From an optimization exercise on the open Yosys and OpenROAD flow, aimed at small area and a short achievable clock period; shortcuts taken in it are not production practice. At most, simulation tests tie the RTL to the original design; equivalence was not proved. Not every run is shown, and edits may drop behaviour that the tests do not exercise. For runs 8 and 9, only the layout was checked, not whether the RTL still works. Power and IR drop assume default switching activity.

==> design/flow/design.v <==
`timescale 1ns / 1ps
module conv (
input [4:0] stride,
input  conv_enable, 
output reg [18:0] address1 , address2, write_address,
output reg end_reach, full_conv_end, dot_sum_end,
input clk,
input reset,
input [9:0] w1 ,h1,w2,h2,
output reg [9:0] width, height
  );
reg [9:0] H1_index_outer , V1_index_outer ;
reg [5:0]	v1_index_inner , h1_index_inner ;
reg dot_sum_start ;
always @ (posedge clk) begin	 
		if (reset) begin
			H1_index_outer = 0;
			V1_index_outer = 0;
			v1_index_inner = 0;
			h1_index_inner = 0;
			address1 = 0;
			address2 = 0;
			write_address = 0;
			end_reach = 0;
			dot_sum_end = 0;
			dot_sum_start = 1;
			full_conv_end = 0;
			width = 0;
			height = 0;
		end
		else if (conv_enable) begin
				if (dot_sum_start) begin
						v1_index_inner = 0;
						h1_index_inner = 0;
						dot_sum_start = 0;
						dot_sum_end =0;
				end	
				if (!full_conv_end) begin
					address1 = address1 + 2'b01;
					h1_index_inner = h1_index_inner + 2'b01 ;
					if (h1_index_inner == w2) begin			 
						v1_index_inner = v1_index_inner + 1;
						h1_index_inner = 6'b0;								
						address1 = (v1_index_inner + V1_index_outer )* w1 + H1_index_outer;
					end	
					if (v1_index_inner == h2) begin			 
						H1_index_outer = H1_index_outer + stride;
						address1 = V1_index_outer * w1 + H1_index_outer ;
						dot_sum_start = 1;
						dot_sum_end =1;
						v1_index_inner = 6'b0;
					end
					if ((H1_index_outer + w2) > w1	) begin		 
						width = H1_index_outer;
						dot_sum_start = 1;
						V1_index_outer = V1_index_outer + stride;
						H1_index_outer = 10'b0000000000;
						address1 = V1_index_outer * w1;
					end
					if (address1 == h1*w1 ) 		full_conv_end = 1;		 
					if ((address1 + 1) == h1*w1 ) 		height = V1_index_outer + 1;
					address2 = v1_index_inner*w2 + h1_index_inner;
					if (dot_sum_start)	write_address	= write_address + 1;
				end
		end
    end
endmodule 
==> design/flow/run.sh <==
#!/bin/bash
# synth_recipe.tcl (not shown) runs the flow's synth.tcl, then flattens the netlist and writes it again
# the make line also repeats each setting of config.mk as NAME=value (left out here)
make -C /OpenROAD-flow-scripts/flow DESIGN_CONFIG=/design/flow/config.mk WORK_HOME=/design/flow/orfs CLKGATE_MAP_FILE= SYNTH_SCRIPT=/design/flow/synth_recipe.tcl finish
==> design/flow/config.mk <==
export PLATFORM = sky130hd
export DESIGN_NAME = conv
export DESIGN_NICKNAME = conv
export VERILOG_FILES = /design/flow/design.v
export SDC_FILE = /design/flow/constraint.sdc
export NUM_CORES = 4
export LEC_CHECK = 0
export CAP_MARGIN = 20
export CORE_MARGIN = 2
export CORE_UTILIZATION = 40
export SLEW_MARGIN = 20
==> design/flow/constraint.sdc <==
create_clock -name core_clock -period 11.0 [get_ports {clk}]
set_input_delay 2.2000 -clock core_clock [delete_from_list [all_inputs] [get_ports {clk}]]
set_output_delay 2.2000 -clock core_clock [all_outputs]
set_load 0.01 [all_outputs]
==> impl_metrics.yaml, run 1 <==
grt:
  grt_use_met2: 0.421
  grt_pass1_wl_um: 119000
  grt.busiest_layer: "met2"
  grt_max_degree: 77
  grtUsageMet3: 0.0277
  grt_usage: 0.242
  grt_overflow_total: 0
  grt_pass1_vias: 21200
  antenna_found_initial: 3
die:
  die_area_um2: 62300
  io_pins: 128
  start_util: 0.402
  taps: 782
routing:
  vias_per_cell: 5.35
  wl_per_cell_um: 19.2
  via_count: 20600
  finalWirelength_um: 74000
  drt_drc_violations_left: 0
  wl_met2_um: 36200
  met3_length_um: 3530
  met1_length_um: 32800
  drt-pass1-iter-count: 5
  drt_iter0_drc: 1253
  highest-signal-layer: "met4"
timing:
  relSlewSlack: 0.355
  holdWs_ps: 462
  tns_ps: 0
  report.final.hold_viol_count: 0
  period_share: 0.950
  timing.final.max_slew_violations: 0
  tightestPinTransition_ps: 961
pwr:
  power_frac_comb: 0.755
  p_leak_uw: 0.0129
  sequentialPowerShare: 0.137
  finalPower_uw: 3240
  p_int_uw: 1580
  swShare: 0.513
clocking:
  cts_tree: "yes"
  cts.clk_slew.worst_paths_ps: 90
  cts_root_buf: "clkbuf_16"
  htree_levels: 3
  cts_setup_buffers: 0
  cts-hold-fix-buffers: 0
  cts_buffers: 9
cells_and_area:
  clockNetworkAreaShare: 0.0107
  inverters: 437
  dominant_cells: "multi-input gates"
  num-nonclk-buffers: 240
  layout_common_cells: "inv_1 (437), nand2_1 (357), fa_1 (313), ha_1 (296), and2_1 (238)"
  drive_gt1_frac: 0.0596
  fill_cells: 5922
  multiInputGateArea_um2: 19800
  buf_share: 0.0797
  antennaDiodeCount: 0
yosys:
  synth-compound-area-share: 0.108
  yosysSeqAreaShare: 0.0913
  synthSimpleGateAreaFrac: 0.204
  synth-edff-count: 0
  synth.ff_latch_count: 110
  synth_mux_area_frac: 0.0134
  ys_warn_count: 1
  synth_fa_ha_area_frac: 0.413
  syn_area_um2: 24100
  async_flop_share: 0
  synth_area_leaders: "fa_1 (26%), ha_1 (15%), dfxtp_1 (9.1%)"
min_path:
  hold_path_startpoint: "address2[9]$_SDFFE_PP0P_"
  hp-class: "flip-flop to flip-flop"
  hold_end: "address2[9]$_SDFFE_PP0P_"
critical_path:
  slowest_stage: "fa_1"
  r2r-start: "v1_index_inner[0]$_SDFFE_PP0P_"
  worstPathRequired_ps: 11270
  critPathCaptureType: "flip-flop"
  critPathCapture: "height[6]$_SDFFE_PP0P_"
  max_stage_delay_ps: 580
  r2r_end: "height[6]$_SDFFE_PP0P_"
  cp_max_fo: 10
  path_depth: 33
  r2r_setup_slack_ps: 700
  critPathLaunch: "stride[1]"
job:
  maxCapViolations: 0
placed_design:
  gp_congestion: 0.929
  port_buffers: 124
  dp.cells: 3838
  place_ws_ps: 61.5
  dp_hpwl_um: 60900
run_status:
  run_status: "complete, no violations"
**Run 1: PDN straps and rails**

Pins as bars on the die edge. Tap cells in grey.
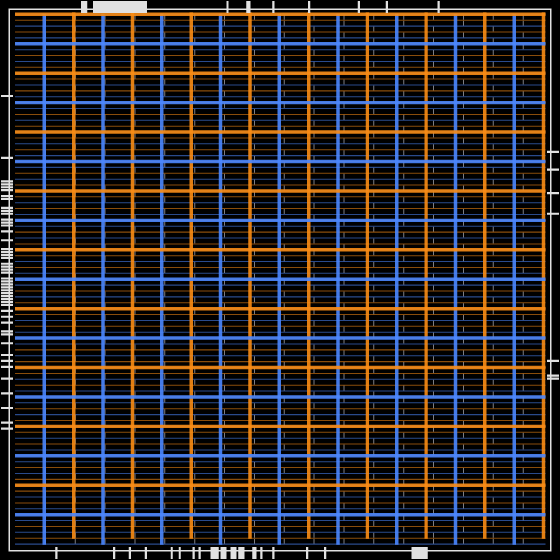
net	colour
VSS	blue
VDD	orange
met5 straps	18
tap cells	782
die width: 250 µm
Max VDD drop: 0.129 mV

**Run 1: cell classes on the final placement**

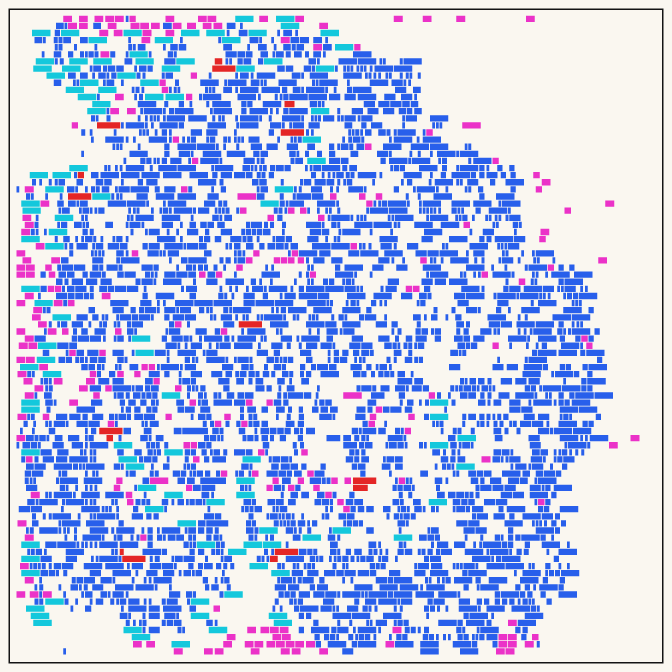
class	colour	cells
other buffers and delay cells	magenta	240
all other logic	blue	2706
clock drivers and dummy loads	red	16
flip-flops	cyan	110
register share of the cell area: 0.0813
Row Count: 90
Core Footprint: 60000 µm²
Finished Core Util: 0.451
Final Cell Area: 27100 µm²

**Run 1: clock network drawn from the DEF**

Scale bar: 50 µm.
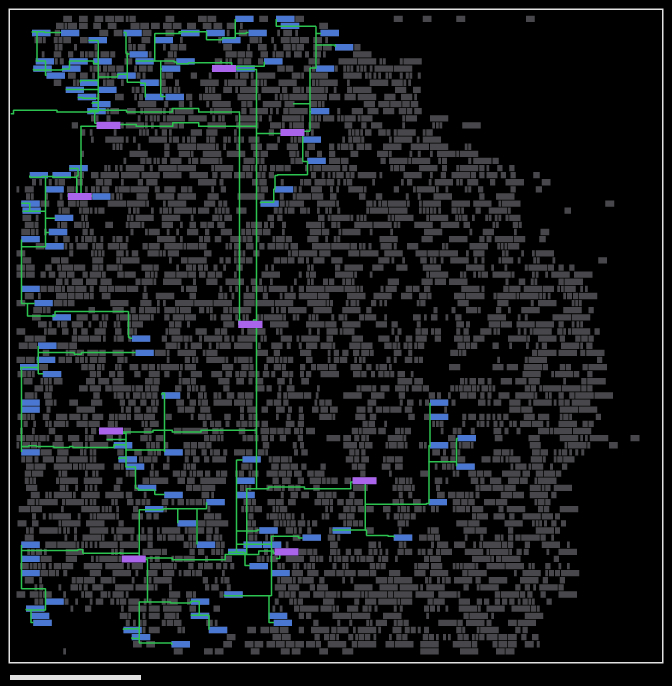
[flip-flops] blue | count: 110
[clock wires] green | length: 2060 µm
[cells driving clock nets] purple | count: 9
routed clock nets	10
clock skew: 18.4 ps
Clk pwr share: 0.108
Clk Latency, worst-skew pair: 410 ps
clk pwr: 350 µW

**Run 1: metal layers overlaid**

Two of the layers only.
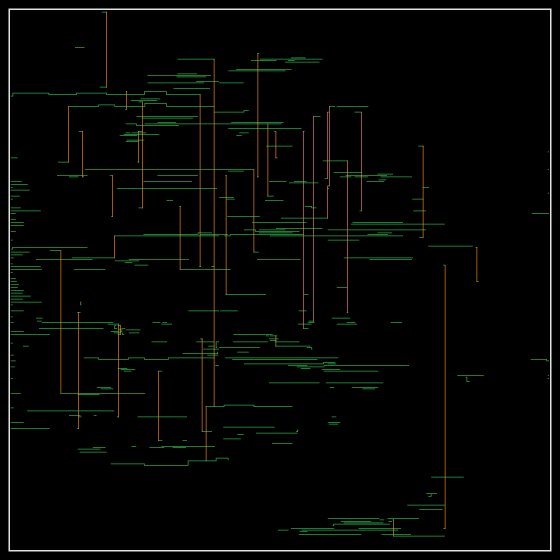

## Run 2: what changed since run 1
==> design/flow/design.v (replaced) <==
`timescale 1ns / 1ps
module conv (
input [4:0] stride,
input  conv_enable,
output reg [18:0] address1 , address2, write_address,
output reg end_reach, full_conv_end, dot_sum_end,
input clk,
input reset,
input [9:0] w1 ,h1,w2,h2,
output reg [9:0] width, height
  );
reg [9:0]  H, V;            
reg [5:0]  vi, hi;          
reg [18:0] win_base;        
reg [18:0] nrb;             
wire        hi_wrap = ({4'b0, hi} + 10'd1) == w2;
wire [5:0]  vi1     = vi + 6'd1;
wire        win_end = hi_wrap && ({4'b0, vi1} == h2);
wire [9:0]  Hs      = H + {5'b0, stride};
wire        row_end = win_end && ((Hs + w2) > w1);
wire [5:0]  hi_n    = hi_wrap ? 6'd0 : hi + 6'd1;
wire [5:0]  vi_n    = hi_wrap ? (win_end ? 6'd0 : vi1) : vi;
wire [9:0]  H_n     = row_end ? 10'd0 : (win_end ? Hs : H);
wire [9:0]  V_n     = row_end ? V + {5'b0, stride} : V;
wire [18:0] wrap_val = address1 + {9'b0, w1 - w2 + 10'd1};
wire        cap     = hi_wrap && (H == 10'd0) && ({4'b0, vi1} == {5'b0, stride});
wire [18:0] nrb_cur = cap ? wrap_val : nrb;
wire [18:0] a1_n    = row_end ? nrb_cur :
                      win_end ? win_base + {14'b0, stride} :
                      hi_wrap ? wrap_val : address1 + 19'd1;
wire [9:0]  row_n   = V_n + {4'b0, vi_n};
wire        fce_n   = (row_n == h1) && (H_n == 10'd0) && (hi_n == 6'd0);
wire        hgt_n   = (row_n == h1 - 10'd1) && (H_n + {4'b0, hi_n} == w1 - 10'd1);
always @(posedge clk) begin
  if (reset) begin
    H <= 0; V <= 0; vi <= 0; hi <= 0;
    win_base <= 0; nrb <= 0;
    address1 <= 0; address2 <= 0; write_address <= 0;
    end_reach <= 0; dot_sum_end <= 0; full_conv_end <= 0;
    width <= 0; height <= 0;
  end else if (conv_enable) begin
    dot_sum_end <= 1'b0;
    if (!full_conv_end) begin
      hi <= hi_n; vi <= vi_n; H <= H_n; V <= V_n;
      nrb <= nrb_cur;
      address1 <= a1_n;
      if (win_end) win_base <= a1_n;
      address2 <= win_end ? 19'd0 : address2 + 19'd1;
      if (win_end) write_address <= write_address + 19'd1;
      dot_sum_end <= win_end;
      if (row_end) width <= Hs;
      if (fce_n) full_conv_end <= 1'b1;
      if (hgt_n) height <= V_n + 10'd1;
    end
  end
end
endmodule
**Run 2: metal layers overlaid**

Two of the layers only.
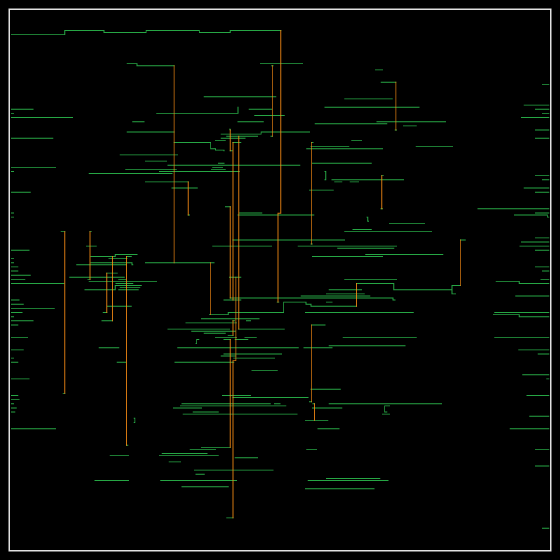
layer	colour	wire length
met3	green	2550 µm
met4	orange	755 µm
drt total wl: 38900 µm
Total Routing Usage GR: 0.247
Routed wire per std cell: 18.8 µm
via count: 11600

==> run 2 against run 1 <==
Effect of this change:
- still clean
- wire length is 47% lower
- power shrank 52%
- die area fell by 50%
- maximum frequency is 3.4% higher
- sequential share of layout area is 13 points higher
- sequential power increased by 26%
- clock-buffer cell count grew 10
- register-to-register slack improved by 2200 ps
- first-iteration DRC count fell by 33%
- setup slack better by 350 ps
==> impl_metrics.yaml, run 2 <==
grt:
  grtUsageMet3: 0.0380
  grt.busiest_layer: "met2"
  antenna_found_initial: 0
  grt_pass1_wl_um: 60100
  grt_max_degree: 70
  grt_use_met2: 0.401
  grt_overflow_total: 0
  grt_pass1_vias: 10600
cells_and_area:
  fill_cells: 2921
  seq_share: 0.211
  buf_share: 0.101
  final_core_util: 0.479
  drive_gt1_frac: 0.0495
  final_area_um2: 14200
  antennaDiodeCount: 0
  clockNetworkAreaShare: 0.0417
clocking:
  cts_root_buf: "clkbuf_16"
  cts.clk_slew.worst_paths_ps: 70
  htree_levels: 4
  cts_setup_buffers: 0
  cts_buffers: 17
  cts_tree: "yes"
  clk_latency_ps: 450
  cts-hold-fix-buffers: 0
min_path:
  hold_path_startpoint: "nrb[4]$_SDFFE_PP0P_"
  hp-class: "flip-flop to flip-flop"
placed_design:
  port_buffers: 126
  dp.cells: 2034
  gp_congestion: 0.943
  dp_hpwl_um: 28800
yosys:
  synth-edff-count: 0
  syn_area_um2: 12000
  synth-compound-area-share: 0.192
  synth_mux_area_frac: 0.0362
  yosysSeqAreaShare: 0.249
  ys_warn_count: 1
  synth_fa_ha_area_frac: 0.0978
routing:
  drt-pass1-iter-count: 6
  drt_iter0_drc: 837
  vias_per_cell: 5.62
  wl_met2_um: 17800
  drt_drc_violations_left: 0
  highest-signal-layer: "met4"
  met3_length_um: 2550
critical_path:
  critPathLaunch: "stride[0]"
  path_depth: 37
  critPathCapture: "height[4]$_SDFFE_PP0P_"
  max_stage_delay_ps: 640
  critPathCaptureType: "flip-flop"
  r2r-start: "H[0]$_SDFFE_PP0P_"
pwr:
  p_int_uw: 1030
  p_clk_uw: 607
  p_leak_uw: 0.00548
die:
  io_pins: 128
  start_util: 0.405
  taps: 390
timing:
  tns_ps: 0
  holdWs_ps: 451
  relSlewSlack: 0.387
run_status:
  run_status: "complete, no violations"
job:
  maxCapViolations: 0
**Run 2: PDN straps and rails**

Pins as bars on the die edge. Tap cells in grey.
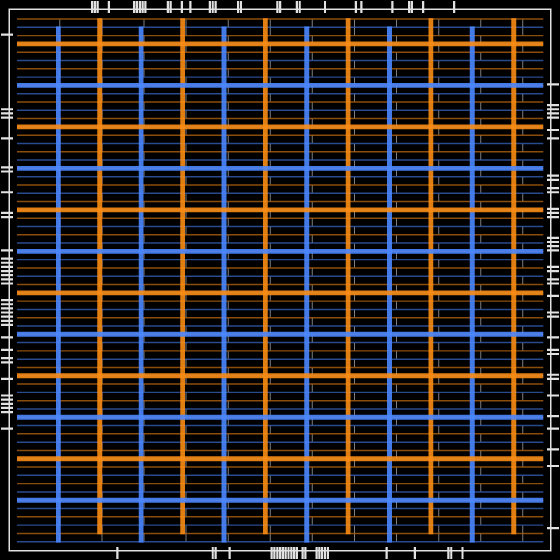
Max VDD drop: 0.0993 mV
Core Footprint: 29600 µm²
die height: 177 µm
die width: 177 µm

**Run 2: clock network drawn from the DEF**

Scale bar: 50 µm.
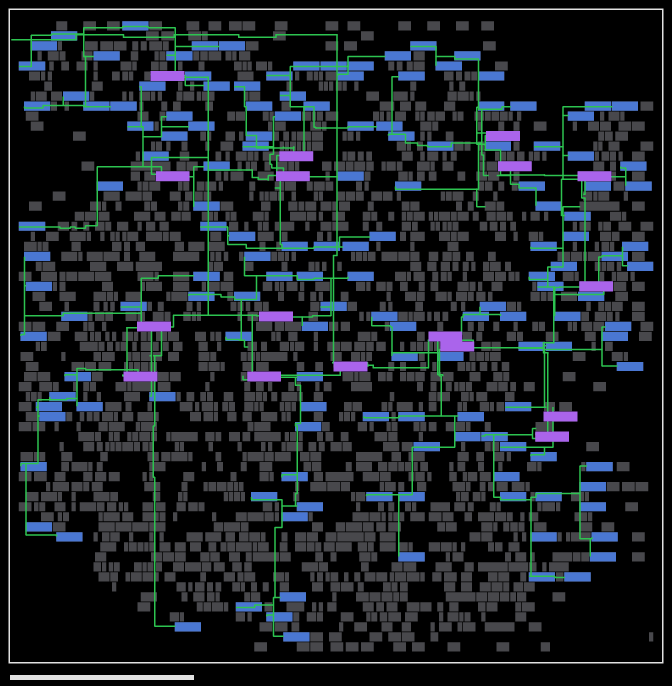

## Run 3: what changed since run 2
==> design/flow/design.v (replaced) <==
`timescale 1ns / 1ps
module conv (
input [4:0] stride,
input  conv_enable,
output reg [18:0] address1 , address2, write_address,
output reg end_reach, full_conv_end, dot_sum_end,
input clk,
input reset,
input [9:0] w1 ,h1,w2,h2,
output reg [9:0] width, height
  );
reg [4:0]  sR;
reg [9:0]  K;        
reg [9:0]  h1m1;     
reg [9:0]  h1ms;     
reg        w2is1;    
always @(posedge clk) begin
  sR    <= stride;
  K     <= w1 - w2 + 10'd1;
  h1m1  <= h1 - 10'd1;
  h1ms  <= h1 - {5'b0, stride};
  w2is1 <= (w2 == 10'd1);
end
reg [5:0]  hc;              
reg [5:0]  vc;              
reg [9:0]  H, V;            
reg        Hz;              
reg [9:0]  R;               
reg [18:0] win_base;        
reg [18:0] nrb;             
wire        step    = conv_enable && !full_conv_end;
wire        wrap    = (hc == 6'd1);
wire        win_end = wrap && (vc == 6'd1);
wire [9:0]  Hs      = H + {5'b0, sR};
wire [9:0]  VS      = V + {5'b0, sR};
wire [9:0]  R1      = R + 10'd1;
wire        LC      = ({1'b0, Hs} >= {1'b0, K});
wire        row_end = win_end && LC;
wire [18:0] wrap_val = address1 + {9'b0, K};
wire        cap     = wrap && Hz && (R1 == VS);
wire [18:0] a1_n    = row_end ? (cap ? wrap_val : nrb) :
                      win_end ? win_base + {14'b0, sR} :
                      wrap    ? wrap_val : address1 + 19'd1;
wire        Hlast   = (H + 10'd1 == K);
wire        fce_n   = (wrap && !win_end && Hz && (R == h1m1)) ||
                      (row_end && (V == h1ms));
wire        hgt_n   = (hc == 6'd2 && Hlast && R == h1m1) ||
                      (wrap && !win_end && w2is1 && Hlast && R1 == h1m1) ||
                      (win_end && !LC && w2is1 && (Hs + 10'd1 == K) && V == h1m1) ||
                      (row_end && w2is1 && K == 10'd1 && V + 10'd1 == h1ms);
wire [9:0]  hgt_v   = (row_end ? VS : V) + 10'd1;
always @(posedge clk) begin
  if (reset) begin
    hc <= w2[5:0]; vc <= h2[5:0];
    H <= 0; V <= 0; R <= 0; Hz <= 1'b1;
    win_base <= 0;
    address1 <= 0; address2 <= 0; write_address <= 0;
    end_reach <= 0; dot_sum_end <= 0; full_conv_end <= 0;
    width <= 0; height <= 0;
  end else if (conv_enable) begin
    dot_sum_end <= step && win_end;
    if (step) begin
      hc <= wrap ? w2[5:0] : hc - 6'd1;
      if (win_end) vc <= h2[5:0];
      else if (wrap) vc <= vc - 6'd1;
      if (row_end) begin
        H <= 0; Hz <= 1'b1; V <= VS; R <= VS;
      end else if (win_end) begin
        H <= Hs; Hz <= 1'b0; R <= V;
      end else if (wrap) begin
        R <= R1;
      end
      address1 <= a1_n;
      if (win_end) win_base <= a1_n;
      address2 <= win_end ? 19'd0 : address2 + 19'd1;
      if (win_end) write_address <= write_address + 19'd1;
      if (row_end) width <= Hs;
      if (fce_n) full_conv_end <= 1'b1;
      if (hgt_n) height <= hgt_v;
    end
  end
end
always @(posedge clk) begin
  if (cap) nrb <= wrap_val;
end
endmodule
--- a/design/flow/config.mk
+++ b/design/flow/config.mk
@@ -5,7 +5,9 @@
 export SDC_FILE = /design/flow/constraint.sdc
 export NUM_CORES = 4
 export LEC_CHECK = 0
+export ABC_CLOCK_PERIOD_IN_PS = 2500
 export CAP_MARGIN = 20
 export CORE_MARGIN = 2
 export CORE_UTILIZATION = 40
+export SETUP_SLACK_MARGIN = 5
 export SLEW_MARGIN = 20
**Run 3: clock network drawn from the DEF**

Scale bar: 50 µm.
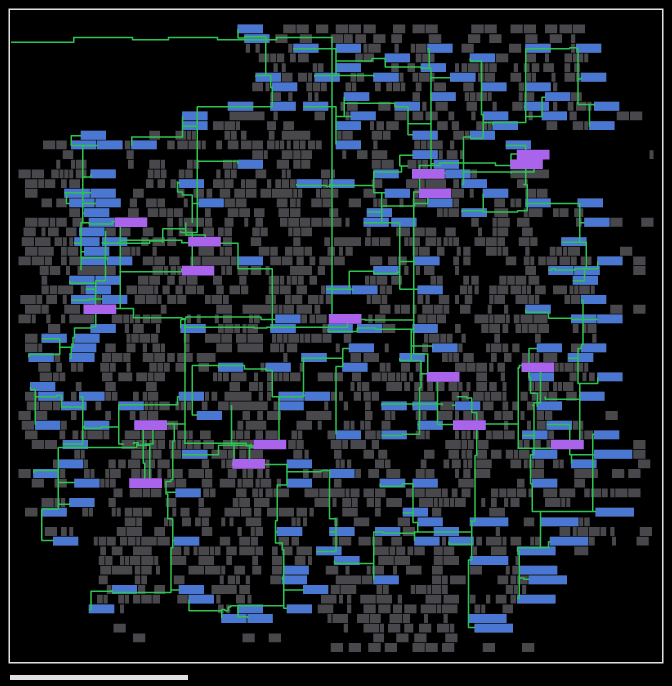
clk pwr: 693 µW
Clk pwr share: 0.389
clock skew: 14.0 ps

==> run 3 against run 2 <==
Effect of this change:
- non-clock buffer count is 18 lower
- maximum frequency is 88% higher
- global-route usage is 2.4 points lower
- sequential power is 42% higher
- register-to-register slack better by 2700 ps
- clock power is 14% higher
- via count is 2.3% lower
- sequential share of layout area is 6.0 points higher
- first-iteration DRC count is 3.1% higher
- design area is 5.7% higher
- critical path depth is 23 lower
- combinational power is 21% lower
- largest cell class unchanged
- largest power group is now sequential cells
- highest routed layer unchanged
==> impl_metrics.yaml, run 3 <==
run_status:
  run_status: "complete, no violations"
cells_and_area:
  register_area_um2: 4040
  final_area_um2: 15000
  multi_input_area_share: 0.553
  antennaDiodeCount: 0
  final_core_util: 0.473
  area_growth_syn_to_layout_pct: 16.2
  clockNetworkAreaShare: 0.0422
  drive_gt1_frac: 0.0618
  final_common_cell: "dfxtp_1"
  buf_share: 0.0859
  fill_cells: 3010
  multiInputGateArea_um2: 8280
  layout_common_cells: "dfxtp_1 (184), nand2_1 (150), nor2_1 (147), clkdlybuf4s50_1 (121), xnor2_1 (111)"
  multiInputCombCellCount: 1214
  seq_cell_count: 196
yosys:
  synth-compound-area-share: 0.169
  synth.top_cell.area_share: 0.286
  synth-edff-count: 12
  synth_fa_ha_area_frac: 0.0773
  syn_inst: 1546
  synth_area_leaders: "dfxtp_1 (29%), xnor2_1 (7.5%), xor2_1 (7.3%)"
  yosysSeqAreaShare: 0.314
  synth_mux_area_frac: 0.0145
  synth_top_area_cell: "dfxtp_1"
  async_flop_share: 0
  synthXorXnorAreaFrac: 0.158
  synth.distinct_cells: 99
  synth.ff_latch_count: 196
  syn_area_um2: 12900
  ys_warn_count: 1
  synthSimpleGateAreaFrac: 0.222
pwr:
  p_leak_uw: 0.00575
  p_int_uw: 1250
  power.group.top: "sequential cells"
  ir_drop_mv: 0.113
  p_comb_uw: 294
  power_frac_comb: 0.165
clocking:
  cts.clk_slew.worst_paths_ps: 80
  cts_buffers: 17
  cts_tree: "yes"
  htree_levels: 4
  cts-hold-fix-buffers: 0
  cts_setup_buffers: 0
  clk_latency_ps: 450
  cts_root_buf: "clkbuf_16"
  ctsResizeCount: 0
routing:
  wl_met2_um: 17700
  highest-signal-layer: "met4"
  finalWirelength_um: 37500
  met3_length_um: 1610
  met1_length_um: 17500
  antenna_left: 0
  wl_per_cell_um: 18.4
  drt_iter0_drc: 863
  drt_drc_violations_left: 0
  vias_per_cell: 5.57
  drt-pass1-iter-count: 5
  via_count: 11400
critical_path:
  r2r-start: "sR[1]$_DFF_P_"
  path_depth: 14
  crit_buf_inv: 1
  worstPathRequired_ps: 11380
  critPathTopFamily: "simple AND/OR/NAND/NOR gates"
  critPathCapture: "V[7]$_SDFFE_PP0P_"
  startpoint_type: "flip-flop"
  critPathCaptureType: "flip-flop"
  crit_chain: "inv_1, fa_1, nand2b_1, a21oi_1, o211ai_1, xnor2_1, ha_1, o21ai_0, o21ai_0, a21oi_2, nor2_1, nand2_1, or3_1, a21oi_1"
  critPathLaunch: "sR[1]$_DFF_P_"
  max_stage_delay_ps: 820
placed_design:
  place_area_um2: 14300
  dp.cells: 2004
  gp_congestion: 0.872
  port_buffers: 122
  dp_hpwl_um: 27500
die:
  die_x_um: 183
  taps: 402
  fp.dieH_um: 183
  die_area_um2: 33700
  io_pins: 128
  start_util: 0.407
  core_um2: 31600
timing:
  min_period_ps: 5370
  setup_viol: 0
  setup_ws_ps: 5630
  tns_ps: 0
  fmax_ghz: 0.186
  tightestPinTransition_ps: 1090
  relSlewSlack: 0.272
  holdWs_ps: 449
grt:
  grt_max_degree: 74
  grt_pass1_wl_um: 59000
  grt.busiest_layer: "met2"
  grtUsageMet3: 0.0335
  grt_overflow_total: 0
  grt_use_met2: 0.374
  grt_pass1_vias: 10700
  antenna_found_initial: 0
  use_met1: 0.299
  grt_usage: 0.223
min_path:
  hp-class: "flip-flop to flip-flop"
  hold_path_startpoint: "nrb[1]$_DFF_P_"
job:
  maxCapViolations: 0
**Run 3: cell classes on the final placement**

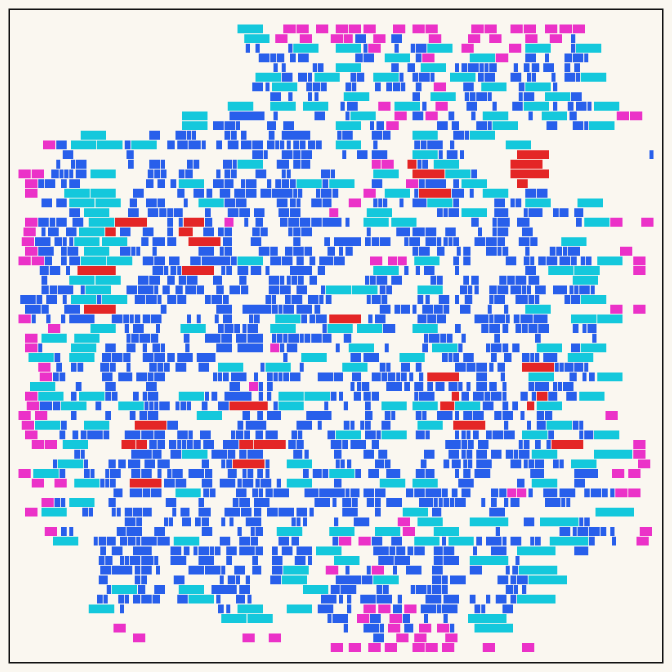
class	colour	cells
other buffers and delay cells	magenta	131
clock drivers and dummy loads	red	32
all other logic	blue	1275
flip-flops	cyan	196
Row Count: 65
register share of the cell area: 0.270

## Run 4: what changed since run 3
==> design/flow/config.mk (replaced) <==
export PLATFORM = sky130hd
export DESIGN_NAME = conv
export DESIGN_NICKNAME = conv
export VERILOG_FILES = /design/flow/design.v
export SDC_FILE = /design/flow/constraint.sdc
export NUM_CORES = 4
export LEC_CHECK = 0
export CAP_MARGIN = 20
export CORE_MARGIN = 2
export CORE_UTILIZATION = 40
export SLEW_MARGIN = 20
**Run 4: PDN straps and rails**

Pins as bars on the die edge. Tap cells in grey.
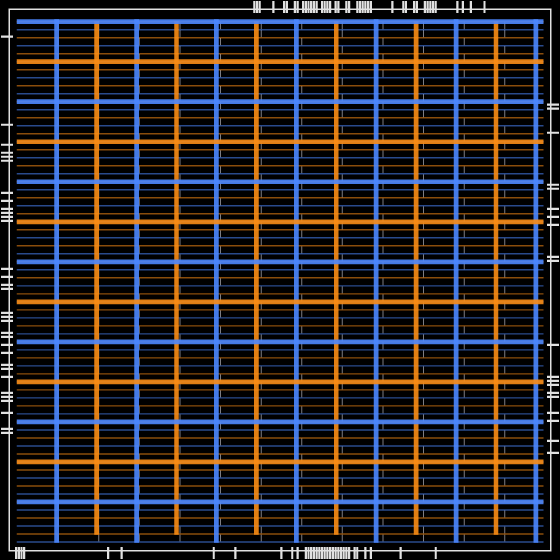
net	colour
VDD	orange
VSS	blue
rows	65
signal pins	128
die height: 183 µm
Core Footprint: 31600 µm²
Max VDD drop: 0.113 mV
die width: 183 µm

==> run 4 against run 3 <==
Effect of this change:
- hold slack is the same
- synthesized area is the same
- first-iteration DRC count is the same
- register-to-register slack is essentially flat
- cell count is the same
- utilization is the same
- via count is the same
- clock skew is the same
- largest cell class unchanged
- synthesized cell count is the same
==> impl_metrics.yaml, run 4 <==
timing:
  relSlewSlack: 0.272
  skew_ps: 14.0
  tightestPinTransition_ps: 1090
  tns_ps: 0
  setup_viol: 0
  holdWs_ps: 449
cells_and_area:
  area_growth_syn_to_layout_pct: 16.2
  buf_share: 0.0859
  register_area_um2: 4040
  drive_gt1_frac: 0.0618
  final_common_cell: "dfxtp_1"
  multiInputGateArea_um2: 8280
  multiInputCombCellCount: 1214
  clockNetworkAreaShare: 0.0422
  layout_common_cells: "dfxtp_1 (184), nand2_1 (150), nor2_1 (147), clkdlybuf4s50_1 (121), xnor2_1 (111)"
  seq_cell_count: 196
routing:
  wl_met2_um: 17700
  via_count: 11400
  highest-signal-layer: "met4"
  drt_drc_violations_left: 0
  met3_length_um: 1610
  wl_per_cell_um: 18.4
  met1_length_um: 17500
  drt_iter0_drc: 863
  finalWirelength_um: 37500
placed_design:
  place_area_um2: 14300
  gp_congestion: 0.872
  dp.cells: 2004
  dp_hpwl_um: 27500
pwr:
  power.group.top: "sequential cells"
  p_clk_uw: 693
  p_comb_uw: 294
  power_frac_comb: 0.165
clocking:
  cts_root_buf: "clkbuf_16"
  cts-hold-fix-buffers: 0
  cts_setup_buffers: 0
  cts.clk_slew.worst_paths_ps: 80
  cts_buffers: 17
  clk_latency_ps: 450
  cts_tree: "yes"
  htree_levels: 4
yosys:
  synthXorXnorAreaFrac: 0.158
  synth_fa_ha_area_frac: 0.0773
  synth_top_area_cell: "dfxtp_1"
  async_flop_share: 0
  synth.distinct_cells: 99
  synth-edff-count: 12
  ys_warn_count: 1
  yosysSeqAreaShare: 0.314
  synthSimpleGateAreaFrac: 0.222
  synth_mux_area_frac: 0.0145
  synth.top_cell.area_share: 0.286
critical_path:
  r2r-start: "sR[1]$_DFF_P_"
  path_depth: 14
  startpoint_type: "flip-flop"
run_status:
  run_status: "complete, no violations"
grt:
  use_met1: 0.299
  grt_pass1_vias: 10700
  grt_pass1_wl_um: 59000
  antenna_found_initial: 0
  grt_max_degree: 74
  grtUsageMet3: 0.0335
die:
  taps: 402
  die_area_um2: 33700
  start_util: 0.407
job:
  maxCapViolations: 0
**Run 4: full-chip view from the flow's report step**

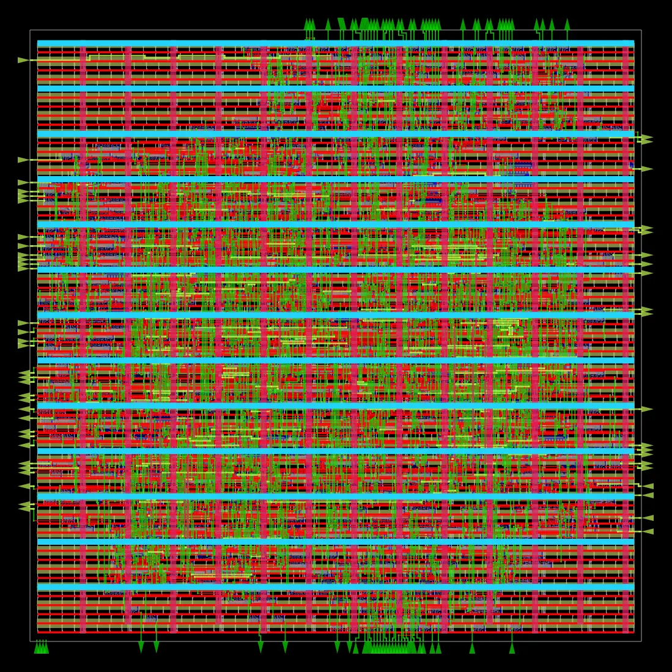
final non-filler cell total: 2036
Final Cell Area: 15000 µm²

**Run 4: metal layers overlaid**

Two of the layers only.
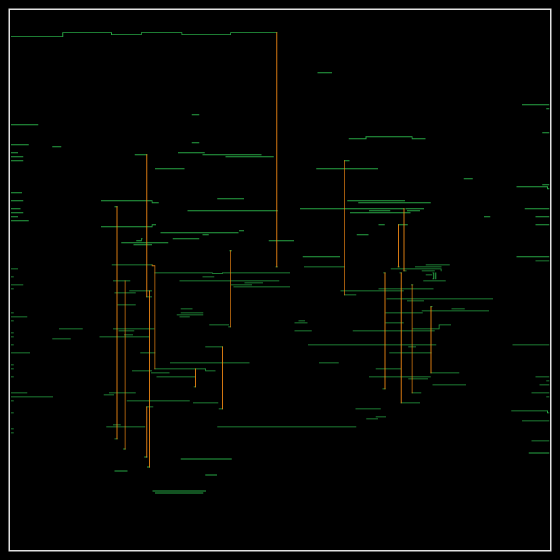

## Run 5: what changed since run 4
==> design/flow/design.v (replaced) <==
`timescale 1ns / 1ps
module conv (
input [4:0] stride,
input  conv_enable,
output reg [18:0] address1,
output [18:0] address2,
output reg [18:0] write_address,
output end_reach,
output reg full_conv_end, dot_sum_end,
input clk,
input reset,
input [9:0] w1 ,h1,w2,h2,
output reg [9:0] width, height
  );
reg [4:0]  sR;
reg [9:0]  K;         
reg        K1;        
reg        w2is1;     
reg [5:0]  h2m1;      
reg [6:0]  h2m1ms;    
reg [5:0]  CS;        
always @(posedge clk) begin
  sR     <= stride;
  K      <= w1 - w2 + 10'd1;
  K1     <= (w1 == w2);
  w2is1  <= (w2 == 10'd1);
  h2m1   <= h2[5:0] - 6'd1;
  h2m1ms <= {1'b0, h2[5:0]} - 7'd1 - {2'b0, stride};
  CS     <= h2[5:0] + 6'd1 - {1'b0, stride};
end
reg [5:0]  hc;              
reg [5:0]  vc;              
reg [9:0]  P;               
reg        Hz;              
reg        HL;              
reg [9:0]  RL;              
reg [9:0]  Vp1;             
reg [18:0] nxt_win;         
reg [18:0] nrb;             
reg [11:0] a2;              
assign end_reach = 1'b0;
assign address2 = {7'b0, a2};
wire        step    = conv_enable && !full_conv_end;
wire        wrap    = (hc == 6'd1);
wire        win_end = wrap && (vc == 6'd1);
wire        LC      = (P >= K);
wire        row_end = win_end && LC;
wire [18:0] wrap_val = address1 + {9'b0, K};
wire        cap     = wrap && Hz && (vc == CS);
wire [18:0] nrb_cur = cap ? wrap_val : nrb;
wire [18:0] a1_n    = row_end ? nrb_cur :
                      win_end ? nxt_win :
                      address1 + (wrap ? {9'b0, K} : 19'd1);
wire [9:0]  RL_d    = row_end ? {{3{h2m1ms[6]}}, h2m1ms} :
                      win_end ? {4'b0, h2m1} :
                      wrap    ? 10'h3ff : 10'd0;
wire [9:0]  RL_n    = RL + RL_d;
wire        Hz_n    = row_end || (Hz && !win_end);
wire        HL_n    = row_end ? K1 : win_end ? (P + 10'd1 == K) : HL;
wire        fce_n   = (RL_n == 10'd0) && wrap && Hz_n;
wire        hgt_n   = (RL_n == 10'd1) && HL_n && (wrap ? w2is1 : (hc == 6'd2));
wire [9:0]  Vp1_n   = row_end ? Vp1 + {5'b0, sR} : Vp1;
always @(posedge clk) begin
  if (reset) begin
    hc <= w2[5:0]; vc <= h2[5:0];
    P <= {5'b0, stride}; Hz <= 1'b1; HL <= (w1 == w2);
    RL <= h1; Vp1 <= 10'd1;
    nxt_win <= {14'b0, stride};
    address1 <= 0; a2 <= 0; write_address <= 0;
    dot_sum_end <= 0; full_conv_end <= 0;
    width <= 0; height <= 0;
  end else if (conv_enable) begin
    dot_sum_end <= step && win_end;
    if (step) begin
      hc <= wrap ? w2[5:0] : hc - 6'd1;
      if (win_end) vc <= h2[5:0];
      else if (wrap) vc <= vc - 6'd1;
      if (row_end) P <= {5'b0, sR};
      else if (win_end) P <= P + {5'b0, sR};
      Hz <= Hz_n; HL <= HL_n;
      RL <= RL_n; Vp1 <= Vp1_n;
      address1 <= a1_n;
      if (win_end) nxt_win <= a1_n + {14'b0, sR};
      a2 <= win_end ? 12'd0 : a2 + 12'd1;
      if (win_end) write_address <= write_address + 19'd1;
      if (row_end) width <= P;
      if (fce_n) full_conv_end <= 1'b1;
      if (hgt_n) height <= Vp1_n;
    end
  end
end
always @(posedge clk) begin
  if (cap) nrb <= wrap_val;
end
endmodule
--- a/design/flow/config.mk
+++ b/design/flow/config.mk
@@ -8,4 +8,5 @@
 export CAP_MARGIN = 20
 export CORE_MARGIN = 2
 export CORE_UTILIZATION = 40
+export SETUP_SLACK_MARGIN = 5
 export SLEW_MARGIN = 20
**Run 5: metal layers overlaid**

Two of the layers only.
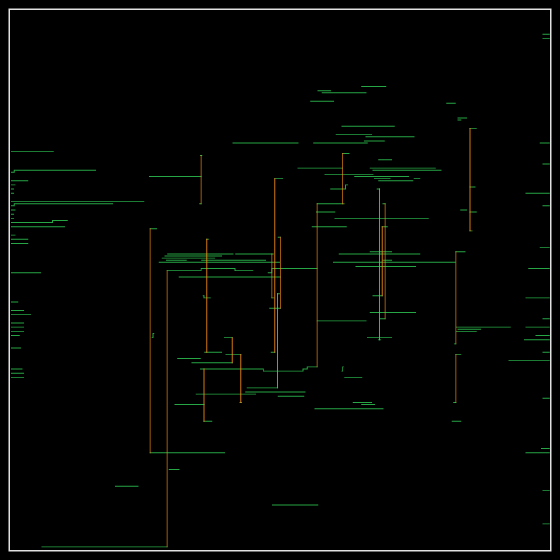
layer	colour	wire length
met3	green	1330 µm
met4	orange	637 µm
drt total wl: 31100 µm
Total Routing Usage GR: 0.205
via count: 10100
Routed wire per std cell: 16.5 µm

==> run 5 against run 4 <==
Effect of this change:
- still clean on timing, DRC and antenna
- cell count fell by 7.4%
- register-to-register slack worse by 200 ps
- clock-buffer cell count increased by 3
- utilization grew 0.59 points
==> impl_metrics.yaml, run 5 <==
timing:
  setup_viol: 0
  skew_ps: 13.2
  holdWs_ps: 455
  period_share: 0.506
  setup_ws_ps: 5430
  report.final.hold_viol_count: 0
  relSlewSlack: 0.344
  tightestPinTransition_ps: 983
  tns_ps: 0
  fmax_ghz: 0.180
cells_and_area:
  num-nonclk-buffers: 129
  register_area_um2: 4110
  final_common_cell: "dfxtp_1"
  multiInputCombCellCount: 1067
  inverters: 85
  layout_common_cells: "dfxtp_1 (156), nor2_1 (154), nand2_1 (150), clkdlybuf4s50_1 (114), a21oi_1 (100)"
  clockNetworkAreaShare: 0.0395
  seq_cell_count: 189
  multiInputGateArea_um2: 7110
  area_growth_syn_to_layout_pct: 17.5
  drive_gt1_frac: 0.0526
  instances_no_fill: 1885
  buf_share: 0.0907
routing:
  met3_length_um: 1330
  drt-pass1-iter-count: 7
  antenna_left: 0
  drt_drc_violations_left: 0
  drt_iter0_drc: 684
  wl_met2_um: 14400
  met1_length_um: 14700
  highest-signal-layer: "met4"
yosys:
  yosysMostFrequentCell: "dfxtp_1"
  synth_fa_ha_area_frac: 0.116
  synthXorXnorAreaFrac: 0.0923
  syn_area_um2: 11800
  yosysSeqAreaShare: 0.350
  synth_area_leaders: "dfxtp_1 (27%), ha_1 (9.7%), edfxtp_1 (8.4%)"
  synth.top_cell.area_share: 0.265
  async_flop_share: 0
  synth_common_cells: "dfxtp_1 (156), nor2_1 (155), nand2_1 (150), a21oi_1 (100), ha_1 (91)"
  synth_mux_area_frac: 0.0225
  synth-edff-count: 33
  synth.distinct_cells: 76
  ys_warn_count: 1
  synth.ff_latch_count: 189
  synth_top_area_cell: "dfxtp_1"
  synthSimpleGateAreaFrac: 0.200
  avgSynthCellArea_um2: 8.42
pwr:
  p_int_uw: 1230
  p_switching_uw: 536
  power.group.top: "sequential cells"
  p_comb_uw: 374
  p_clk_uw: 599
  ir_drop_mv: 0.0711
  power_frac_comb: 0.212
die:
  die_x_um: 175
  fp.dieH_um: 175
  core_um2: 28900
  taps: 384
  die_area_um2: 30800
  start_util: 0.408
  io_pins: 128
clocking:
  htree_levels: 4
  cts.clk_slew.worst_paths_ps: 80
  clk_latency_ps: 440
  cts-hold-fix-buffers: 0
  cts_tree: "yes"
  cts_buffers: 17
  ctsResizeCount: 0
  cts_setup_buffers: 3
  cts_root_buf: "clkbuf_16"
job:
  maxCapViolations: 0
grt:
  grt_pass1_wl_um: 50500
  use_met1: 0.274
  grt_max_degree: 74
  grt_pass1_vias: 9794
  grtUsageMet3: 0.0314
  grt.busiest_layer: "met2"
  antenna_found_initial: 0
critical_path:
  r2r-start: "hc[2]$_DFFE_PP_"
  critPathCapture: "nxt_win[18]$_SDFFE_PP0P_"
  max_stage_delay_ps: 630
  crit_chain: "or4_4, or2_0, buf_4, nor2_1, ha_1, a21o_1, a311oi_1, o211ai_1, a21oi_1, mux2_2, a211oi_1, nand4b_1, or3_4, or4_1, a31oi_1"
  path_depth: 15
  slowest_stage: "or4_4"
  startpoint_type: "flip-flop"
placed_design:
  place_ws_ps: 4260
  dp_hpwl_um: 23100
  place_area_um2: 13200
  gp_congestion: 0.861
  dp.cells: 1851
run_status:
  run_status: "complete, no violations"
min_path:
  hold_end: "nrb[9]$_DFF_P_"
  hold_path_depth: 2
**Run 5: full-chip view from the flow's report step**

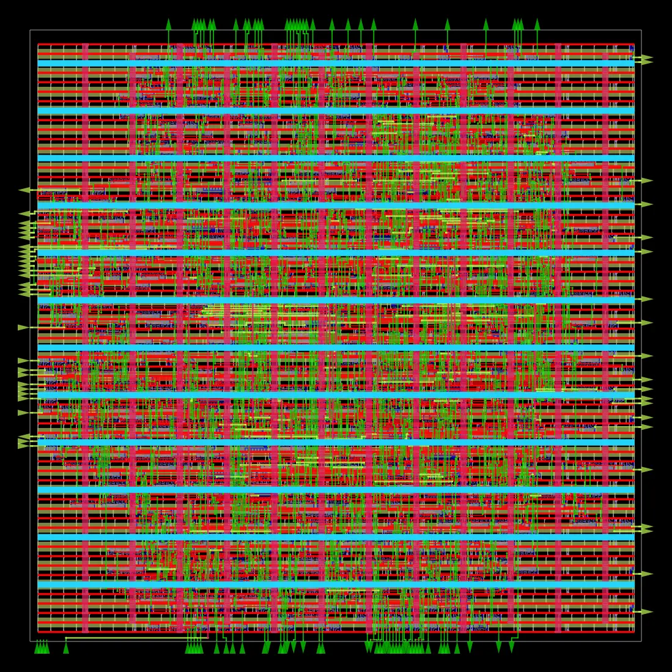
Finished Core Util: 0.479
Final Cell Area: 13800 µm²

**Run 5: clock network drawn from the DEF**

Scale bar: 50 µm.
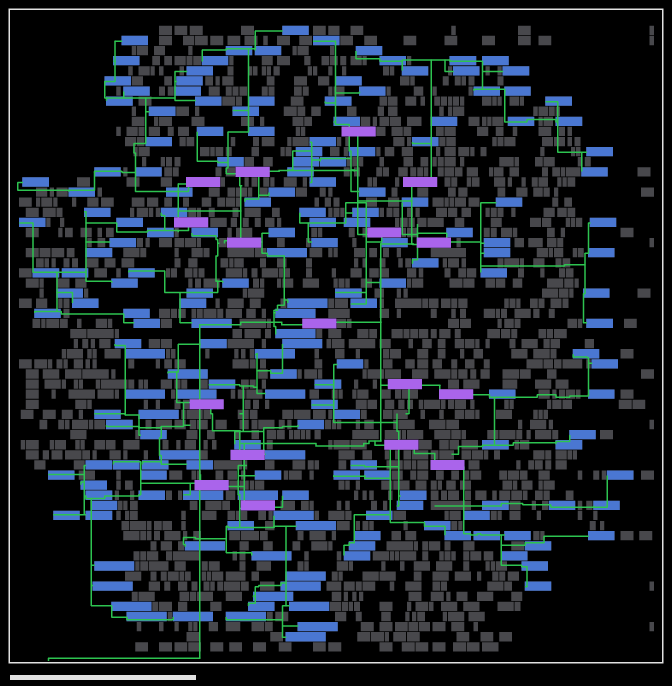

## Run 6: what changed since run 5
--- a/design/flow/config.mk
+++ b/design/flow/config.mk
@@ -8,5 +8,4 @@
 export CAP_MARGIN = 20
 export CORE_MARGIN = 2
 export CORE_UTILIZATION = 40
-export SETUP_SLACK_MARGIN = 5
 export SLEW_MARGIN = 20
**Run 6: clock network drawn from the DEF**

Scale bar: 50 µm.
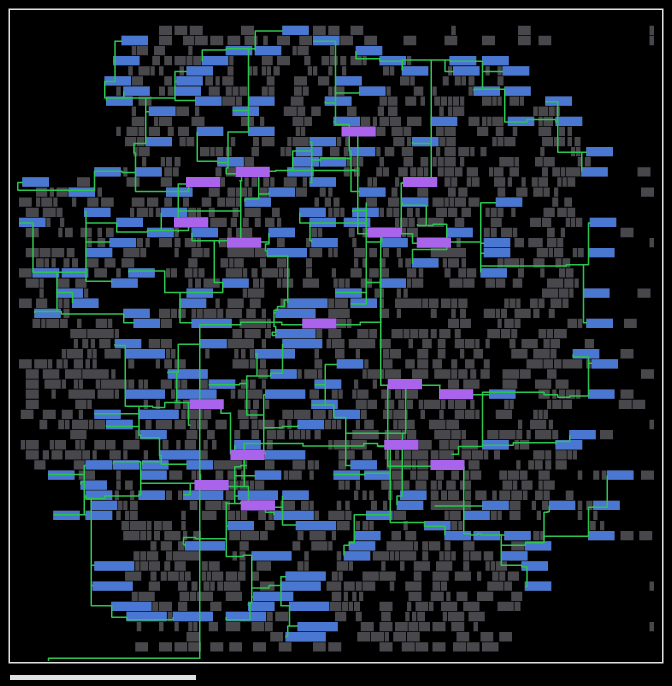
[cells driving clock nets] purple | count: 17
[clock wires] green | length: 2460 µm
[flip-flops] blue | count: 189
routed clock nets	18
Clk pwr share: 0.339
clk pwr: 597 µW
Clk Latency, worst-skew pair: 440 ps

==> run 6 against run 5 <==
Effect of this change:
- sequential cell count did not move
- still clean on timing, DRC and antenna
- largest power group unchanged
- largest cell class unchanged
- maximum frequency fell by 17%
- critical endpoint is now height[0]$_SDFFE_PP0P_
- utilization fell by 0.14 points
- die area did not move
- critical path type unchanged
==> impl_metrics.yaml, run 6 <==
run_status:
  run_status: "complete, no violations"
timing:
  tightestPinTransition_ps: 975
  period_share: 0.612
  setup_viol: 0
  setup_ws_ps: 4270
  tns_ps: 0
  holdWs_ps: 454
routing:
  met1_length_um: 14700
  finalWirelength_um: 31000
  highest-signal-layer: "met4"
  met3_length_um: 1280
  drt_iter0_drc: 746
placed_design:
  gp_congestion: 0.861
  dp.cells: 1851
  dp_hpwl_um: 23100
grt:
  grt_pass1_vias: 9780
  grt.busiest_layer: "met2"
  grt_pass1_wl_um: 50500
  use_met1: 0.275
  grtUsageMet3: 0.0312
  grt_max_degree: 74
  grt_usage: 0.205
cells_and_area:
  instances_no_fill: 1882
  clockNetworkAreaShare: 0.0397
  final_core_util: 0.478
  num-nonclk-buffers: 126
  final_area_um2: 13800
  final_common_cell: "dfxtp_1"
  drive_gt1_frac: 0.0487
  area_growth_syn_to_layout_pct: 17.2
  seq_cell_count: 189
  multiInputGateArea_um2: 7090
  register_area_um2: 4110
  buf_share: 0.0893
  layout_common_cells: "dfxtp_1 (156), nor2_1 (154), nand2_1 (150), clkdlybuf4s50_1 (114), a21oi_1 (100)"
die:
  die_x_um: 175
  fp.dieH_um: 175
  die_area_um2: 30800
  start_util: 0.408
  taps: 384
yosys:
  avgSynthCellArea_um2: 8.42
  synth_mux_area_frac: 0.0225
  synth_top_area_cell: "dfxtp_1"
  synth.distinct_cells: 76
  yosysMostFrequentCell: "dfxtp_1"
  ys_warn_count: 1
  async_flop_share: 0
  synth_fa_ha_area_frac: 0.116
  synth.top_cell.area_share: 0.265
  synth-edff-count: 33
  yosysSeqAreaShare: 0.350
  synth_area_leaders: "dfxtp_1 (27%), ha_1 (9.7%), edfxtp_1 (8.4%)"
pwr:
  p_switching_uw: 533
  p_comb_uw: 371
  power.group.top: "sequential cells"
  p_int_uw: 1230
clocking:
  htree_levels: 4
  cts_root_buf: "clkbuf_16"
  ctsResizeCount: 0
  cts_buffers: 17
  cts-hold-fix-buffers: 0
critical_path:
  startpoint_type: "flip-flop"
  critPathCapture: "height[0]$_SDFFE_PP0P_"
  r2r-start: "P[0]$_DFFE_PP_"
min_path:
  hold_path_depth: 2
  hold_end: "nrb[3]$_DFF_P_"
job:
  maxCapViolations: 0
**Run 6: cell classes on the final placement**

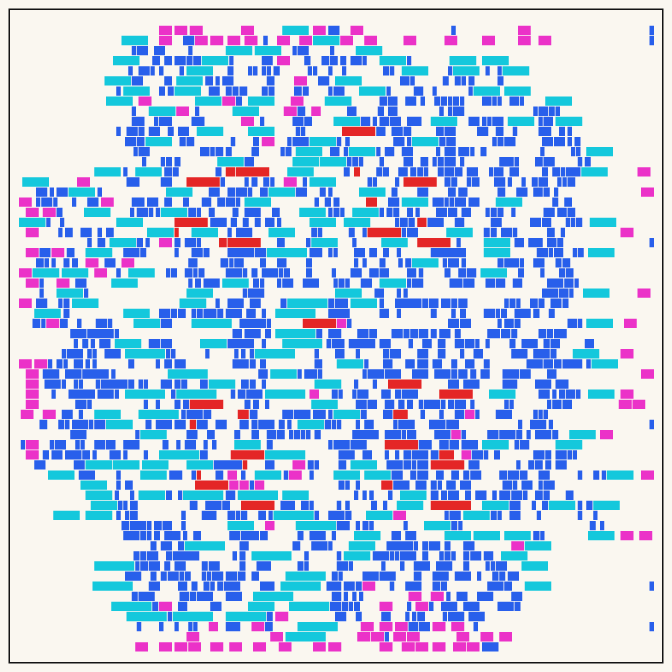
class	colour	cells
all other logic	blue	1152
other buffers and delay cells	magenta	126
clock drivers and dummy loads	red	31
flip-flops	cyan	189
Row Count: 62
register share of the cell area: 0.298

**Run 6: metal layers overlaid**

Two of the layers only.
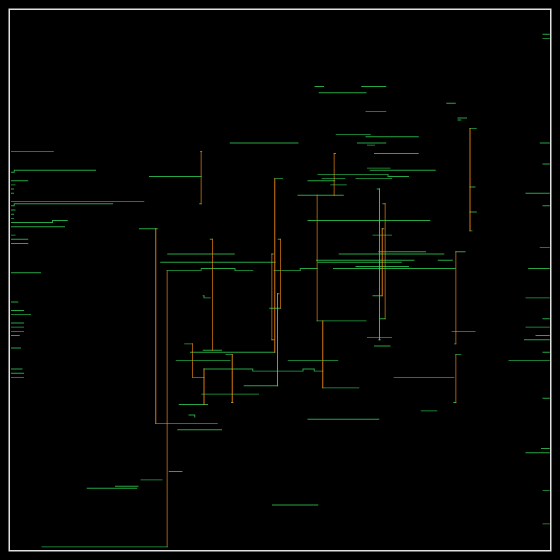

## Run 7: what changed since run 6
==> design/flow/flow/run.sh (new file) <==
#!/bin/bash
set -euo pipefail
cd "$(dirname "$0")/.."
bash standard.sh SETUP_SLACK_MARGIN=8 finish > flow_make.log 2>&1
==> design/flow/standard.sh (new file) <==
#!/bin/bash
# synth_recipe.tcl (not shown) runs the flow's synth.tcl, then flattens the netlist and writes it again
# the make line also repeats each setting of config.mk as NAME=value (left out here)
make -C /OpenROAD-flow-scripts/flow DESIGN_CONFIG=/design/flow/config.mk WORK_HOME=/design/flow/orfs CLKGATE_MAP_FILE= SYNTH_SCRIPT=/design/flow/synth_recipe.tcl "${@:-finish}"
removed: design/flow/run.sh
**Run 7: metal layers overlaid**

Two of the layers only.
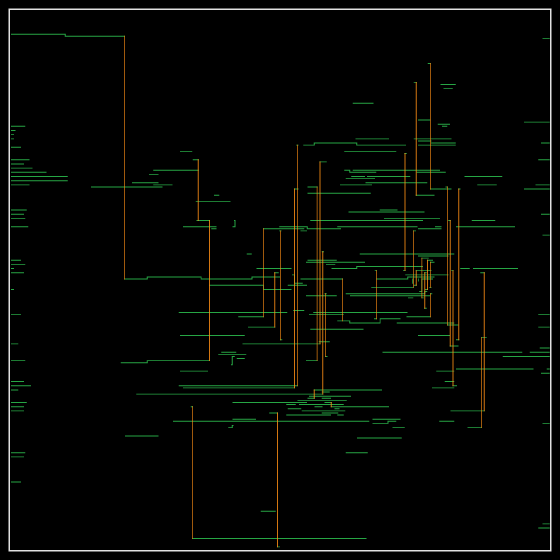
drt total wl: 38900 µm
Routed wire per std cell: 18.3 µm
Total Routing Usage GR: 0.245
via count: 11400

==> run 7 against run 6 <==
Effect of this change:
- combinational power grew 54%
- largest power group unchanged
- maximum frequency rose by 47%
- power up 12%
- non-clock buffer count increased by 241
- largest cell class unchanged
- register-to-register slack better by 2100 ps
- clock skew hardly changed
- via count is 14% higher
==> impl_metrics.yaml, run 7 <==
routing:
  drt_iter0_drc: 830
  met3_length_um: 2080
  met1_length_um: 17000
placed_design:
  dp.cells: 1850
  dp_hpwl_um: 23600
  gp_congestion: 0.849
cells_and_area:
  instances_no_fill: 2126
  final_common_cell: "buf_4"
  final_area_um2: 17800
  drive_gt1_frac: 0.421
  seq_cell_count: 189
  final_core_util: 0.618
  seq_share: 0.241
  clockNetworkAreaShare: 0.0317
  multiInputGateArea_um2: 8600
  layout_common_cells: "buf_4 (193), nand2_1 (139), nor2_1 (130), buf_6 (122)"
  area_growth_syn_to_layout_pct: 51.5
clocking:
  cts_root_buf: "clkbuf_16"
  htree_levels: 4
  clk_latency_ps: 440
die:
  die_x_um: 175
  row_count: 62
  taps: 384
  start_util: 0.408
  die_area_um2: 30800
critical_path:
  critPathCapture: "height[0]$_SDFFE_PP0P_"
  r2r-start: "P[3]$_DFFE_PP_"
  startpoint_type: "flip-flop"
grt:
  use_met1: 0.317
  grt_pass1_vias: 11000
  grt.busiest_layer: "met2"
timing:
  setup_ws_ps: 6420
  tightestPinTransition_ps: 788
  tns_ps: 0
  period_share: 0.417
  holdWs_ps: 454
pwr:
  p_switching_uw: 633
  p_comb_uw: 570
  p_clk_uw: 620
yosys:
  synth_fa_ha_area_frac: 0.116
  synth-edff-count: 33
  synth.distinct_cells: 76
  yosysSeqAreaShare: 0.350
  synth.top_cell.area_share: 0.265
  synth_top_area_cell: "dfxtp_1"
  synth_mux_area_frac: 0.0225
  synth_area_leaders: "dfxtp_1 (27%), ha_1 (9.7%), edfxtp_1 (8.4%)"
  avgSynthCellArea_um2: 8.42
min_path:
  hold_end: "nrb[9]$_DFF_P_"
run_status:
  run_status: "complete, no violations"
**Run 7: clock network drawn from the DEF**

Scale bar: 50 µm.
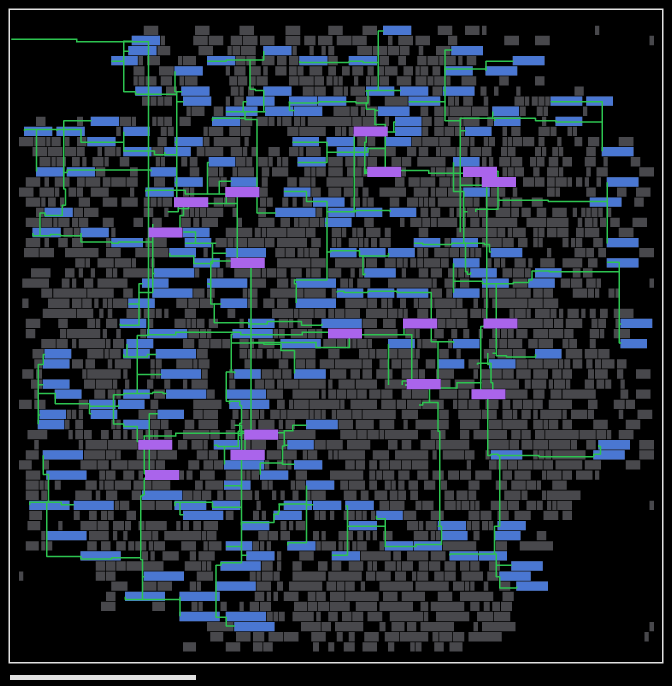
[flip-flops] blue | count: 189
[cells driving clock nets] purple | count: 17
[clock wires] green | length: 2640 µm
routed clock nets	18
flops lie	spread over the die
clock skew: 12.9 ps
Clk pwr share: 0.313

**Run 7: PDN straps and rails**

Pins as bars on the die edge. Tap cells in grey.
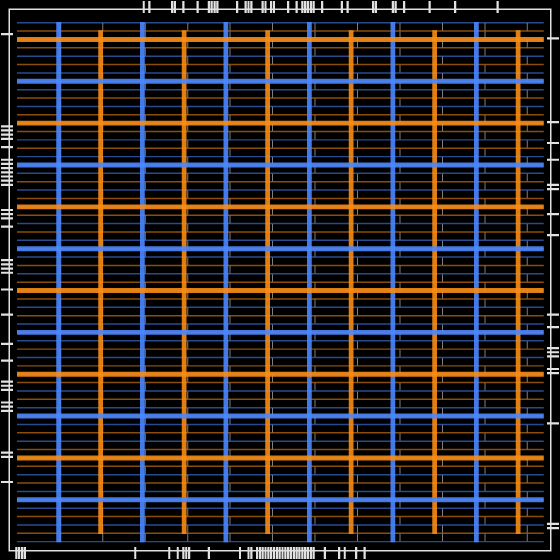

## Run 8: what changed since run 7
==> design/flow/design.v (replaced) <==
`timescale 1ns / 1ps
module conv (
input [4:0] stride,
input  conv_enable,
output reg [18:0] address1,
output [18:0] address2,
output reg [18:0] write_address,
output end_reach,
output reg full_conv_end, dot_sum_end,
input clk,
input reset,
input [9:0] w1 ,h1,w2,h2,
output reg [9:0] width, height
  );
reg [4:0]  sR;
reg [9:0]  Km;        
reg        K1;        
reg        w2is1;     
reg        h2is1;     
reg        sis1;      
reg [5:0]  h2m1;      
reg [6:0]  h2m1ms;    
reg [6:0]  CS1;       
always @(posedge clk) begin
  sR     <= stride;
  Km     <= w1 - w2;
  K1     <= (w1 == w2);
  w2is1  <= (w2 == 10'd1);
  h2is1  <= (h2 == 10'd1);
  sis1   <= (stride == 5'd1);
  h2m1   <= h2[5:0] - 6'd1;
  h2m1ms <= {1'b0, h2[5:0]} - 7'd1 - {2'b0, stride};
  CS1    <= {1'b0, h2[5:0]} + 7'd2 - {2'b0, stride};
end
reg [5:0]  hc;              
reg        wrapF;           
reg [5:0]  vc;              
reg        vclF;            
reg        capF;            
reg [9:0]  P;               
reg        LC;              
reg        Hz;              
reg        HL;              
reg [9:0]  RL;              
reg [9:0]  Vp1;             
reg [18:0] win_base;        
reg [18:0] nrb;             
reg [11:0] a2;              
assign end_reach = 1'b0;
assign address2 = {7'b0, a2};
wire        go      = conv_enable && !full_conv_end;
wire        wrap    = wrapF;
wire        win_end = wrapF && vclF;
wire        row_end = win_end && LC;
wire        cap     = wrapF && Hz && capF;
wire [18:0] a1_inc  = address1 + 19'd1;
wire [18:0] a1_wv   = address1 + {9'b0, Km} + 19'd1;
wire [18:0] a1_bs   = win_base + {14'b0, sR};
wire [18:0] nrb_cur = cap ? a1_wv : nrb;
wire [18:0] a1_n    = row_end ? nrb_cur :
                      win_end ? a1_bs :
                      wrap    ? a1_wv : a1_inc;
wire [9:0]  P_s     = P + {5'b0, sR};
wire [9:0]  P_n     = row_end ? {5'b0, sR} : P_s;
wire [9:0]  RL_d    = row_end ? {{3{h2m1ms[6]}}, h2m1ms} :
                      win_end ? {4'b0, h2m1} :
                      wrap    ? 10'h3ff : 10'd0;
wire [9:0]  RL_n    = RL + RL_d;
wire        Hz_n    = row_end || (Hz && !win_end);
wire        HL_n    = row_end ? K1 : win_end ? (P == Km) : HL;
wire        fce_n   = (RL_n == 10'd0) && wrap && Hz_n;
wire        hgt_n   = (RL_n == 10'd1) && HL_n && (wrap ? w2is1 : (hc == 6'd2));
wire [9:0]  Vp1_n   = row_end ? Vp1 + {5'b0, sR} : Vp1;
always @(posedge clk) begin
  if (reset) begin
    hc <= w2[5:0]; wrapF <= (w2 == 10'd1);
    vc <= h2[5:0]; vclF <= (h2 == 10'd1);
    capF <= (stride == 5'd1);
    P <= {5'b0, stride};
    Hz <= 1'b1; HL <= (w1 == w2);
    RL <= h1; Vp1 <= 10'd1;
    win_base <= 0;
    address1 <= 0; a2 <= 0; write_address <= 0;
    dot_sum_end <= 0; full_conv_end <= 0;
    width <= 0; height <= 0;
  end else if (conv_enable) begin
    dot_sum_end <= go && win_end;
    if (go) begin
      hc <= wrap ? w2[5:0] : hc - 6'd1;
      wrapF <= wrap ? w2is1 : (hc == 6'd2);
      if (win_end) begin
        vc <= h2[5:0]; vclF <= h2is1; capF <= sis1;
      end else if (wrap) begin
        vc <= vc - 6'd1; vclF <= (vc == 6'd2); capF <= ({1'b0, vc} == CS1);
      end
      if (win_end) P <= P_n;
      Hz <= Hz_n; HL <= HL_n;
      RL <= RL_n; Vp1 <= Vp1_n;
      address1 <= a1_n;
      if (win_end) win_base <= a1_n;
      a2 <= win_end ? 12'd0 : a2 + 12'd1;
      if (win_end) write_address <= write_address + 19'd1;
      if (row_end) width <= P;
      if (fce_n) full_conv_end <= 1'b1;
      if (hgt_n) height <= Vp1_n;
    end
  end
end
always @(posedge clk) begin
  if (cap) nrb <= a1_wv;
end
wire LC_n = P_n > Km;
wire LC_h = P > Km;
always @(posedge clk) begin
  if (reset) LC <= (w1 == 10'd1);
  else LC <= (go && win_end) ? LC_n : LC_h;
end
endmodule
==> design/flow/flow/run.sh (replaced) <==
#!/bin/bash
set -euo pipefail
cd "$(dirname "$0")/.."
bash standard.sh SETUP_SLACK_MARGIN=7.8 finish > flow_make.log 2>&1
**Run 8: PDN straps and rails**

Pins as bars on the die edge. Tap cells in grey.
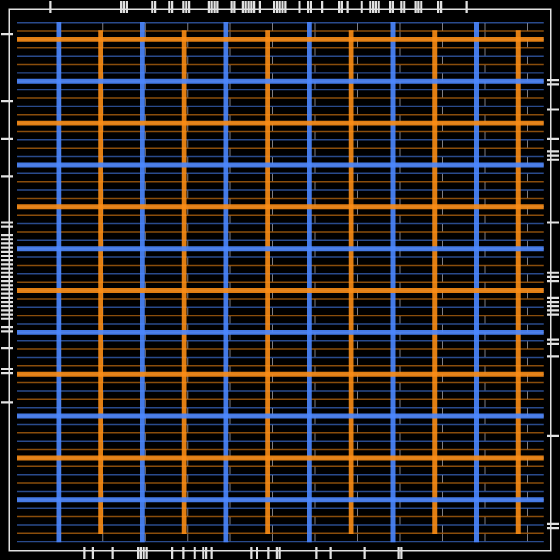
net	colour
VSS	blue
VDD	orange
met4 straps	12
met1 rails	63
die width: 175 µm
Core Footprint: 28900 µm²
die height: 175 µm
Max VDD drop: 0.112 mV

==> run 8 against run 7 <==
Effect of this change:
- still clean
- first-iteration DRC count is 5.1% lower
- combinational power decreased by about 20%
- synthesized area about the same
- hold slack got worse by 17 ps
- clock skew is 5.3 ps higher
- utilization decreased by 9.0 points
- wire length shrank 7.5%
- setup slack gained 1100 ps
- largest power group unchanged
- highest routed layer unchanged
==> impl_metrics.yaml, run 8 <==
run_status:
  run_status: "complete, no violations"
pwr:
  p_switching_uw: 610
  p_comb_uw: 454
  power_frac_comb: 0.239
  clock_power_share: 0.325
  p_int_uw: 1290
  p_clk_uw: 619
  power.group.top: "sequential cells"
  swShare: 0.320
routing:
  met1_length_um: 16100
  drt_iter0_drc: 788
  met3_length_um: 2270
  finalWirelength_um: 36000
  wl_met2_um: 16800
  highest-signal-layer: "met4"
  drt_drc_violations_left: 0
cells_and_area:
  seq_share: 0.288
  fill_cells: 2767
  register_area_um2: 4390
  final_area_um2: 15200
  dominant_cells: "multi-input gates"
  seq_cell_count: 197
  final_core_util: 0.528
  instances_no_fill: 1988
  layout_common_cells: "nand2_1 (162), nor2_1 (128), dfxtp_1 (105), buf_4 (99), a21oi_1 (89)"
  inverters: 86
  multiInputCombCellCount: 1055
  nNetsFinal: 1734
  multiInputGateArea_um2: 7510
  final_common_cell: "nand2_1"
  buf_share: 0.124
  drive_gt1_frac: 0.262
  multi_input_area_share: 0.493
  area_growth_syn_to_layout_pct: 29.5
  clockNetworkAreaShare: 0.0370
  antennaDiodeCount: 0
critical_path:
  max_stage_delay_ps: 300
  path_depth: 11
  worstPathRequired_ps: 11390
  r2r_setup_slack_ps: 7630
  critPathCaptureType: "flip-flop"
  ff2ff_path_depth: 15
  crit_buf_inv: 4
  startpoint_type: "input port"
  critPathCapture: "height[2]$_SDFFE_PP0P_"
  r2r-start: "wrapF$_DFFE_PP_"
  slowest_stage: "mux2_4"
  crit_type: "input port to flip-flop"
  r2r_end: "height[2]$_SDFFE_PP0P_"
  critPathTopFamily: "buffers and inverters"
  crit_chain: "buf_8, nor2b_4, buf_12, o2111ai_4, a211oi_2, o2111ai_2, nor4_4, buf_6, buf_12, mux2_4, nor2_2"
grt:
  grt_usage: 0.233
  grt_overflow_total: 0
  use_met1: 0.317
  grt_use_met2: 0.379
  grtUsageMet3: 0.0342
  grt.busiest_layer: "met2"
  grt_pass1_wl_um: 56400
  grt_pass1_vias: 10300
yosys:
  synth.top_cell.area_share: 0.283
  synth-compound-area-share: 0.172
  synth_area_leaders: "dfxtp_1 (28%), ha_1 (9.0%), edfxtp_1 (7.9%)"
  synth.ff_latch_count: 197
  synth_top_family_by_area: "simple AND/OR/NAND/NOR gates"
  synthXorXnorAreaFrac: 0.0879
  synth_fa_ha_area_frac: 0.107
  synth-edff-count: 31
  synthFlopType: "dfxtp_1"
  synth.distinct_cells: 77
  ys_warn_count: 1
  yosysSeqAreaShare: 0.362
  synth_top_area_cell: "dfxtp_1"
  async_flop_share: 0
  synth_mux_area_frac: 0.0285
  avgSynthCellArea_um2: 8.46
timing:
  rsz0062_at_grt: "true"
  skew_ps: 18.1
  timing.final.max_slew_violations: 0
  period_share: 0.320
  tns_ps: 0
  relSlewSlack: 0.530
  report.final.hold_viol_count: 0
  holdWs_ps: 437
  tightestPinTransition_ps: 706
  setup_ws_ps: 7480
die:
  start_util: 0.408
  row_count: 62
  taps: 384
  die_area_um2: 30800
min_path:
  hp-class: "flip-flop to flip-flop"
  hold_path_depth: 2
  hold_end: "nrb[11]$_DFF_P_"
clocking:
  cts-hold-fix-buffers: 0
  cts_tree: "yes"
  clk_latency_ps: 450
  cts.clk_slew.worst_paths_ps: 70
  cts_root_buf: "clkbuf_16"
  cts_buffer_depth: 2
  htree_levels: 4
job:
  maxCapViolations: 0
placed_design:
  gp_congestion: 0.871
  dp_hpwl_um: 24500
  dp.cells: 1851
  place_area_um2: 13500
**Run 8: metal layers overlaid**

Two of the layers only.
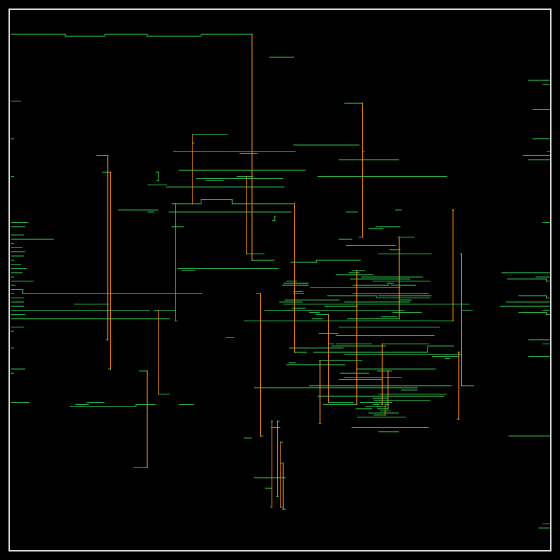
layer	colour	wire length
met4	orange	823 µm
met3	green	2270 µm
Routed wire per std cell: 18.1 µm
via count: 10700

**Run 8: full-chip view from the flow's report step**

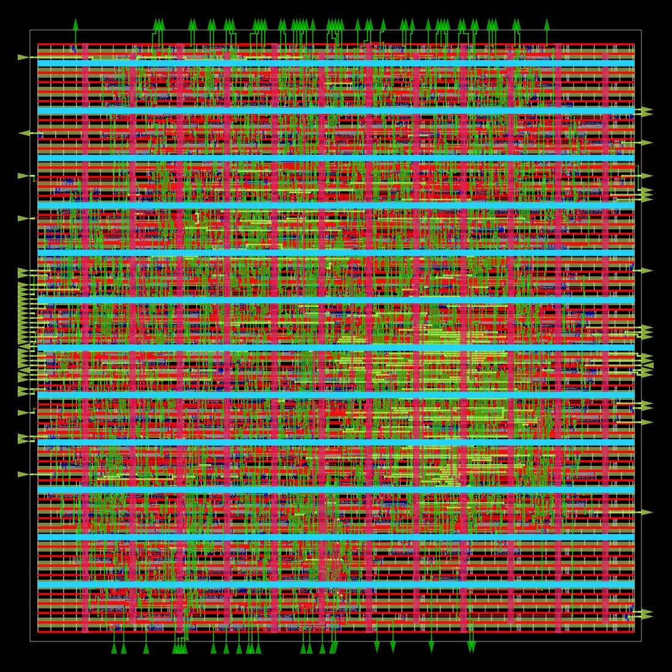

## Run 9: what changed since run 8
==> design/flow/run.sh (new file) <==
#!/bin/bash
# synth_recipe.tcl (not shown) runs the flow's synth.tcl, then flattens the netlist and writes it again
# the make line also repeats each setting of config.mk as NAME=value (left out here)
make -C /OpenROAD-flow-scripts/flow DESIGN_CONFIG=/design/flow/config.mk WORK_HOME=/design/flow/orfs CLKGATE_MAP_FILE= SYNTH_SCRIPT=/design/flow/synth_recipe.tcl finish
--- a/design/flow/config.mk
+++ b/design/flow/config.mk
@@ -8,4 +8,5 @@
 export CAP_MARGIN = 20
 export CORE_MARGIN = 2
 export CORE_UTILIZATION = 40
+export SETUP_SLACK_MARGIN = 5
 export SLEW_MARGIN = 20
removed: design/flow/flow/run.sh
removed: design/flow/standard.sh
**Run 9: full-chip view from the flow's report step**

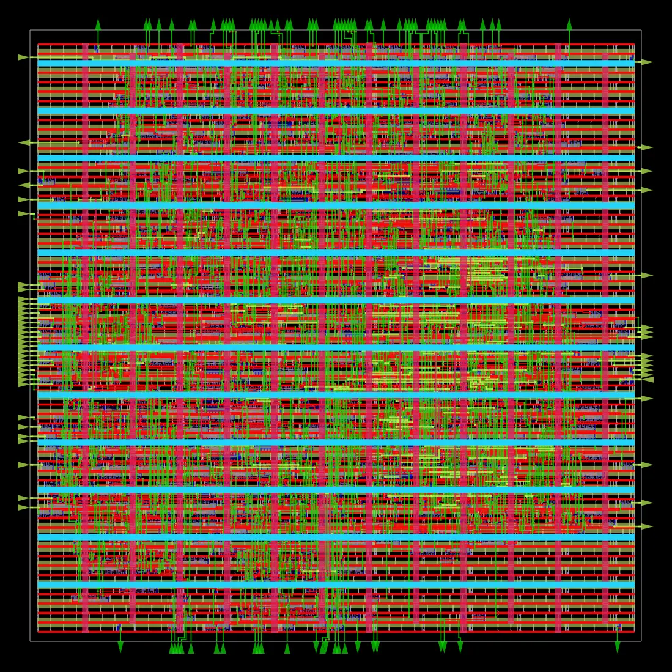
Finished Core Util: 0.480
Die ar.: 30800 µm²

==> run 9 against run 8 <==
Effect of this change:
- power fell by 3.2%
- synthesized area stayed put
- sequential cell count stayed put
- still clean
- setup slack lost 1100 ps
- via count fell by 5.3%
- cell count fell by 5.2%
- die area is the same
- clock skew increased by 7.8 ps
- utilization is 4.8 points lower
- sequential power up 1%
- critical path type unchanged
- register-to-register slack got worse by 690 ps
- first-iteration DRC count is 3.9% lower
==> impl_metrics.yaml, run 9 <==
placed_design:
  dp_hpwl_um: 24300
grt:
  grt_pass1_wl_um: 52000
  grt_pass1_vias: 9506
  grt_overflow_total: 0
  grtUsageMet3: 0.0294
clocking:
  cts_tree: "yes"
  cts_buffer_depth: 2
  htree_levels: 4
yosys:
  synthFlopType: "dfxtp_1"
  yosysSeqAreaShare: 0.362
  synth-edff-count: 31
  synth_top_family_by_area: "simple AND/OR/NAND/NOR gates"
cells_and_area:
  inverters: 85
  multiInputGateArea_um2: 6960
  drive_gt1_frac: 0.0467
  buf_share: 0.0923
  final_area_um2: 13900
  instances_no_fill: 1884
  multi_input_area_share: 0.502
critical_path:
  critPathCapture: "height[2]$_SDFFE_PP0P_"
  path_depth: 9
  slowest_stage: "nor4_4"
  crit_chain: "clkdlybuf4s50_1, nor2b_2, buf_4, o2111ai_1, a211oi_1, o2111ai_2, nor4_4, mux2_4, nor2_2"
pwr:
  swShare: 0.316
  p_int_uw: 1260
  power_frac_comb: 0.208
  clock_power_share: 0.336
  power.group.top: "sequential cells"
routing:
  wl_per_cell_um: 17.5
  drt_drc_violations_left: 0
  met3_length_um: 1780
min_path:
  hold_end: "nrb[11]$_DFF_P_"
die:
  start_util: 0.408
  fp.dieH_um: 175
  row_count: 62
job:
  maxCapViolations: 0
run_status:
  run_status: "complete, no violations"
timing:
  tightestPinTransition_ps: 1070
  rsz0062_at_grt: "false"
  setup_ws_ps: 6330
**Run 9: PDN straps and rails**

Pins as bars on the die edge. Tap cells in grey.
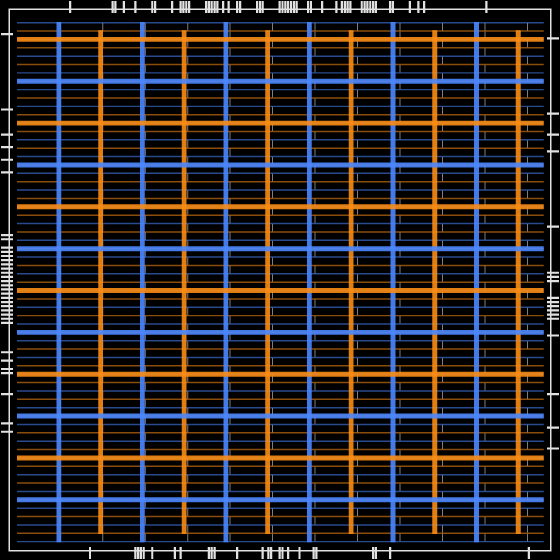
Max VDD drop: 0.111 mV

**Run 9: metal layers overlaid**

Two of the layers only.
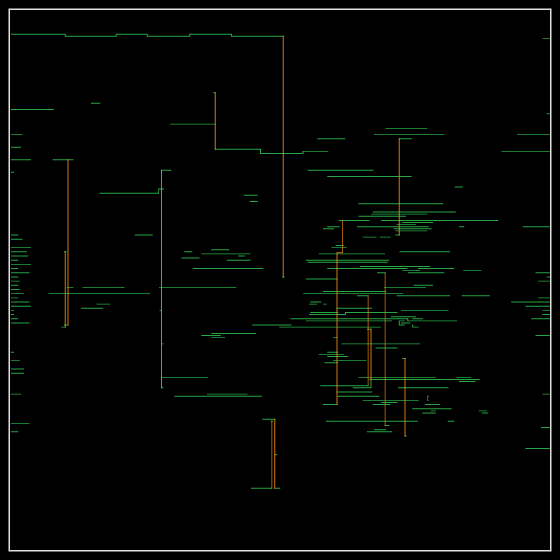

## Run 10: what changed since run 9
--- a/design/flow/design.v
+++ b/design/flow/design.v
@@ -18,8 +18,6 @@
 reg        w2is1;     
 reg        h2is1;     
 reg        sis1;      
-reg [5:0]  h2m1;      
-reg [6:0]  h2m1ms;    
 reg [6:0]  CS1;       
 always @(posedge clk) begin
   sR     <= stride;
@@ -28,8 +26,6 @@
   w2is1  <= (w2 == 10'd1);
   h2is1  <= (h2 == 10'd1);
   sis1   <= (stride == 5'd1);
-  h2m1   <= h2[5:0] - 6'd1;
-  h2m1ms <= {1'b0, h2[5:0]} - 7'd1 - {2'b0, stride};
   CS1    <= {1'b0, h2[5:0]} + 7'd2 - {2'b0, stride};
 end
 reg [5:0]  hc;              
@@ -42,6 +38,7 @@
 reg        Hz;              
 reg        HL;              
 reg [9:0]  RL;              
+reg [9:0]  VL;              
 reg [9:0]  Vp1;             
 reg [18:0] win_base;        
 reg [18:0] nrb;             
@@ -62,14 +59,19 @@
                       wrap    ? a1_wv : a1_inc;
 wire [9:0]  P_s     = P + {5'b0, sR};
 wire [9:0]  P_n     = row_end ? {5'b0, sR} : P_s;
-wire [9:0]  RL_d    = row_end ? {{3{h2m1ms[6]}}, h2m1ms} :
-                      win_end ? {4'b0, h2m1} :
-                      wrap    ? 10'h3ff : 10'd0;
-wire [9:0]  RL_n    = RL + RL_d;
+wire [9:0]  VLs     = VL - {5'b0, sR};
+wire [9:0]  RL_n    = row_end ? VLs :
+                      win_end ? VL :
+                      wrap    ? RL - 10'd1 : RL;
+wire        RL1     = (RL == 10'd1);
 wire        Hz_n    = row_end || (Hz && !win_end);
 wire        HL_n    = row_end ? K1 : win_end ? (P == Km) : HL;
-wire        fce_n   = (RL_n == 10'd0) && wrap && Hz_n;
-wire        hgt_n   = (RL_n == 10'd1) && HL_n && (wrap ? w2is1 : (hc == 6'd2));
+wire        fce_n   = (wrap && !win_end && Hz && RL1) ||
+                      (row_end && VL == {5'b0, sR});
+wire        hgt_n   = (!wrap && hc == 6'd2 && HL && RL1) ||
+                      (wrap && !win_end && w2is1 && HL && RL == 10'd2) ||
+                      (win_end && !LC && w2is1 && P == Km && VL == 10'd1) ||
+                      (row_end && w2is1 && K1 && VLs == 10'd1);
 wire [9:0]  Vp1_n   = row_end ? Vp1 + {5'b0, sR} : Vp1;
 always @(posedge clk) begin
   if (reset) begin
@@ -78,7 +80,7 @@
     capF <= (stride == 5'd1);
     P <= {5'b0, stride};
     Hz <= 1'b1; HL <= (w1 == w2);
-    RL <= h1; Vp1 <= 10'd1;
+    RL <= h1; VL <= h1; Vp1 <= 10'd1;
     win_base <= 0;
     address1 <= 0; a2 <= 0; write_address <= 0;
     dot_sum_end <= 0; full_conv_end <= 0;
@@ -96,6 +98,7 @@
       if (win_end) P <= P_n;
       Hz <= Hz_n; HL <= HL_n;
       RL <= RL_n; Vp1 <= Vp1_n;
+      if (row_end) VL <= VLs;
       address1 <= a1_n;
       if (win_end) win_base <= a1_n;
       a2 <= win_end ? 12'd0 : a2 + 12'd1;
==> design/flow/flow/run.sh (new file) <==
#!/bin/bash
set -euo pipefail
cd "$(dirname "$0")/.."
bash standard.sh SETUP_SLACK_MARGIN=8.2 finish > flow_make.log 2>&1
==> design/flow/standard.sh (new file) <==
#!/bin/bash
# synth_recipe.tcl (not shown) runs the flow's synth.tcl, then flattens the netlist and writes it again
# the make line also repeats each setting of config.mk as NAME=value (left out here)
make -C /OpenROAD-flow-scripts/flow DESIGN_CONFIG=/design/flow/config.mk WORK_HOME=/design/flow/orfs CLKGATE_MAP_FILE= SYNTH_SCRIPT=/design/flow/synth_recipe.tcl "${@:-finish}"
--- a/design/flow/config.mk
+++ b/design/flow/config.mk
@@ -8,5 +8,4 @@
 export CAP_MARGIN = 20
 export CORE_MARGIN = 2
 export CORE_UTILIZATION = 40
-export SETUP_SLACK_MARGIN = 5
 export SLEW_MARGIN = 20
removed: design/flow/run.sh
**Run 10: metal layers overlaid**

Two of the layers only.
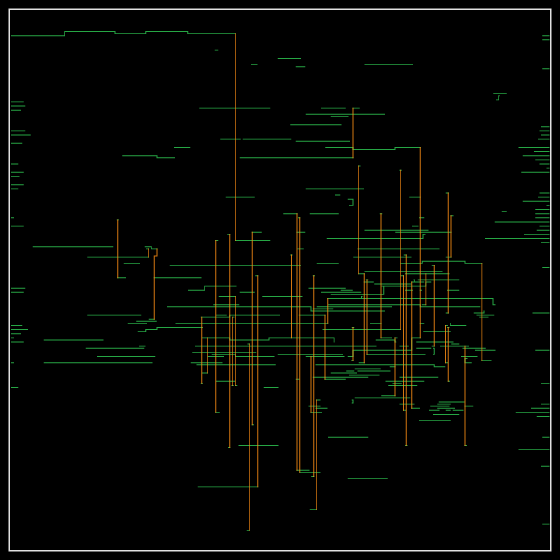
drt total wl: 40800 µm
via count: 11900
Total Routing Usage GR: 0.254

==> run 10 against run 9 <==
Effect of this change:
- still clean on timing, DRC and antenna
- utilization rose by 12 points
- cell count rose by 12%
- register-to-register slack improved by 1000 ps
- wire length rose by 24%
- critical endpoint is now write_address[16]$_SDFFE_PP0P_
==> impl_metrics.yaml, run 10 <==
timing:
  rsz0062_at_grt: "true"
  skew_ps: 14.4
  holdWs_ps: 457
  min_period_ps: 3550
  fmax_ghz: 0.282
  tightestPinTransition_ps: 954
  setup_ws_ps: 7450
cells_and_area:
  multiInputGateArea_um2: 8340
  area_growth_syn_to_layout_pct: 47.1
  buf_share: 0.190
  drive_gt1_frac: 0.365
  final_core_util: 0.597
  fill_cells: 2530
  multi_input_area_share: 0.472
  multiInputCombCellCount: 1096
  inverters: 82
  clkbuf_count: 18
  register_area_um2: 4460
  clockNetworkAreaShare: 0.0348
  instances_no_fill: 2110
clocking:
  cts_buffer_depth: 2
  cts-hold-fix-buffers: 0
  cts_setup_buffers: 138
  htree_levels: 4
  cts_buffers: 17
  cts_tree: "yes"
  clk_latency_ps: 450
  ctsResizeCount: 774
placed_design:
  dp.cells: 1888
  port_buffers: 119
  dp_hpwl_um: 25000
  place_area_um2: 14000
  gp_congestion: 0.839
die:
  die_area_um2: 31500
  taps: 390
  start_util: 0.406
  fp.dieH_um: 177
grt:
  antenna_found_initial: 0
  grt_max_degree: 81
  grtUsageMet3: 0.0383
  grt_use_met2: 0.429
  grt_pass1_vias: 11500
  grt_pass1_wl_um: 62200
  grt_overflow_total: 0
  use_met1: 0.320
routing:
  vias_per_cell: 5.64
  drt-pass1-iter-count: 7
  met3_length_um: 2320
  antenna_left: 0
  drt_drc_violations_left: 0
  wl_per_cell_um: 19.3
critical_path:
  r2r_end: "LC$_DFF_P_"
  critPathCapture: "write_address[16]$_SDFFE_PP0P_"
  crit_type: "input port to flip-flop"
  crit_buf_inv: 5
  path_depth: 11
  cpMostUsedCell: "buf_6"
  slowest_stage: "or3_4"
  critPathLaunch: "conv_enable"
  crit_chain: "buf_8, buf_4, buf_6, buf_6, and4b_2, buf_12, and3_4, and2b_2, nand3_4, or3_4, a21oi_2"
pwr:
  p_leak_uw: 0.00716
  p_int_uw: 1370
  power.group.top: "sequential cells"
  power.density_nw_per_um2: 113
  ir_drop_mv: 0.0982
  power_frac_comb: 0.255
  clock_power_share: 0.334
  p_switching_uw: 628
  swShare: 0.314
yosys:
  synth-edff-count: 41
  syn_area_um2: 12000
  synthFlopType: "dfxtp_1"
  synth_top_family_by_area: "simple AND/OR/NAND/NOR gates"
  synth_top_area_cell: "dfxtp_1"
  syn_inst: 1436
  synth_common_cells: "dfxtp_1 (153), nand2_1 (151), nor2_1 (139), o21ai_0 (93), a21oi_1 (90)"
  ys_warn_count: 1
  synthSimpleGateAreaFrac: 0.207
  yosysSeqAreaShare: 0.357
  async_flop_share: 0
min_path:
  hold_end: "nrb[9]$_DFF_P_"
  hold_path_depth: 2
run_status:
  run_status: "complete, no violations"
job:
  maxCapViolations: 0
**Run 10: cell classes on the final placement**

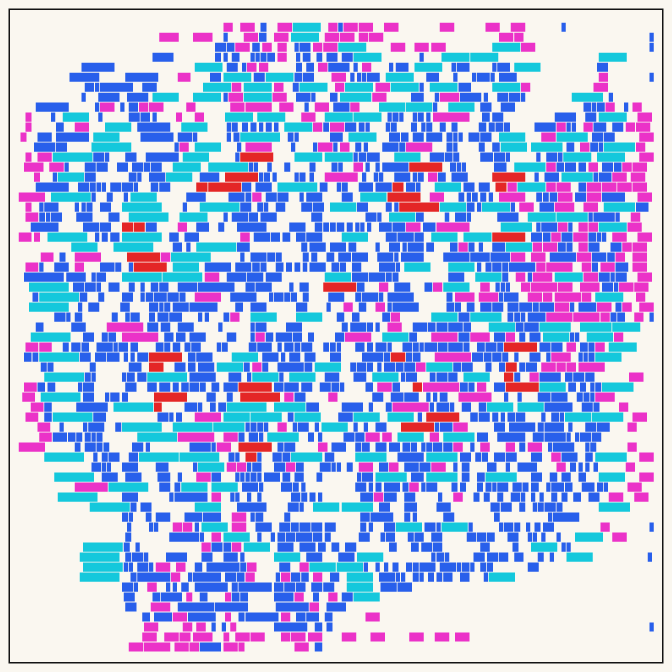
Row Count: 63
Final Cell Area: 17700 µm²
Core Footprint: 29600 µm²
register share of the cell area: 0.252

**Run 10: clock network drawn from the DEF**

Scale bar: 50 µm.
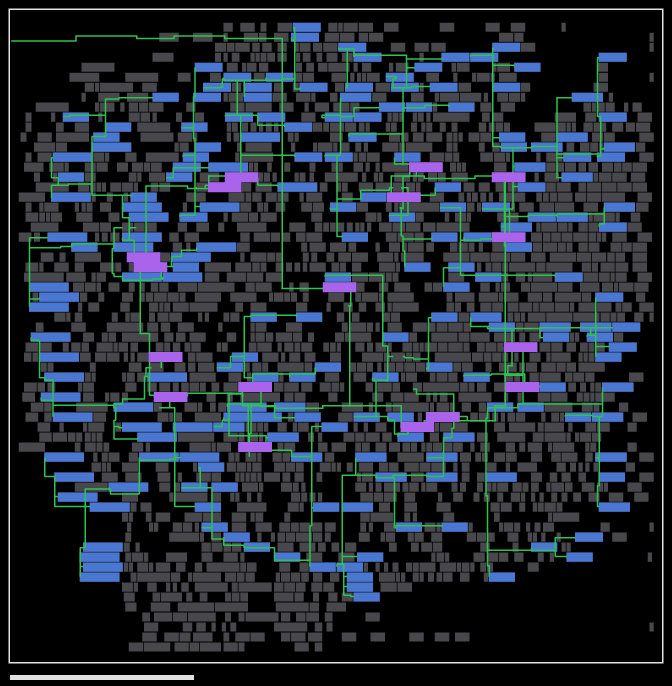

## Run 11: what changed since run 10
==> design/flow/flow/run.sh (replaced) <==
#!/bin/bash
set -euo pipefail
cd "$(dirname "$0")/.."
bash standard.sh SETUP_SLACK_MARGIN=7.8 finish > flow_make.log 2>&1
**Run 11: clock network drawn from the DEF**

Scale bar: 50 µm.
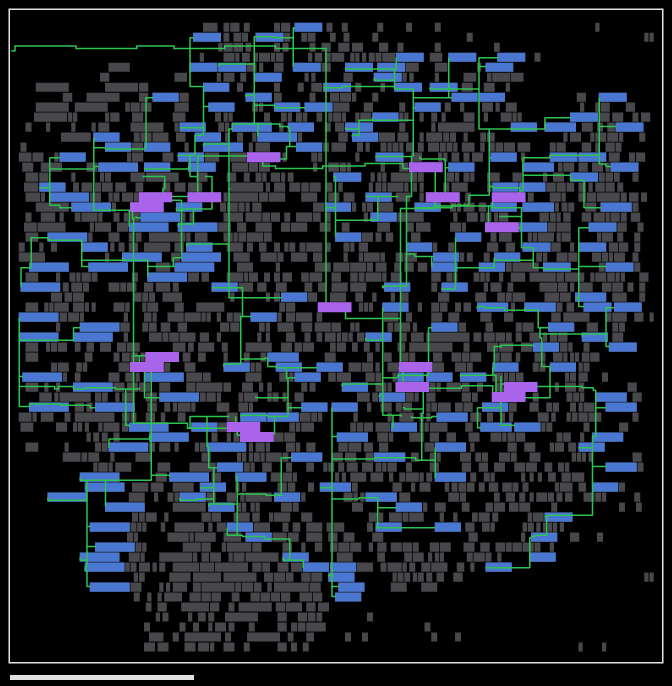
[clock wires] green | length: 2670 µm
[flip-flops] blue | count: 194
[cells driving clock nets] purple | count: 17
flops lie	spread over the die
Clk pwr share: 0.334
Clk Latency, worst-skew pair: 450 ps

==> run 11 against run 10 <==
Effect of this change:
- still clean on timing, DRC and antenna
- sequential cell count did not move
- highest routed layer unchanged
- synthesized cell count unchanged
- first-iteration DRC count fell by 17%
- sequential share of layout area rose by 3.5 points
- critical endpoint is now height[1]$_SDFFE_PP0P_
- largest cell class unchanged
==> impl_metrics.yaml, run 11 <==
clocking:
  cts_buffer_depth: 2
  cts_tree: "yes"
  cts_buffers: 17
  htree_levels: 4
  cts_setup_buffers: 76
  cts-hold-fix-buffers: 0
  ctsResizeCount: 493
routing:
  met3_length_um: 1790
  antenna_left: 0
  drt-pass1-iter-count: 7
pwr:
  power_frac_comb: 0.231
  power.density_nw_per_um2: 123
  ir_drop_mv: 0.126
  swShare: 0.319
  p_switching_uw: 605
  power.group.top: "sequential cells"
timing:
  setup_ws_ps: 7440
  holdWs_ps: 452
  skew_ps: 21.0
  tightestPinTransition_ps: 928
grt:
  grt_overflow_total: 0
  grt_max_degree: 60
  grt_pass1_vias: 10900
  grt_pass1_wl_um: 57500
  antenna_found_initial: 0
  grtUsageMet3: 0.0304
cells_and_area:
  clockNetworkAreaShare: 0.0378
  register_area_um2: 4430
  drive_gt1_frac: 0.252
  buf_share: 0.119
  inverters: 81
  instances_no_fill: 2028
  seq_share: 0.287
  multi_input_area_share: 0.500
  fill_cells: 2834
  area_growth_syn_to_layout_pct: 28.2
  clkbuf_count: 18
yosys:
  async_flop_share: 0
  yosysSeqAreaShare: 0.357
  synthSimpleGateAreaFrac: 0.207
  synth_common_cells: "dfxtp_1 (153), nand2_1 (151), nor2_1 (139), o21ai_0 (93), a21oi_1 (90)"
  ys_warn_count: 1
  synthFlopType: "dfxtp_1"
die:
  fp.dieH_um: 177
  taps: 390
  row_count: 63
  core_um2: 29600
critical_path:
  path_depth: 11
  cpMostUsedCell: "buf_12"
  crit_type: "input port to flip-flop"
  critPathCapture: "height[1]$_SDFFE_PP0P_"
  crit_buf_inv: 4
  critPathLaunch: "conv_enable"
min_path:
  hold_end: "nrb[14]$_DFF_P_"
  hold_path_depth: 2
placed_design:
  port_buffers: 119
  gp_congestion: 0.892
  dp.cells: 1889
run_status:
  run_status: "complete, no violations"
**Run 11: metal layers overlaid**

Two of the layers only.
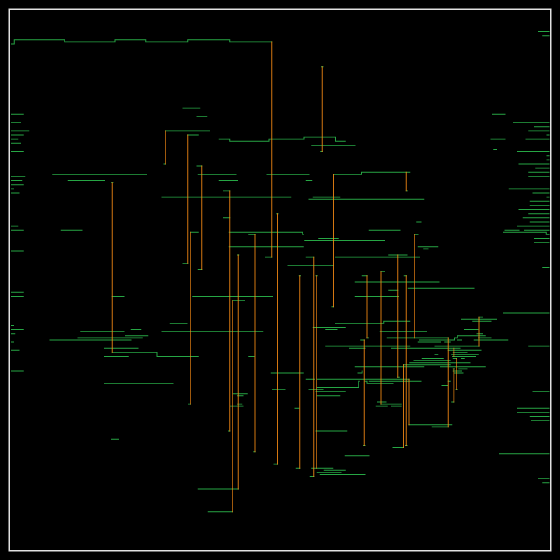
Total Routing Usage GR: 0.233
drt total wl: 37500 µm
Routed wire per std cell: 18.5 µm
via count: 11200

**Run 11: cell classes on the final placement**

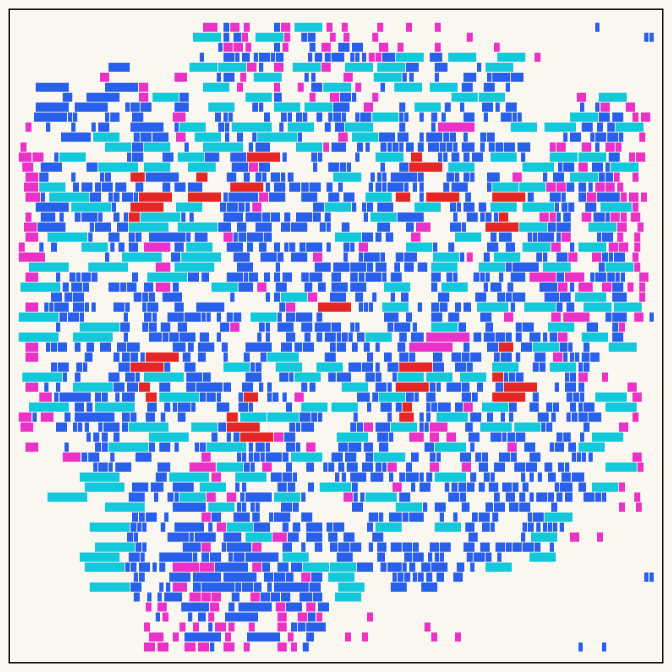

## Run 12: what changed since run 11
==> design/flow/flow/run.sh (replaced) <==
#!/bin/bash
set -euo pipefail
cd "$(dirname "$0")/.."
bash standard.sh SETUP_SLACK_MARGIN=7.8 "BUFFER_PORTS_ARGS=-buffer_cell sky130_fd_sc_hd__buf_2" CORE_UTILIZATION=65 finish > flow_make.log 2>&1
**Run 12: cell classes on the final placement**

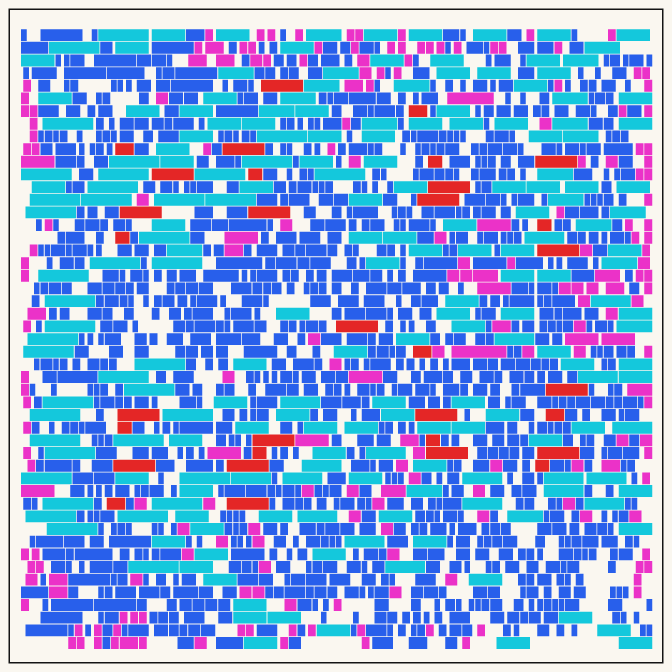
class	colour	cells
other buffers and delay cells	magenta	201
flip-flops	cyan	194
clock drivers and dummy loads	red	32
all other logic	blue	1177
Row Count: 49
Finished Core Util: 0.817
Final Cell Area: 14800 µm²

**Run 12: full-chip view from the flow's report step**

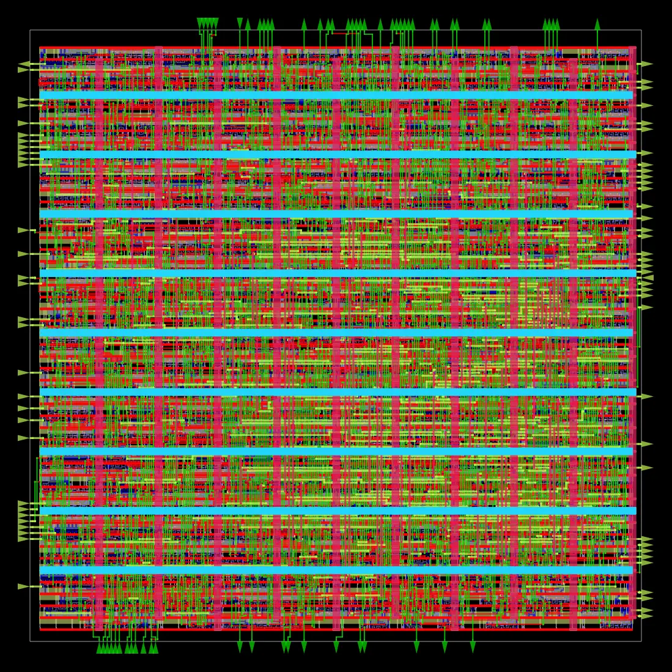
final non-filler cell total: 1833
Die ar.: 19600 µm²

==> run 12 against run 11 <==
Effect of this change:
- still clean on timing, DRC and antenna
- sequential share of layout area is 1.0 points higher
- via count is 3.1% higher
- sequential cell count stayed put
- register-to-register slack better by 30 ps
- maximum frequency is 3.2% higher
- global-route usage is 12 points higher
- clock power is 2% higher
- critical endpoint is now height[9]$_SDFFE_PP0P_
- highest routed layer unchanged
==> impl_metrics.yaml, run 12 <==
run_status:
  run_status: "complete, no violations"
placed_design:
  port_buffers: 119
  gp_congestion: 0.877
  place_ws_ps: 5950
  dp.cells: 1727
pwr:
  power_frac_comb: 0.225
  pg_seq_uw: 826
  power.density_nw_per_um2: 129
  p_int_uw: 1290
  swShare: 0.319
  ir_drop_mv: 0.112
  clock_power_share: 0.340
  power.group.top: "sequential cells"
  p_switching_uw: 606
timing:
  relSlewSlack: 0.488
  skew_ps: 13.1
  tns_ps: 0
  report.final.hold_viol_count: 0
  timing.final.max_slew_violations: 0
  period_share: 0.314
  holdWs_ps: 451
  fmax_ghz: 0.290
  tightestPinTransition_ps: 767
  setup_ws_ps: 7550
cells_and_area:
  drive_gt1_frac: 0.233
  seq_share: 0.297
  inverters: 81
  area_growth_syn_to_layout_pct: 22.8
  register_area_um2: 4390
  multi_input_area_share: 0.517
  clockNetworkAreaShare: 0.0407
  buf_share: 0.100
  clkbuf_count: 19
  fill_cells: 1196
  num-nonclk-buffers: 201
clocking:
  cts_buffers: 17
  clk_latency_ps: 450
  ctsResizeCount: 93
  cts-hold-fix-buffers: 0
  cts_buffer_depth: 2
  cts_tree: "yes"
  cts_setup_buffers: 26
  htree_levels: 4
critical_path:
  crit_buf_inv: 4
  cpMostUsedCell: "buf_12"
  path_depth: 11
  critPathLaunch: "conv_enable"
  crit_type: "input port to flip-flop"
  r2r_setup_slack_ps: 7870
  critPathCapture: "height[9]$_SDFFE_PP0P_"
  slowest_stage: "o41ai_4"
yosys:
  synthFlopType: "dfxtp_1"
  synth.distinct_cells: 81
  synth_common_cells: "dfxtp_1 (153), nand2_1 (151), nor2_1 (139), o21ai_0 (93), a21oi_1 (90)"
  synthSimpleGateAreaFrac: 0.207
  yosysSeqAreaShare: 0.357
  syn_inst: 1436
  ys_warn_count: 1
  async_flop_share: 0
  synth_fa_ha_area_frac: 0.0938
  synth.ff_latch_count: 194
job:
  maxCapViolations: 0
die:
  start_util: 0.665
  fp.dieH_um: 140
  core_um2: 18100
  taps: 229
grt:
  grt_overflow_total: 0
  grt_usage: 0.349
  grtUsageMet3: 0.0715
  antenna_found_initial: 0
  grt_max_degree: 67
  grt_pass1_wl_um: 54600
  grt_pass1_vias: 10600
min_path:
  hold_end: "nrb[13]$_DFF_P_"
  hold_path_depth: 2
  hp-class: "flip-flop to flip-flop"
routing:
  wl_met2_um: 17100
  finalWirelength_um: 36400
  drt_drc_violations_left: 0
  drt_iter0_drc: 1014
  met3_length_um: 3260
  wl_per_cell_um: 19.8
  via_count: 11600
  drt-pass1-iter-count: 26
  antenna_left: 0
**Run 12: PDN straps and rails**

Pins as bars on the die edge. Tap cells in grey.
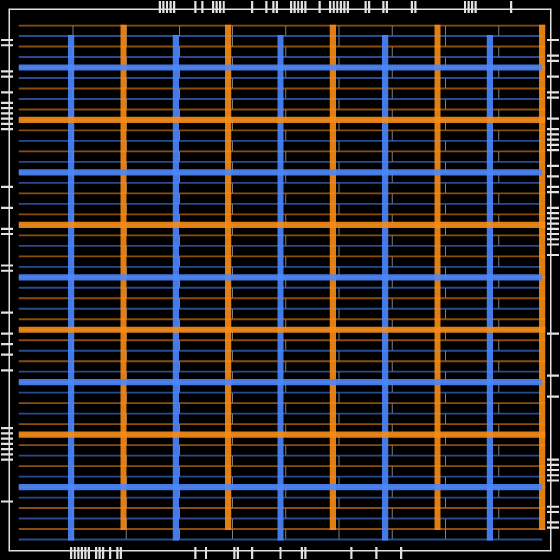

## Run 13: what changed since run 12
==> design/flow/flow/run.sh (replaced) <==
#!/bin/bash
set -euo pipefail
cd "$(dirname "$0")/.."
bash standard.sh SETUP_SLACK_MARGIN=7.8 "BUFFER_PORTS_ARGS=-buffer_cell sky130_fd_sc_hd__buf_2" finish > flow_make.log 2>&1
**Run 13: PDN straps and rails**

Pins as bars on the die edge. Tap cells in grey.
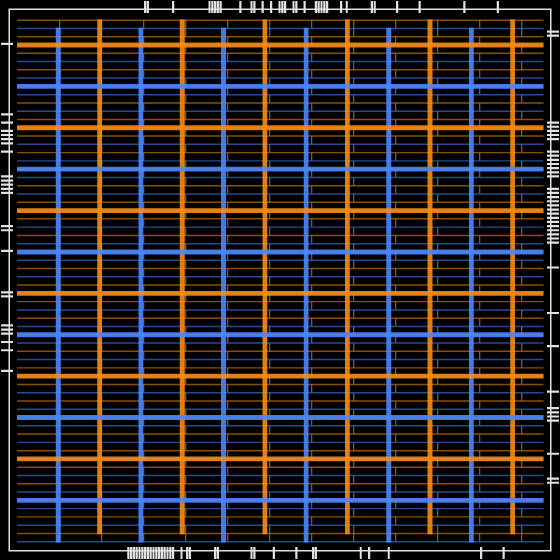
net	colour
VSS	blue
VDD	orange
met4 straps	12
rows	63
die width: 177 µm
Max VDD drop: 0.106 mV
die height: 177 µm

==> run 13 against run 12 <==
Effect of this change:
- still clean
- combinational power is 4.9% lower
- cell count is 7.7% higher
- setup slack worse by 9.5 ps
- utilization is 32 points lower
- wire length hardly changed
- first-iteration DRC count is 24% lower
- critical path depth stayed put
- register-to-register slack worse by 110 ps
- sequential cell count stayed put
- critical endpoint is now height[6]$_SDFFE_PP0P_
==> impl_metrics.yaml, run 13 <==
pwr:
  power.group.top: "sequential cells"
  p_switching_uw: 581
  power.density_nw_per_um2: 128
  clock_power_share: 0.345
  p_leak_uw: 0.00606
  power_frac_comb: 0.218
  swShare: 0.310
  pg_seq_uw: 821
  p_int_uw: 1300
cells_and_area:
  instances_no_fill: 1975
  drive_gt1_frac: 0.210
  final_core_util: 0.494
  clkbuf_count: 18
  seq_share: 0.301
  buf_share: 0.0875
  area_growth_syn_to_layout_pct: 21.7
  num-nonclk-buffers: 183
  multi_input_area_share: 0.512
  final_area_um2: 14600
  clockNetworkAreaShare: 0.0410
  fill_cells: 2877
  seq_cell_count: 194
  register_area_um2: 4410
  inverters: 81
timing:
  relSlewSlack: 0.431
  fmax_ghz: 0.289
  tightestPinTransition_ps: 853
  period_share: 0.315
  timing.final.max_slew_violations: 0
  report.final.hold_viol_count: 0
  tns_ps: 0
  holdWs_ps: 455
  setup_ws_ps: 7540
yosys:
  async_flop_share: 0
  synth_fa_ha_area_frac: 0.0938
  synth.ff_latch_count: 194
  synthFlopType: "dfxtp_1"
  synth.distinct_cells: 81
  synthSimpleGateAreaFrac: 0.207
  synthXorXnorAreaFrac: 0.0859
  synth-edff-count: 41
  synth.top_cell.area_share: 0.255
  synth_common_cells: "dfxtp_1 (153), nand2_1 (151), nor2_1 (139), o21ai_0 (93), a21oi_1 (90)"
  syn_inst: 1436
  yosysSeqAreaShare: 0.357
  ys_warn_count: 1
critical_path:
  path_depth: 11
  slowest_stage: "o41ai_4"
  cp_max_fo: 5
  critPathCapture: "height[6]$_SDFFE_PP0P_"
  crit_type: "input port to flip-flop"
  cpMostUsedCell: "buf_12"
  worstPathRequired_ps: 11330
  critPathLaunch: "conv_enable"
  crit_buf_inv: 4
  r2r_setup_slack_ps: 7760
routing:
  wl_met2_um: 17300
  met3_length_um: 2070
  drt_drc_violations_left: 0
  wl_per_cell_um: 18.4
  via_count: 11100
  antenna_left: 0
  drt-pass1-iter-count: 5
  finalWirelength_um: 36300
  drt_iter0_drc: 773
placed_design:
  dp.cells: 1890
  gp_congestion: 0.901
  place_ws_ps: 5860
  port_buffers: 119
  dp_hpwl_um: 24800
min_path:
  hold_path_depth: 2
  hp-class: "flip-flop to flip-flop"
  hold_end: "width[5]$_SDFFE_PP0P_"
clocking:
  htree_levels: 4
  cts_buffers: 17
  cts_buffer_depth: 2
  cts_tree: "yes"
  cts_setup_buffers: 32
  ctsResizeCount: 96
  cts-hold-fix-buffers: 0
  clk_latency_ps: 460
die:
  core_um2: 29600
  taps: 390
  die_area_um2: 31500
  row_count: 63
  start_util: 0.406
grt:
  grt_pass1_wl_um: 57000
  grt_overflow_total: 0
  grtUsageMet3: 0.0398
  grt_usage: 0.232
  grt_pass1_vias: 10700
  antenna_found_initial: 1
  grt_max_degree: 71
run_status:
  run_status: "complete, no violations"
job:
  maxCapViolations: 0
**Run 13: clock network drawn from the DEF**

Scale bar: 50 µm.
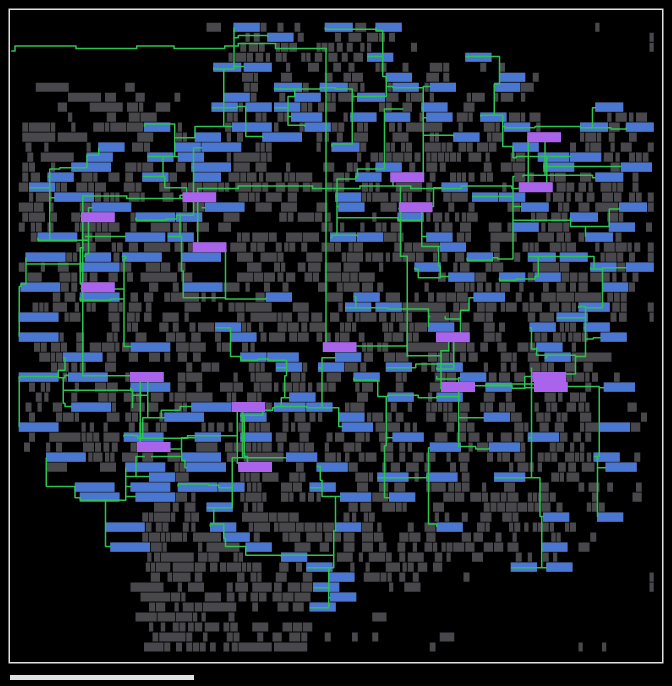
[cells driving clock nets] purple | count: 17
[flip-flops] blue | count: 194
[clock wires] green | length: 2600 µm
routed clock nets	18
clock skew: 15.6 ps
clk pwr: 647 µW

**Run 13: metal layers overlaid**

Two of the layers only.
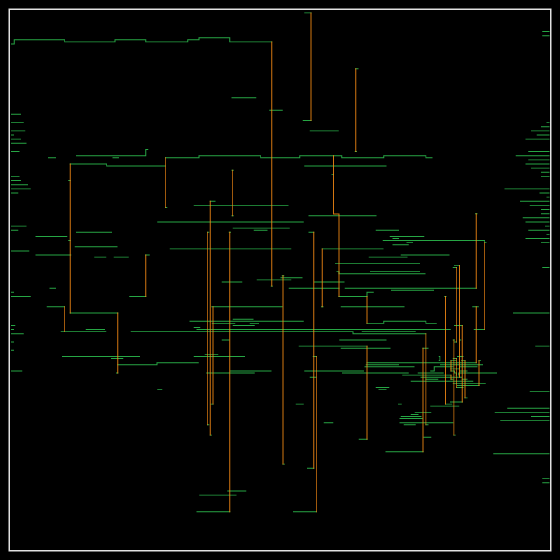

## Run 14: what changed since run 13
--- a/design/flow/design.v
+++ b/design/flow/design.v
@@ -12,6 +12,8 @@
 input [9:0] w1 ,h1,w2,h2,
 output reg [9:0] width, height
   );
+wire [9:0] w2s = {4'b0, w2[5:0]};
+wire [9:0] h2s = {4'b0, h2[5:0]};
 reg [4:0]  sR;
 reg [9:0]  Km;        
 reg        K1;        
@@ -21,10 +23,10 @@
 reg [6:0]  CS1;       
 always @(posedge clk) begin
   sR     <= stride;
-  Km     <= w1 - w2;
-  K1     <= (w1 == w2);
-  w2is1  <= (w2 == 10'd1);
-  h2is1  <= (h2 == 10'd1);
+  Km     <= w1 - w2s;
+  K1     <= (w1 == w2s);
+  w2is1  <= (w2s == 10'd1);
+  h2is1  <= (h2s == 10'd1);
   sis1   <= (stride == 5'd1);
   CS1    <= {1'b0, h2[5:0]} + 7'd2 - {2'b0, stride};
 end
@@ -71,15 +73,15 @@
 wire        hgt_n   = (!wrap && hc == 6'd2 && HL && RL1) ||
                       (wrap && !win_end && w2is1 && HL && RL == 10'd2) ||
                       (win_end && !LC && w2is1 && P == Km && VL == 10'd1) ||
-                      (row_end && w2is1 && K1 && VLs == 10'd1);
+                      (row_end && w2is1 && K1 && VL == 10'd2);    
 wire [9:0]  Vp1_n   = row_end ? Vp1 + {5'b0, sR} : Vp1;
 always @(posedge clk) begin
   if (reset) begin
-    hc <= w2[5:0]; wrapF <= (w2 == 10'd1);
-    vc <= h2[5:0]; vclF <= (h2 == 10'd1);
+    hc <= w2[5:0]; wrapF <= (w2s == 10'd1);
+    vc <= h2[5:0]; vclF <= (h2s == 10'd1);
     capF <= (stride == 5'd1);
     P <= {5'b0, stride};
-    Hz <= 1'b1; HL <= (w1 == w2);
+    Hz <= 1'b1; HL <= (w1 == w2s);
     RL <= h1; VL <= h1; Vp1 <= 10'd1;
     win_base <= 0;
     address1 <= 0; a2 <= 0; write_address <= 0;
**Run 14: metal layers overlaid**

Two of the layers only.
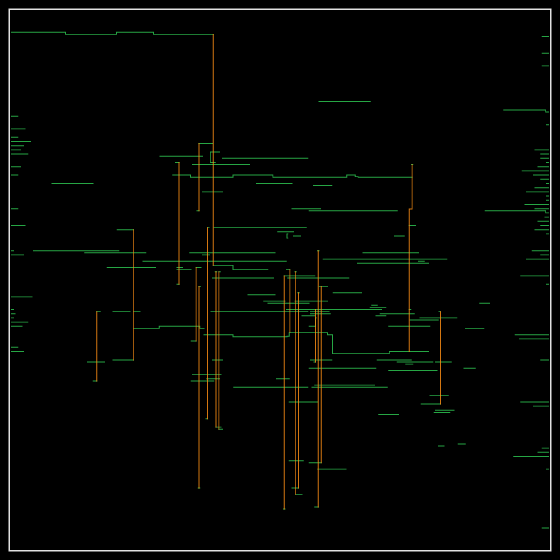
Routed wire per std cell: 17.5 µm
drt total wl: 33600 µm

==> run 14 against run 13 <==
Effect of this change:
- register-to-register slack improved by 160 ps
- wire length decreased by 7.4%
- hold slack got worse by 10 ps
==> impl_metrics.yaml, run 14 <==
min_path:
  hold_path_depth: 2
  hold_end: "nrb[10]$_DFF_P_"
  hp-class: "flip-flop to flip-flop"
timing:
  skew_ps: 14.3
  timing.final.max_slew_violations: 0
  tightestPinTransition_ps: 1020
  relSlewSlack: 0.315
  period_share: 0.300
  fmax_ghz: 0.303
  holdWs_ps: 445
  report.final.hold_viol_count: 0
grt:
  grt_usage: 0.217
  grt_pass1_vias: 9946
  grt_pass1_wl_um: 52800
  grt_overflow_total: 0
  grtUsageMet3: 0.0315
  grt_max_degree: 83
pwr:
  clock_power_share: 0.353
  power.group.top: "sequential cells"
  power.density_nw_per_um2: 133
  power_frac_comb: 0.208
  p_switching_uw: 575
  pg_seq_uw: 826
  p_int_uw: 1310
  swShare: 0.306
critical_path:
  critPathLaunch: "w2[1]"
  path_depth: 15
  crit_buf_inv: 9
  slowest_stage: "ha_4"
  r2r_setup_slack_ps: 7920
  cpMostUsedCell: "buf_6"
  worstPathRequired_ps: 11380
  critPathCapture: "Km[3]$_DFF_P_"
  r2r_end: "win_base[15]$_SDFFE_PP0P_"
routing:
  antenna_left: 0
  met1_length_um: 15100
  drt_iter0_drc: 794
  via_count: 10400
  met3_length_um: 1500
  wl_met2_um: 16100
  drt-pass1-iter-count: 6
  vias_per_cell: 5.44
cells_and_area:
  seq_share: 0.312
  drive_gt1_frac: 0.224
  instances_no_fill: 1918
  fill_cells: 2798
  clkbuf_count: 20
  buf_share: 0.0839
  num-nonclk-buffers: 178
  register_area_um2: 4410
  seq_cell_count: 194
  clockNetworkAreaShare: 0.0437
  final_area_um2: 14200
  inverters: 71
placed_design:
  port_buffers: 111
  gp_congestion: 0.854
  place_ws_ps: 6440
  dp_hpwl_um: 22600
  dp.cells: 1829
clocking:
  cts_buffer_depth: 2
  clk_latency_ps: 450
  cts-hold-fix-buffers: 0
  htree_levels: 4
  cts_setup_buffers: 33
  clock-sinks: 194
die:
  row_count: 62
  taps: 384
  start_util: 0.407
  die_area_um2: 30600
job:
  maxCapViolations: 0
yosys:
  synth_fa_ha_area_frac: 0.0935
  synth.ff_latch_count: 194
  synth_common_cells: "nand2_1 (183), dfxtp_1 (153), nor2_1 (123), o21ai_0 (96), a21oi_1 (94)"
  synth_top_family_by_area: "simple AND/OR/NAND/NOR gates"
  syn_inst: 1392
  synth.top_cell.area_share: 0.262
  ys_warn_count: 1
  async_flop_share: 0
  synthSimpleGateAreaFrac: 0.196
  synth-edff-count: 41
  synthFlopType: "dfxtp_1"
  yosysSeqAreaShare: 0.368
run_status:
  run_status: "complete, no violations"
**Run 14: PDN straps and rails**

Pins as bars on the die edge. Tap cells in grey.
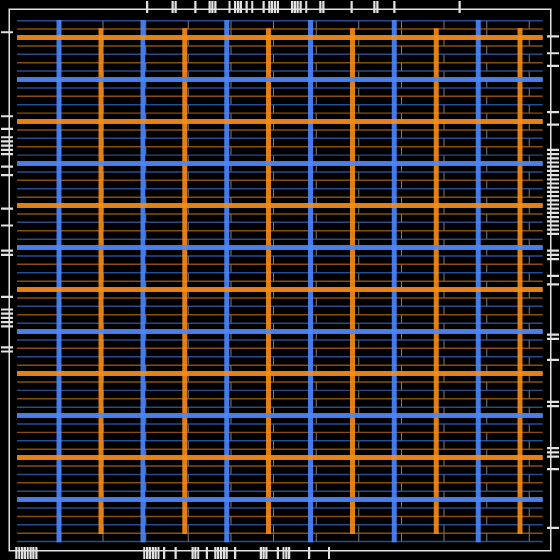
die height: 175 µm
Max VDD drop: 0.0971 mV
Core Footprint: 28700 µm²
die width: 175 µm

**Run 14: clock network drawn from the DEF**

Scale bar: 50 µm.
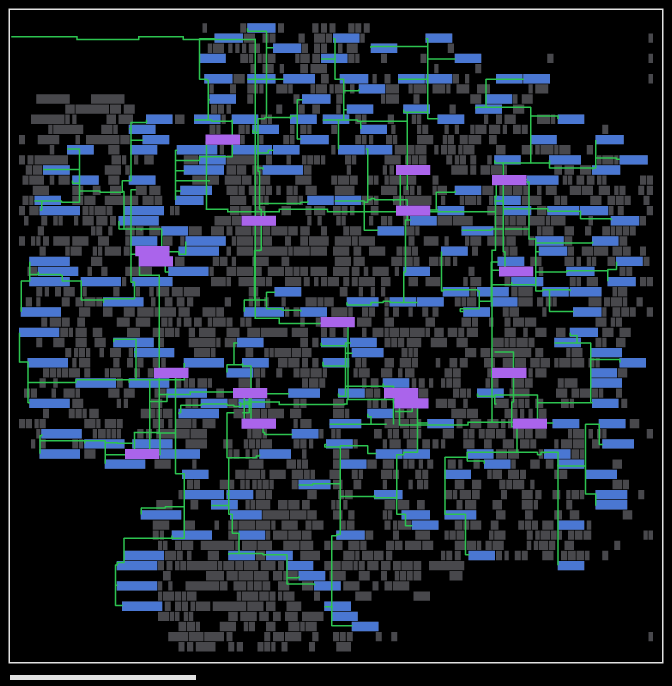

## Run 15: what changed since run 14
==> design/flow/flow/run.sh (replaced) <==
#!/bin/bash
set -euo pipefail
cd "$(dirname "$0")/.."
bash standard.sh SETUP_SLACK_MARGIN=7.8 "BUFFER_PORTS_ARGS=-buffer_cell sky130_fd_sc_hd__buf_2" CTS_BUF_LIST=sky130_fd_sc_hd__clkbuf_8 finish > flow_make.log 2>&1
**Run 15: clock network drawn from the DEF**

Scale bar: 50 µm.
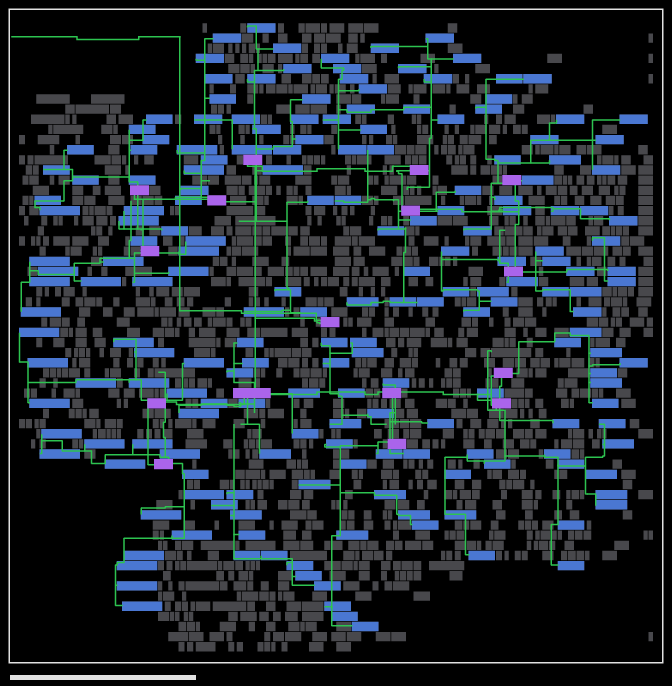
[flip-flops] blue | count: 194
[cells driving clock nets] purple | count: 17
[clock wires] green | length: 2590 µm
routed clock nets	18
clk pwr: 526 µW
Clk Latency, worst-skew pair: 500 ps
Clk pwr share: 0.303
clock skew: 23.9 ps

**Run 15: cell classes on the final placement**

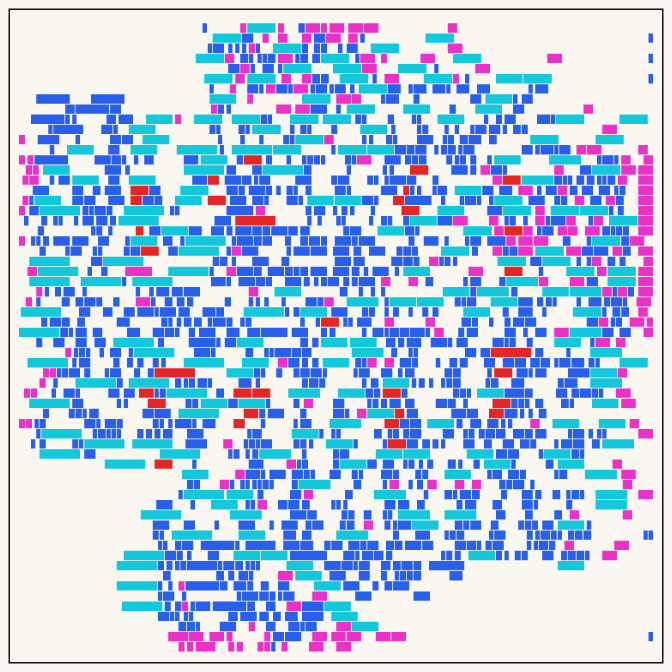
class	colour	cells
all other logic	blue	1130
clock drivers and dummy loads	red	32
flip-flops	cyan	194
other buffers and delay cells	magenta	196
Finished Core Util: 0.502
Final Cell Area: 14400 µm²
register share of the cell area: 0.309

==> run 15 against run 14 <==
Effect of this change:
- clock skew grew 9.6 ps
- still clean
- via count grew 1.4%
- largest cell class unchanged
- utilization grew 0.84 points
==> impl_metrics.yaml, run 15 <==
run_status:
  run_status: "complete, no violations"
critical_path:
  r2r_setup_slack_ps: 7800
  worstPathRequired_ps: 11450
  r2r-start: "sR[0]$_DFF_P_"
  path_depth: 4
  critPathLaunch: "w1[8]"
  slowest_stage: "nor4_1"
  r2r_end: "LC$_DFF_P_"
  critPathCapture: "LC$_DFF_P_"
  ff2ff_path_depth: 14
  crit_buf_inv: 1
cells_and_area:
  antennaDiodeCount: 0
  buf_share: 0.114
  num-nonclk-buffers: 196
  register_area_um2: 4440
  multiInputGateArea_um2: 7090
  clockNetworkAreaShare: 0.0303
  multi_input_area_share: 0.493
  nNetsFinal: 1670
  drive_gt1_frac: 0.238
  clkbuf_count: 18
  instances_no_fill: 1936
  multiInputCombCellCount: 1059
  fill_cells: 2744
  area_growth_syn_to_layout_pct: 23.3
  seq_cell_count: 194
  final_common_cell: "nand2_1"
  inverters: 71
min_path:
  hp-class: "flip-flop to flip-flop"
  hold_end: "nrb[10]$_DFF_P_"
  hold_path_startpoint: "nrb[10]$_DFF_P_"
  hold_path_depth: 2
yosys:
  synthFlopType: "dfxtp_1"
  synth.distinct_cells: 83
  ys_warn_count: 1
  syn_area_um2: 11700
  yosysSeqAreaShare: 0.368
  syn_inst: 1392
  async_flop_share: 0
  synth-compound-area-share: 0.176
  synth-edff-count: 41
  synth_fa_ha_area_frac: 0.0935
  synth_top_family_by_area: "simple AND/OR/NAND/NOR gates"
  synth_mux_area_frac: 0.0196
  avgSynthCellArea_um2: 8.39
  synthSimpleGateAreaFrac: 0.196
  synth_common_cells: "nand2_1 (183), dfxtp_1 (153), nor2_1 (123), o21ai_0 (96), a21oi_1 (94)"
  synth.ff_latch_count: 194
  synth.top_cell.area_share: 0.262
clocking:
  cts_buffer_depth: 2
  cts.clk_slew.worst_paths_ps: 120
  cts_setup_buffers: 60
  clock-sinks: 194
  cts-hold-fix-buffers: 0
  htree_levels: 4
  cts_buffers: 17
pwr:
  p_comb_uw: 384
  p_leak_uw: 0.00584
  power.group.top: "sequential cells"
  p_int_uw: 1180
  power.density_nw_per_um2: 121
  pg_seq_uw: 825
  finalPower_uw: 1740
  power_frac_comb: 0.221
  p_switching_uw: 551
  swShare: 0.318
  ir_drop_mv: 0.0806
routing:
  drt_iter0_drc: 785
  finalWirelength_um: 33700
  wl_met2_um: 16300
  antenna_left: 0
  met3_length_um: 1540
  via_count: 10600
  met1_length_um: 15000
  highest-signal-layer: "met4"
  wl_per_cell_um: 17.4
  drt-pass1-iter-count: 5
  drt_drc_violations_left: 0
  vias_per_cell: 5.46
grt:
  grt_max_degree: 83
  grt_overflow_total: 0
  grtUsageMet3: 0.0331
  grt_usage: 0.219
  grt_pass1_wl_um: 52900
  grt_pass1_vias: 10100
  antenna_found_initial: 0
placed_design:
  dp.cells: 1829
  place_area_um2: 12700
  place_ws_ps: 6440
  port_buffers: 111
  dp_hpwl_um: 22600
  gp_congestion: 0.854
die:
  start_util: 0.407
  die_area_um2: 30600
  die_x_um: 175
  io_pins: 128
  fp.dieH_um: 175
  taps: 384
  row_count: 62
  core_um2: 28700
timing:
  tightestPinTransition_ps: 1020
  relSlewSlack: 0.316
  report.final.hold_viol_count: 0
  fmax_ghz: 0.300
  timing.final.max_slew_violations: 0
  holdWs_ps: 454
  period_share: 0.303
job:
  maxCapViolations: 0

==> gallery <==
Full-chip view from the flow's report step.
Plate I
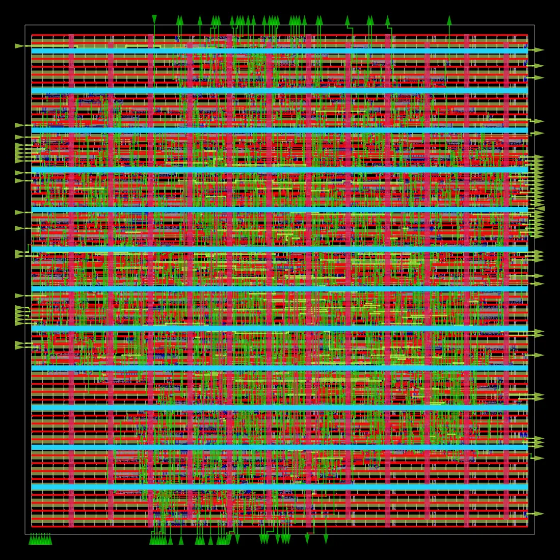
Plate II
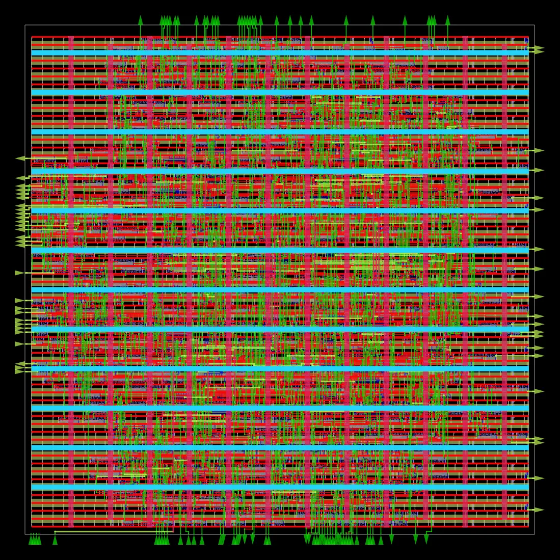
Plate III
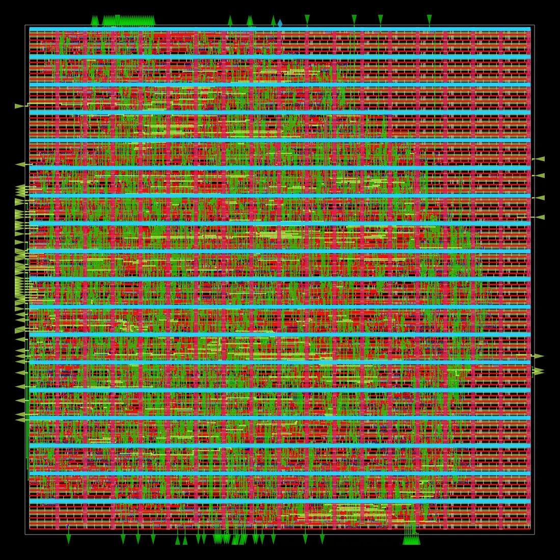
Plate IV
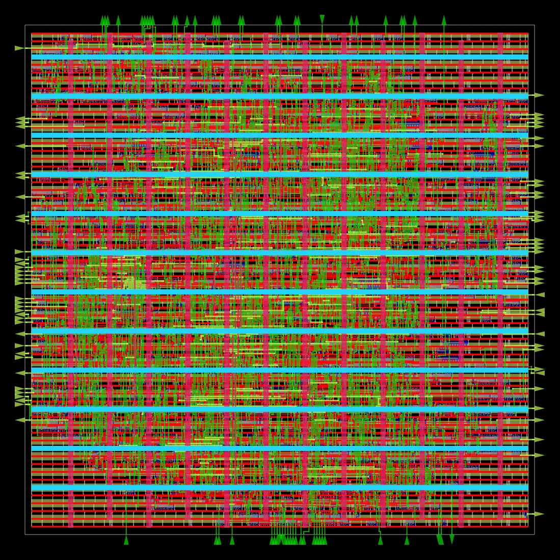
The one with the most cells is Plate III.
The one with the most wire is Plate III.
| picture | from |
|---|---|
| Plate III | run 1 |
| Plate IV | run 2 |
| Plate I | run 14 |
| Plate II | run 6 |


==> notes/layouts.md <==
Pictures saved along the way, in no particular order.

Cell classes on the final placement.
(a)
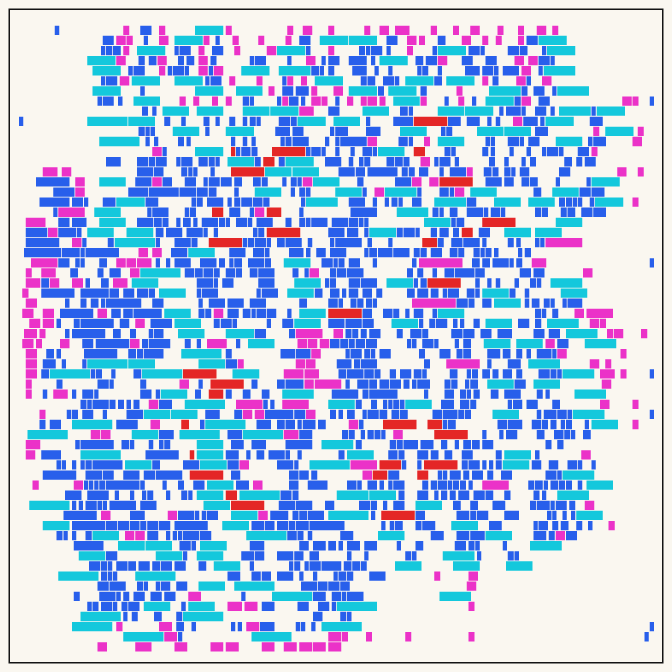
(b)
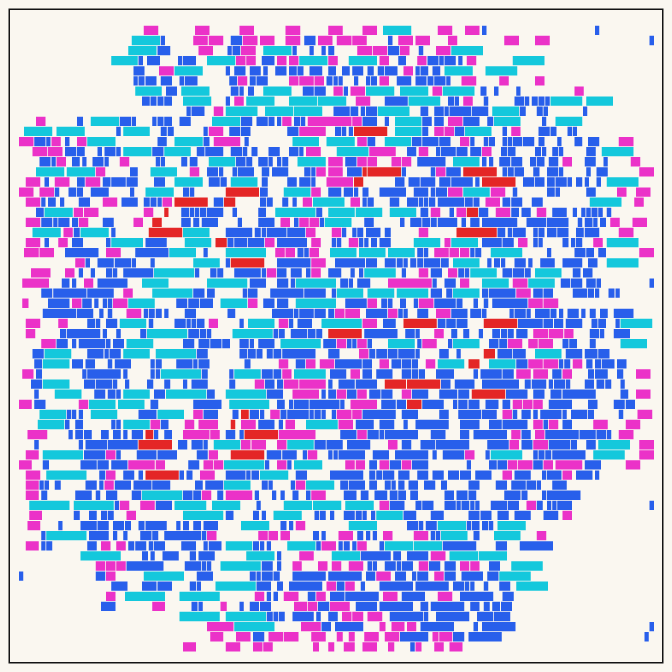
(c)
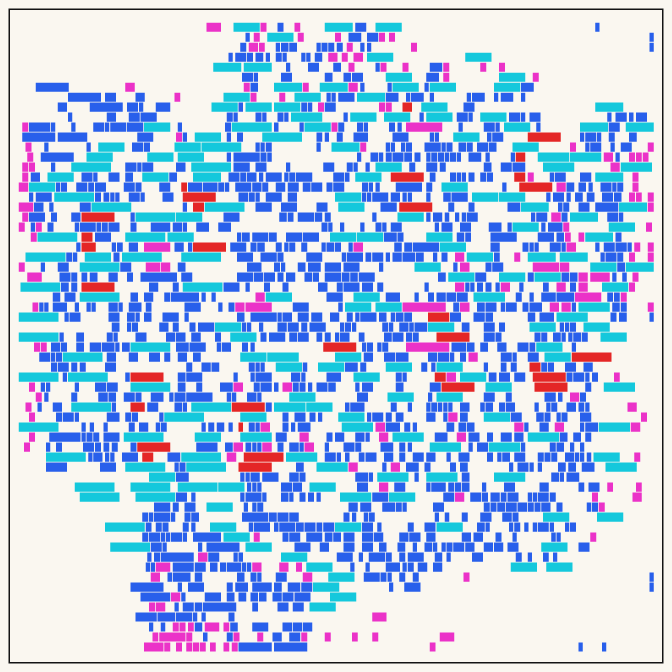
(d)
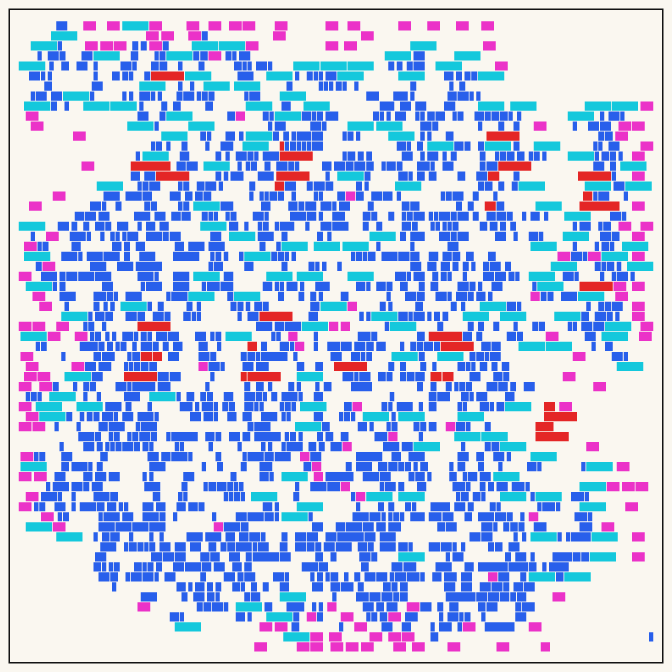
(a): run 8
(d): run 2
(c): run 13
(b): run 7

Key to (b):
class	colour	cells
other buffers and delay cells	magenta	367
all other logic	blue	1154
clock drivers and dummy loads	red	32
flip-flops	cyan	189

-- separate check: timing with driven ports --
The flow's constraints put no driver on any port. The routed layouts listed below were extracted and timed again, unchanged, in two steps. Step 1: set_driving_cell puts a clkbuf_16 on clk and a buf_2 on each other input, an assumption about the parent block. Step 2, shift: input delay + t, output delay - t, t = (earliest + latest rising clock arrival at the registers) / 2. This alone moves slack from input paths to output paths. Slacks: no drivers / after step 1 / after step 2; pairs: no drivers / after step 1.
| run | t (ns) | setup WS [ns] |
|---|---|---|
| run 1 | 0.456 | 0.555 / 0.570 / 0.114 |
| run 2 | 0.492 | 0.903 / 0.936 / 0.444 |
| run 3 | 0.496 | 5.632 / 5.632 / 5.632 |
| run 4 | 0.496 | 5.632 / 5.632 / 5.632 |
| run 5 | 0.483 | 5.432 / 5.432 / 5.432 |
| run 6 | 0.478 | 4.268 / 4.268 / 4.268 |
| run 7 | 0.485 | 6.416 / 6.416 / 6.416 |
| run 8 | 0.494 | 7.478 / 7.436 / 6.942 |
| run 9 | 0.491 | 6.329 / 6.353 / 5.862 |
| run 10 | 0.491 | 7.453 / 7.438 / 6.947 |
| run 11 | 0.490 | 7.438 / 7.416 / 6.926 |
| run 12 | 0.493 | 7.550 / 7.532 / 7.039 |
| run 13 | 0.500 | 7.540 / 7.532 / 7.032 |
| run 14 | 0.493 | 7.701 / 7.699 / 7.206 |
| run 15 | 0.532 | 7.668 / 7.696 / 7.164 |
After both steps every run listed still meets setup and hold.
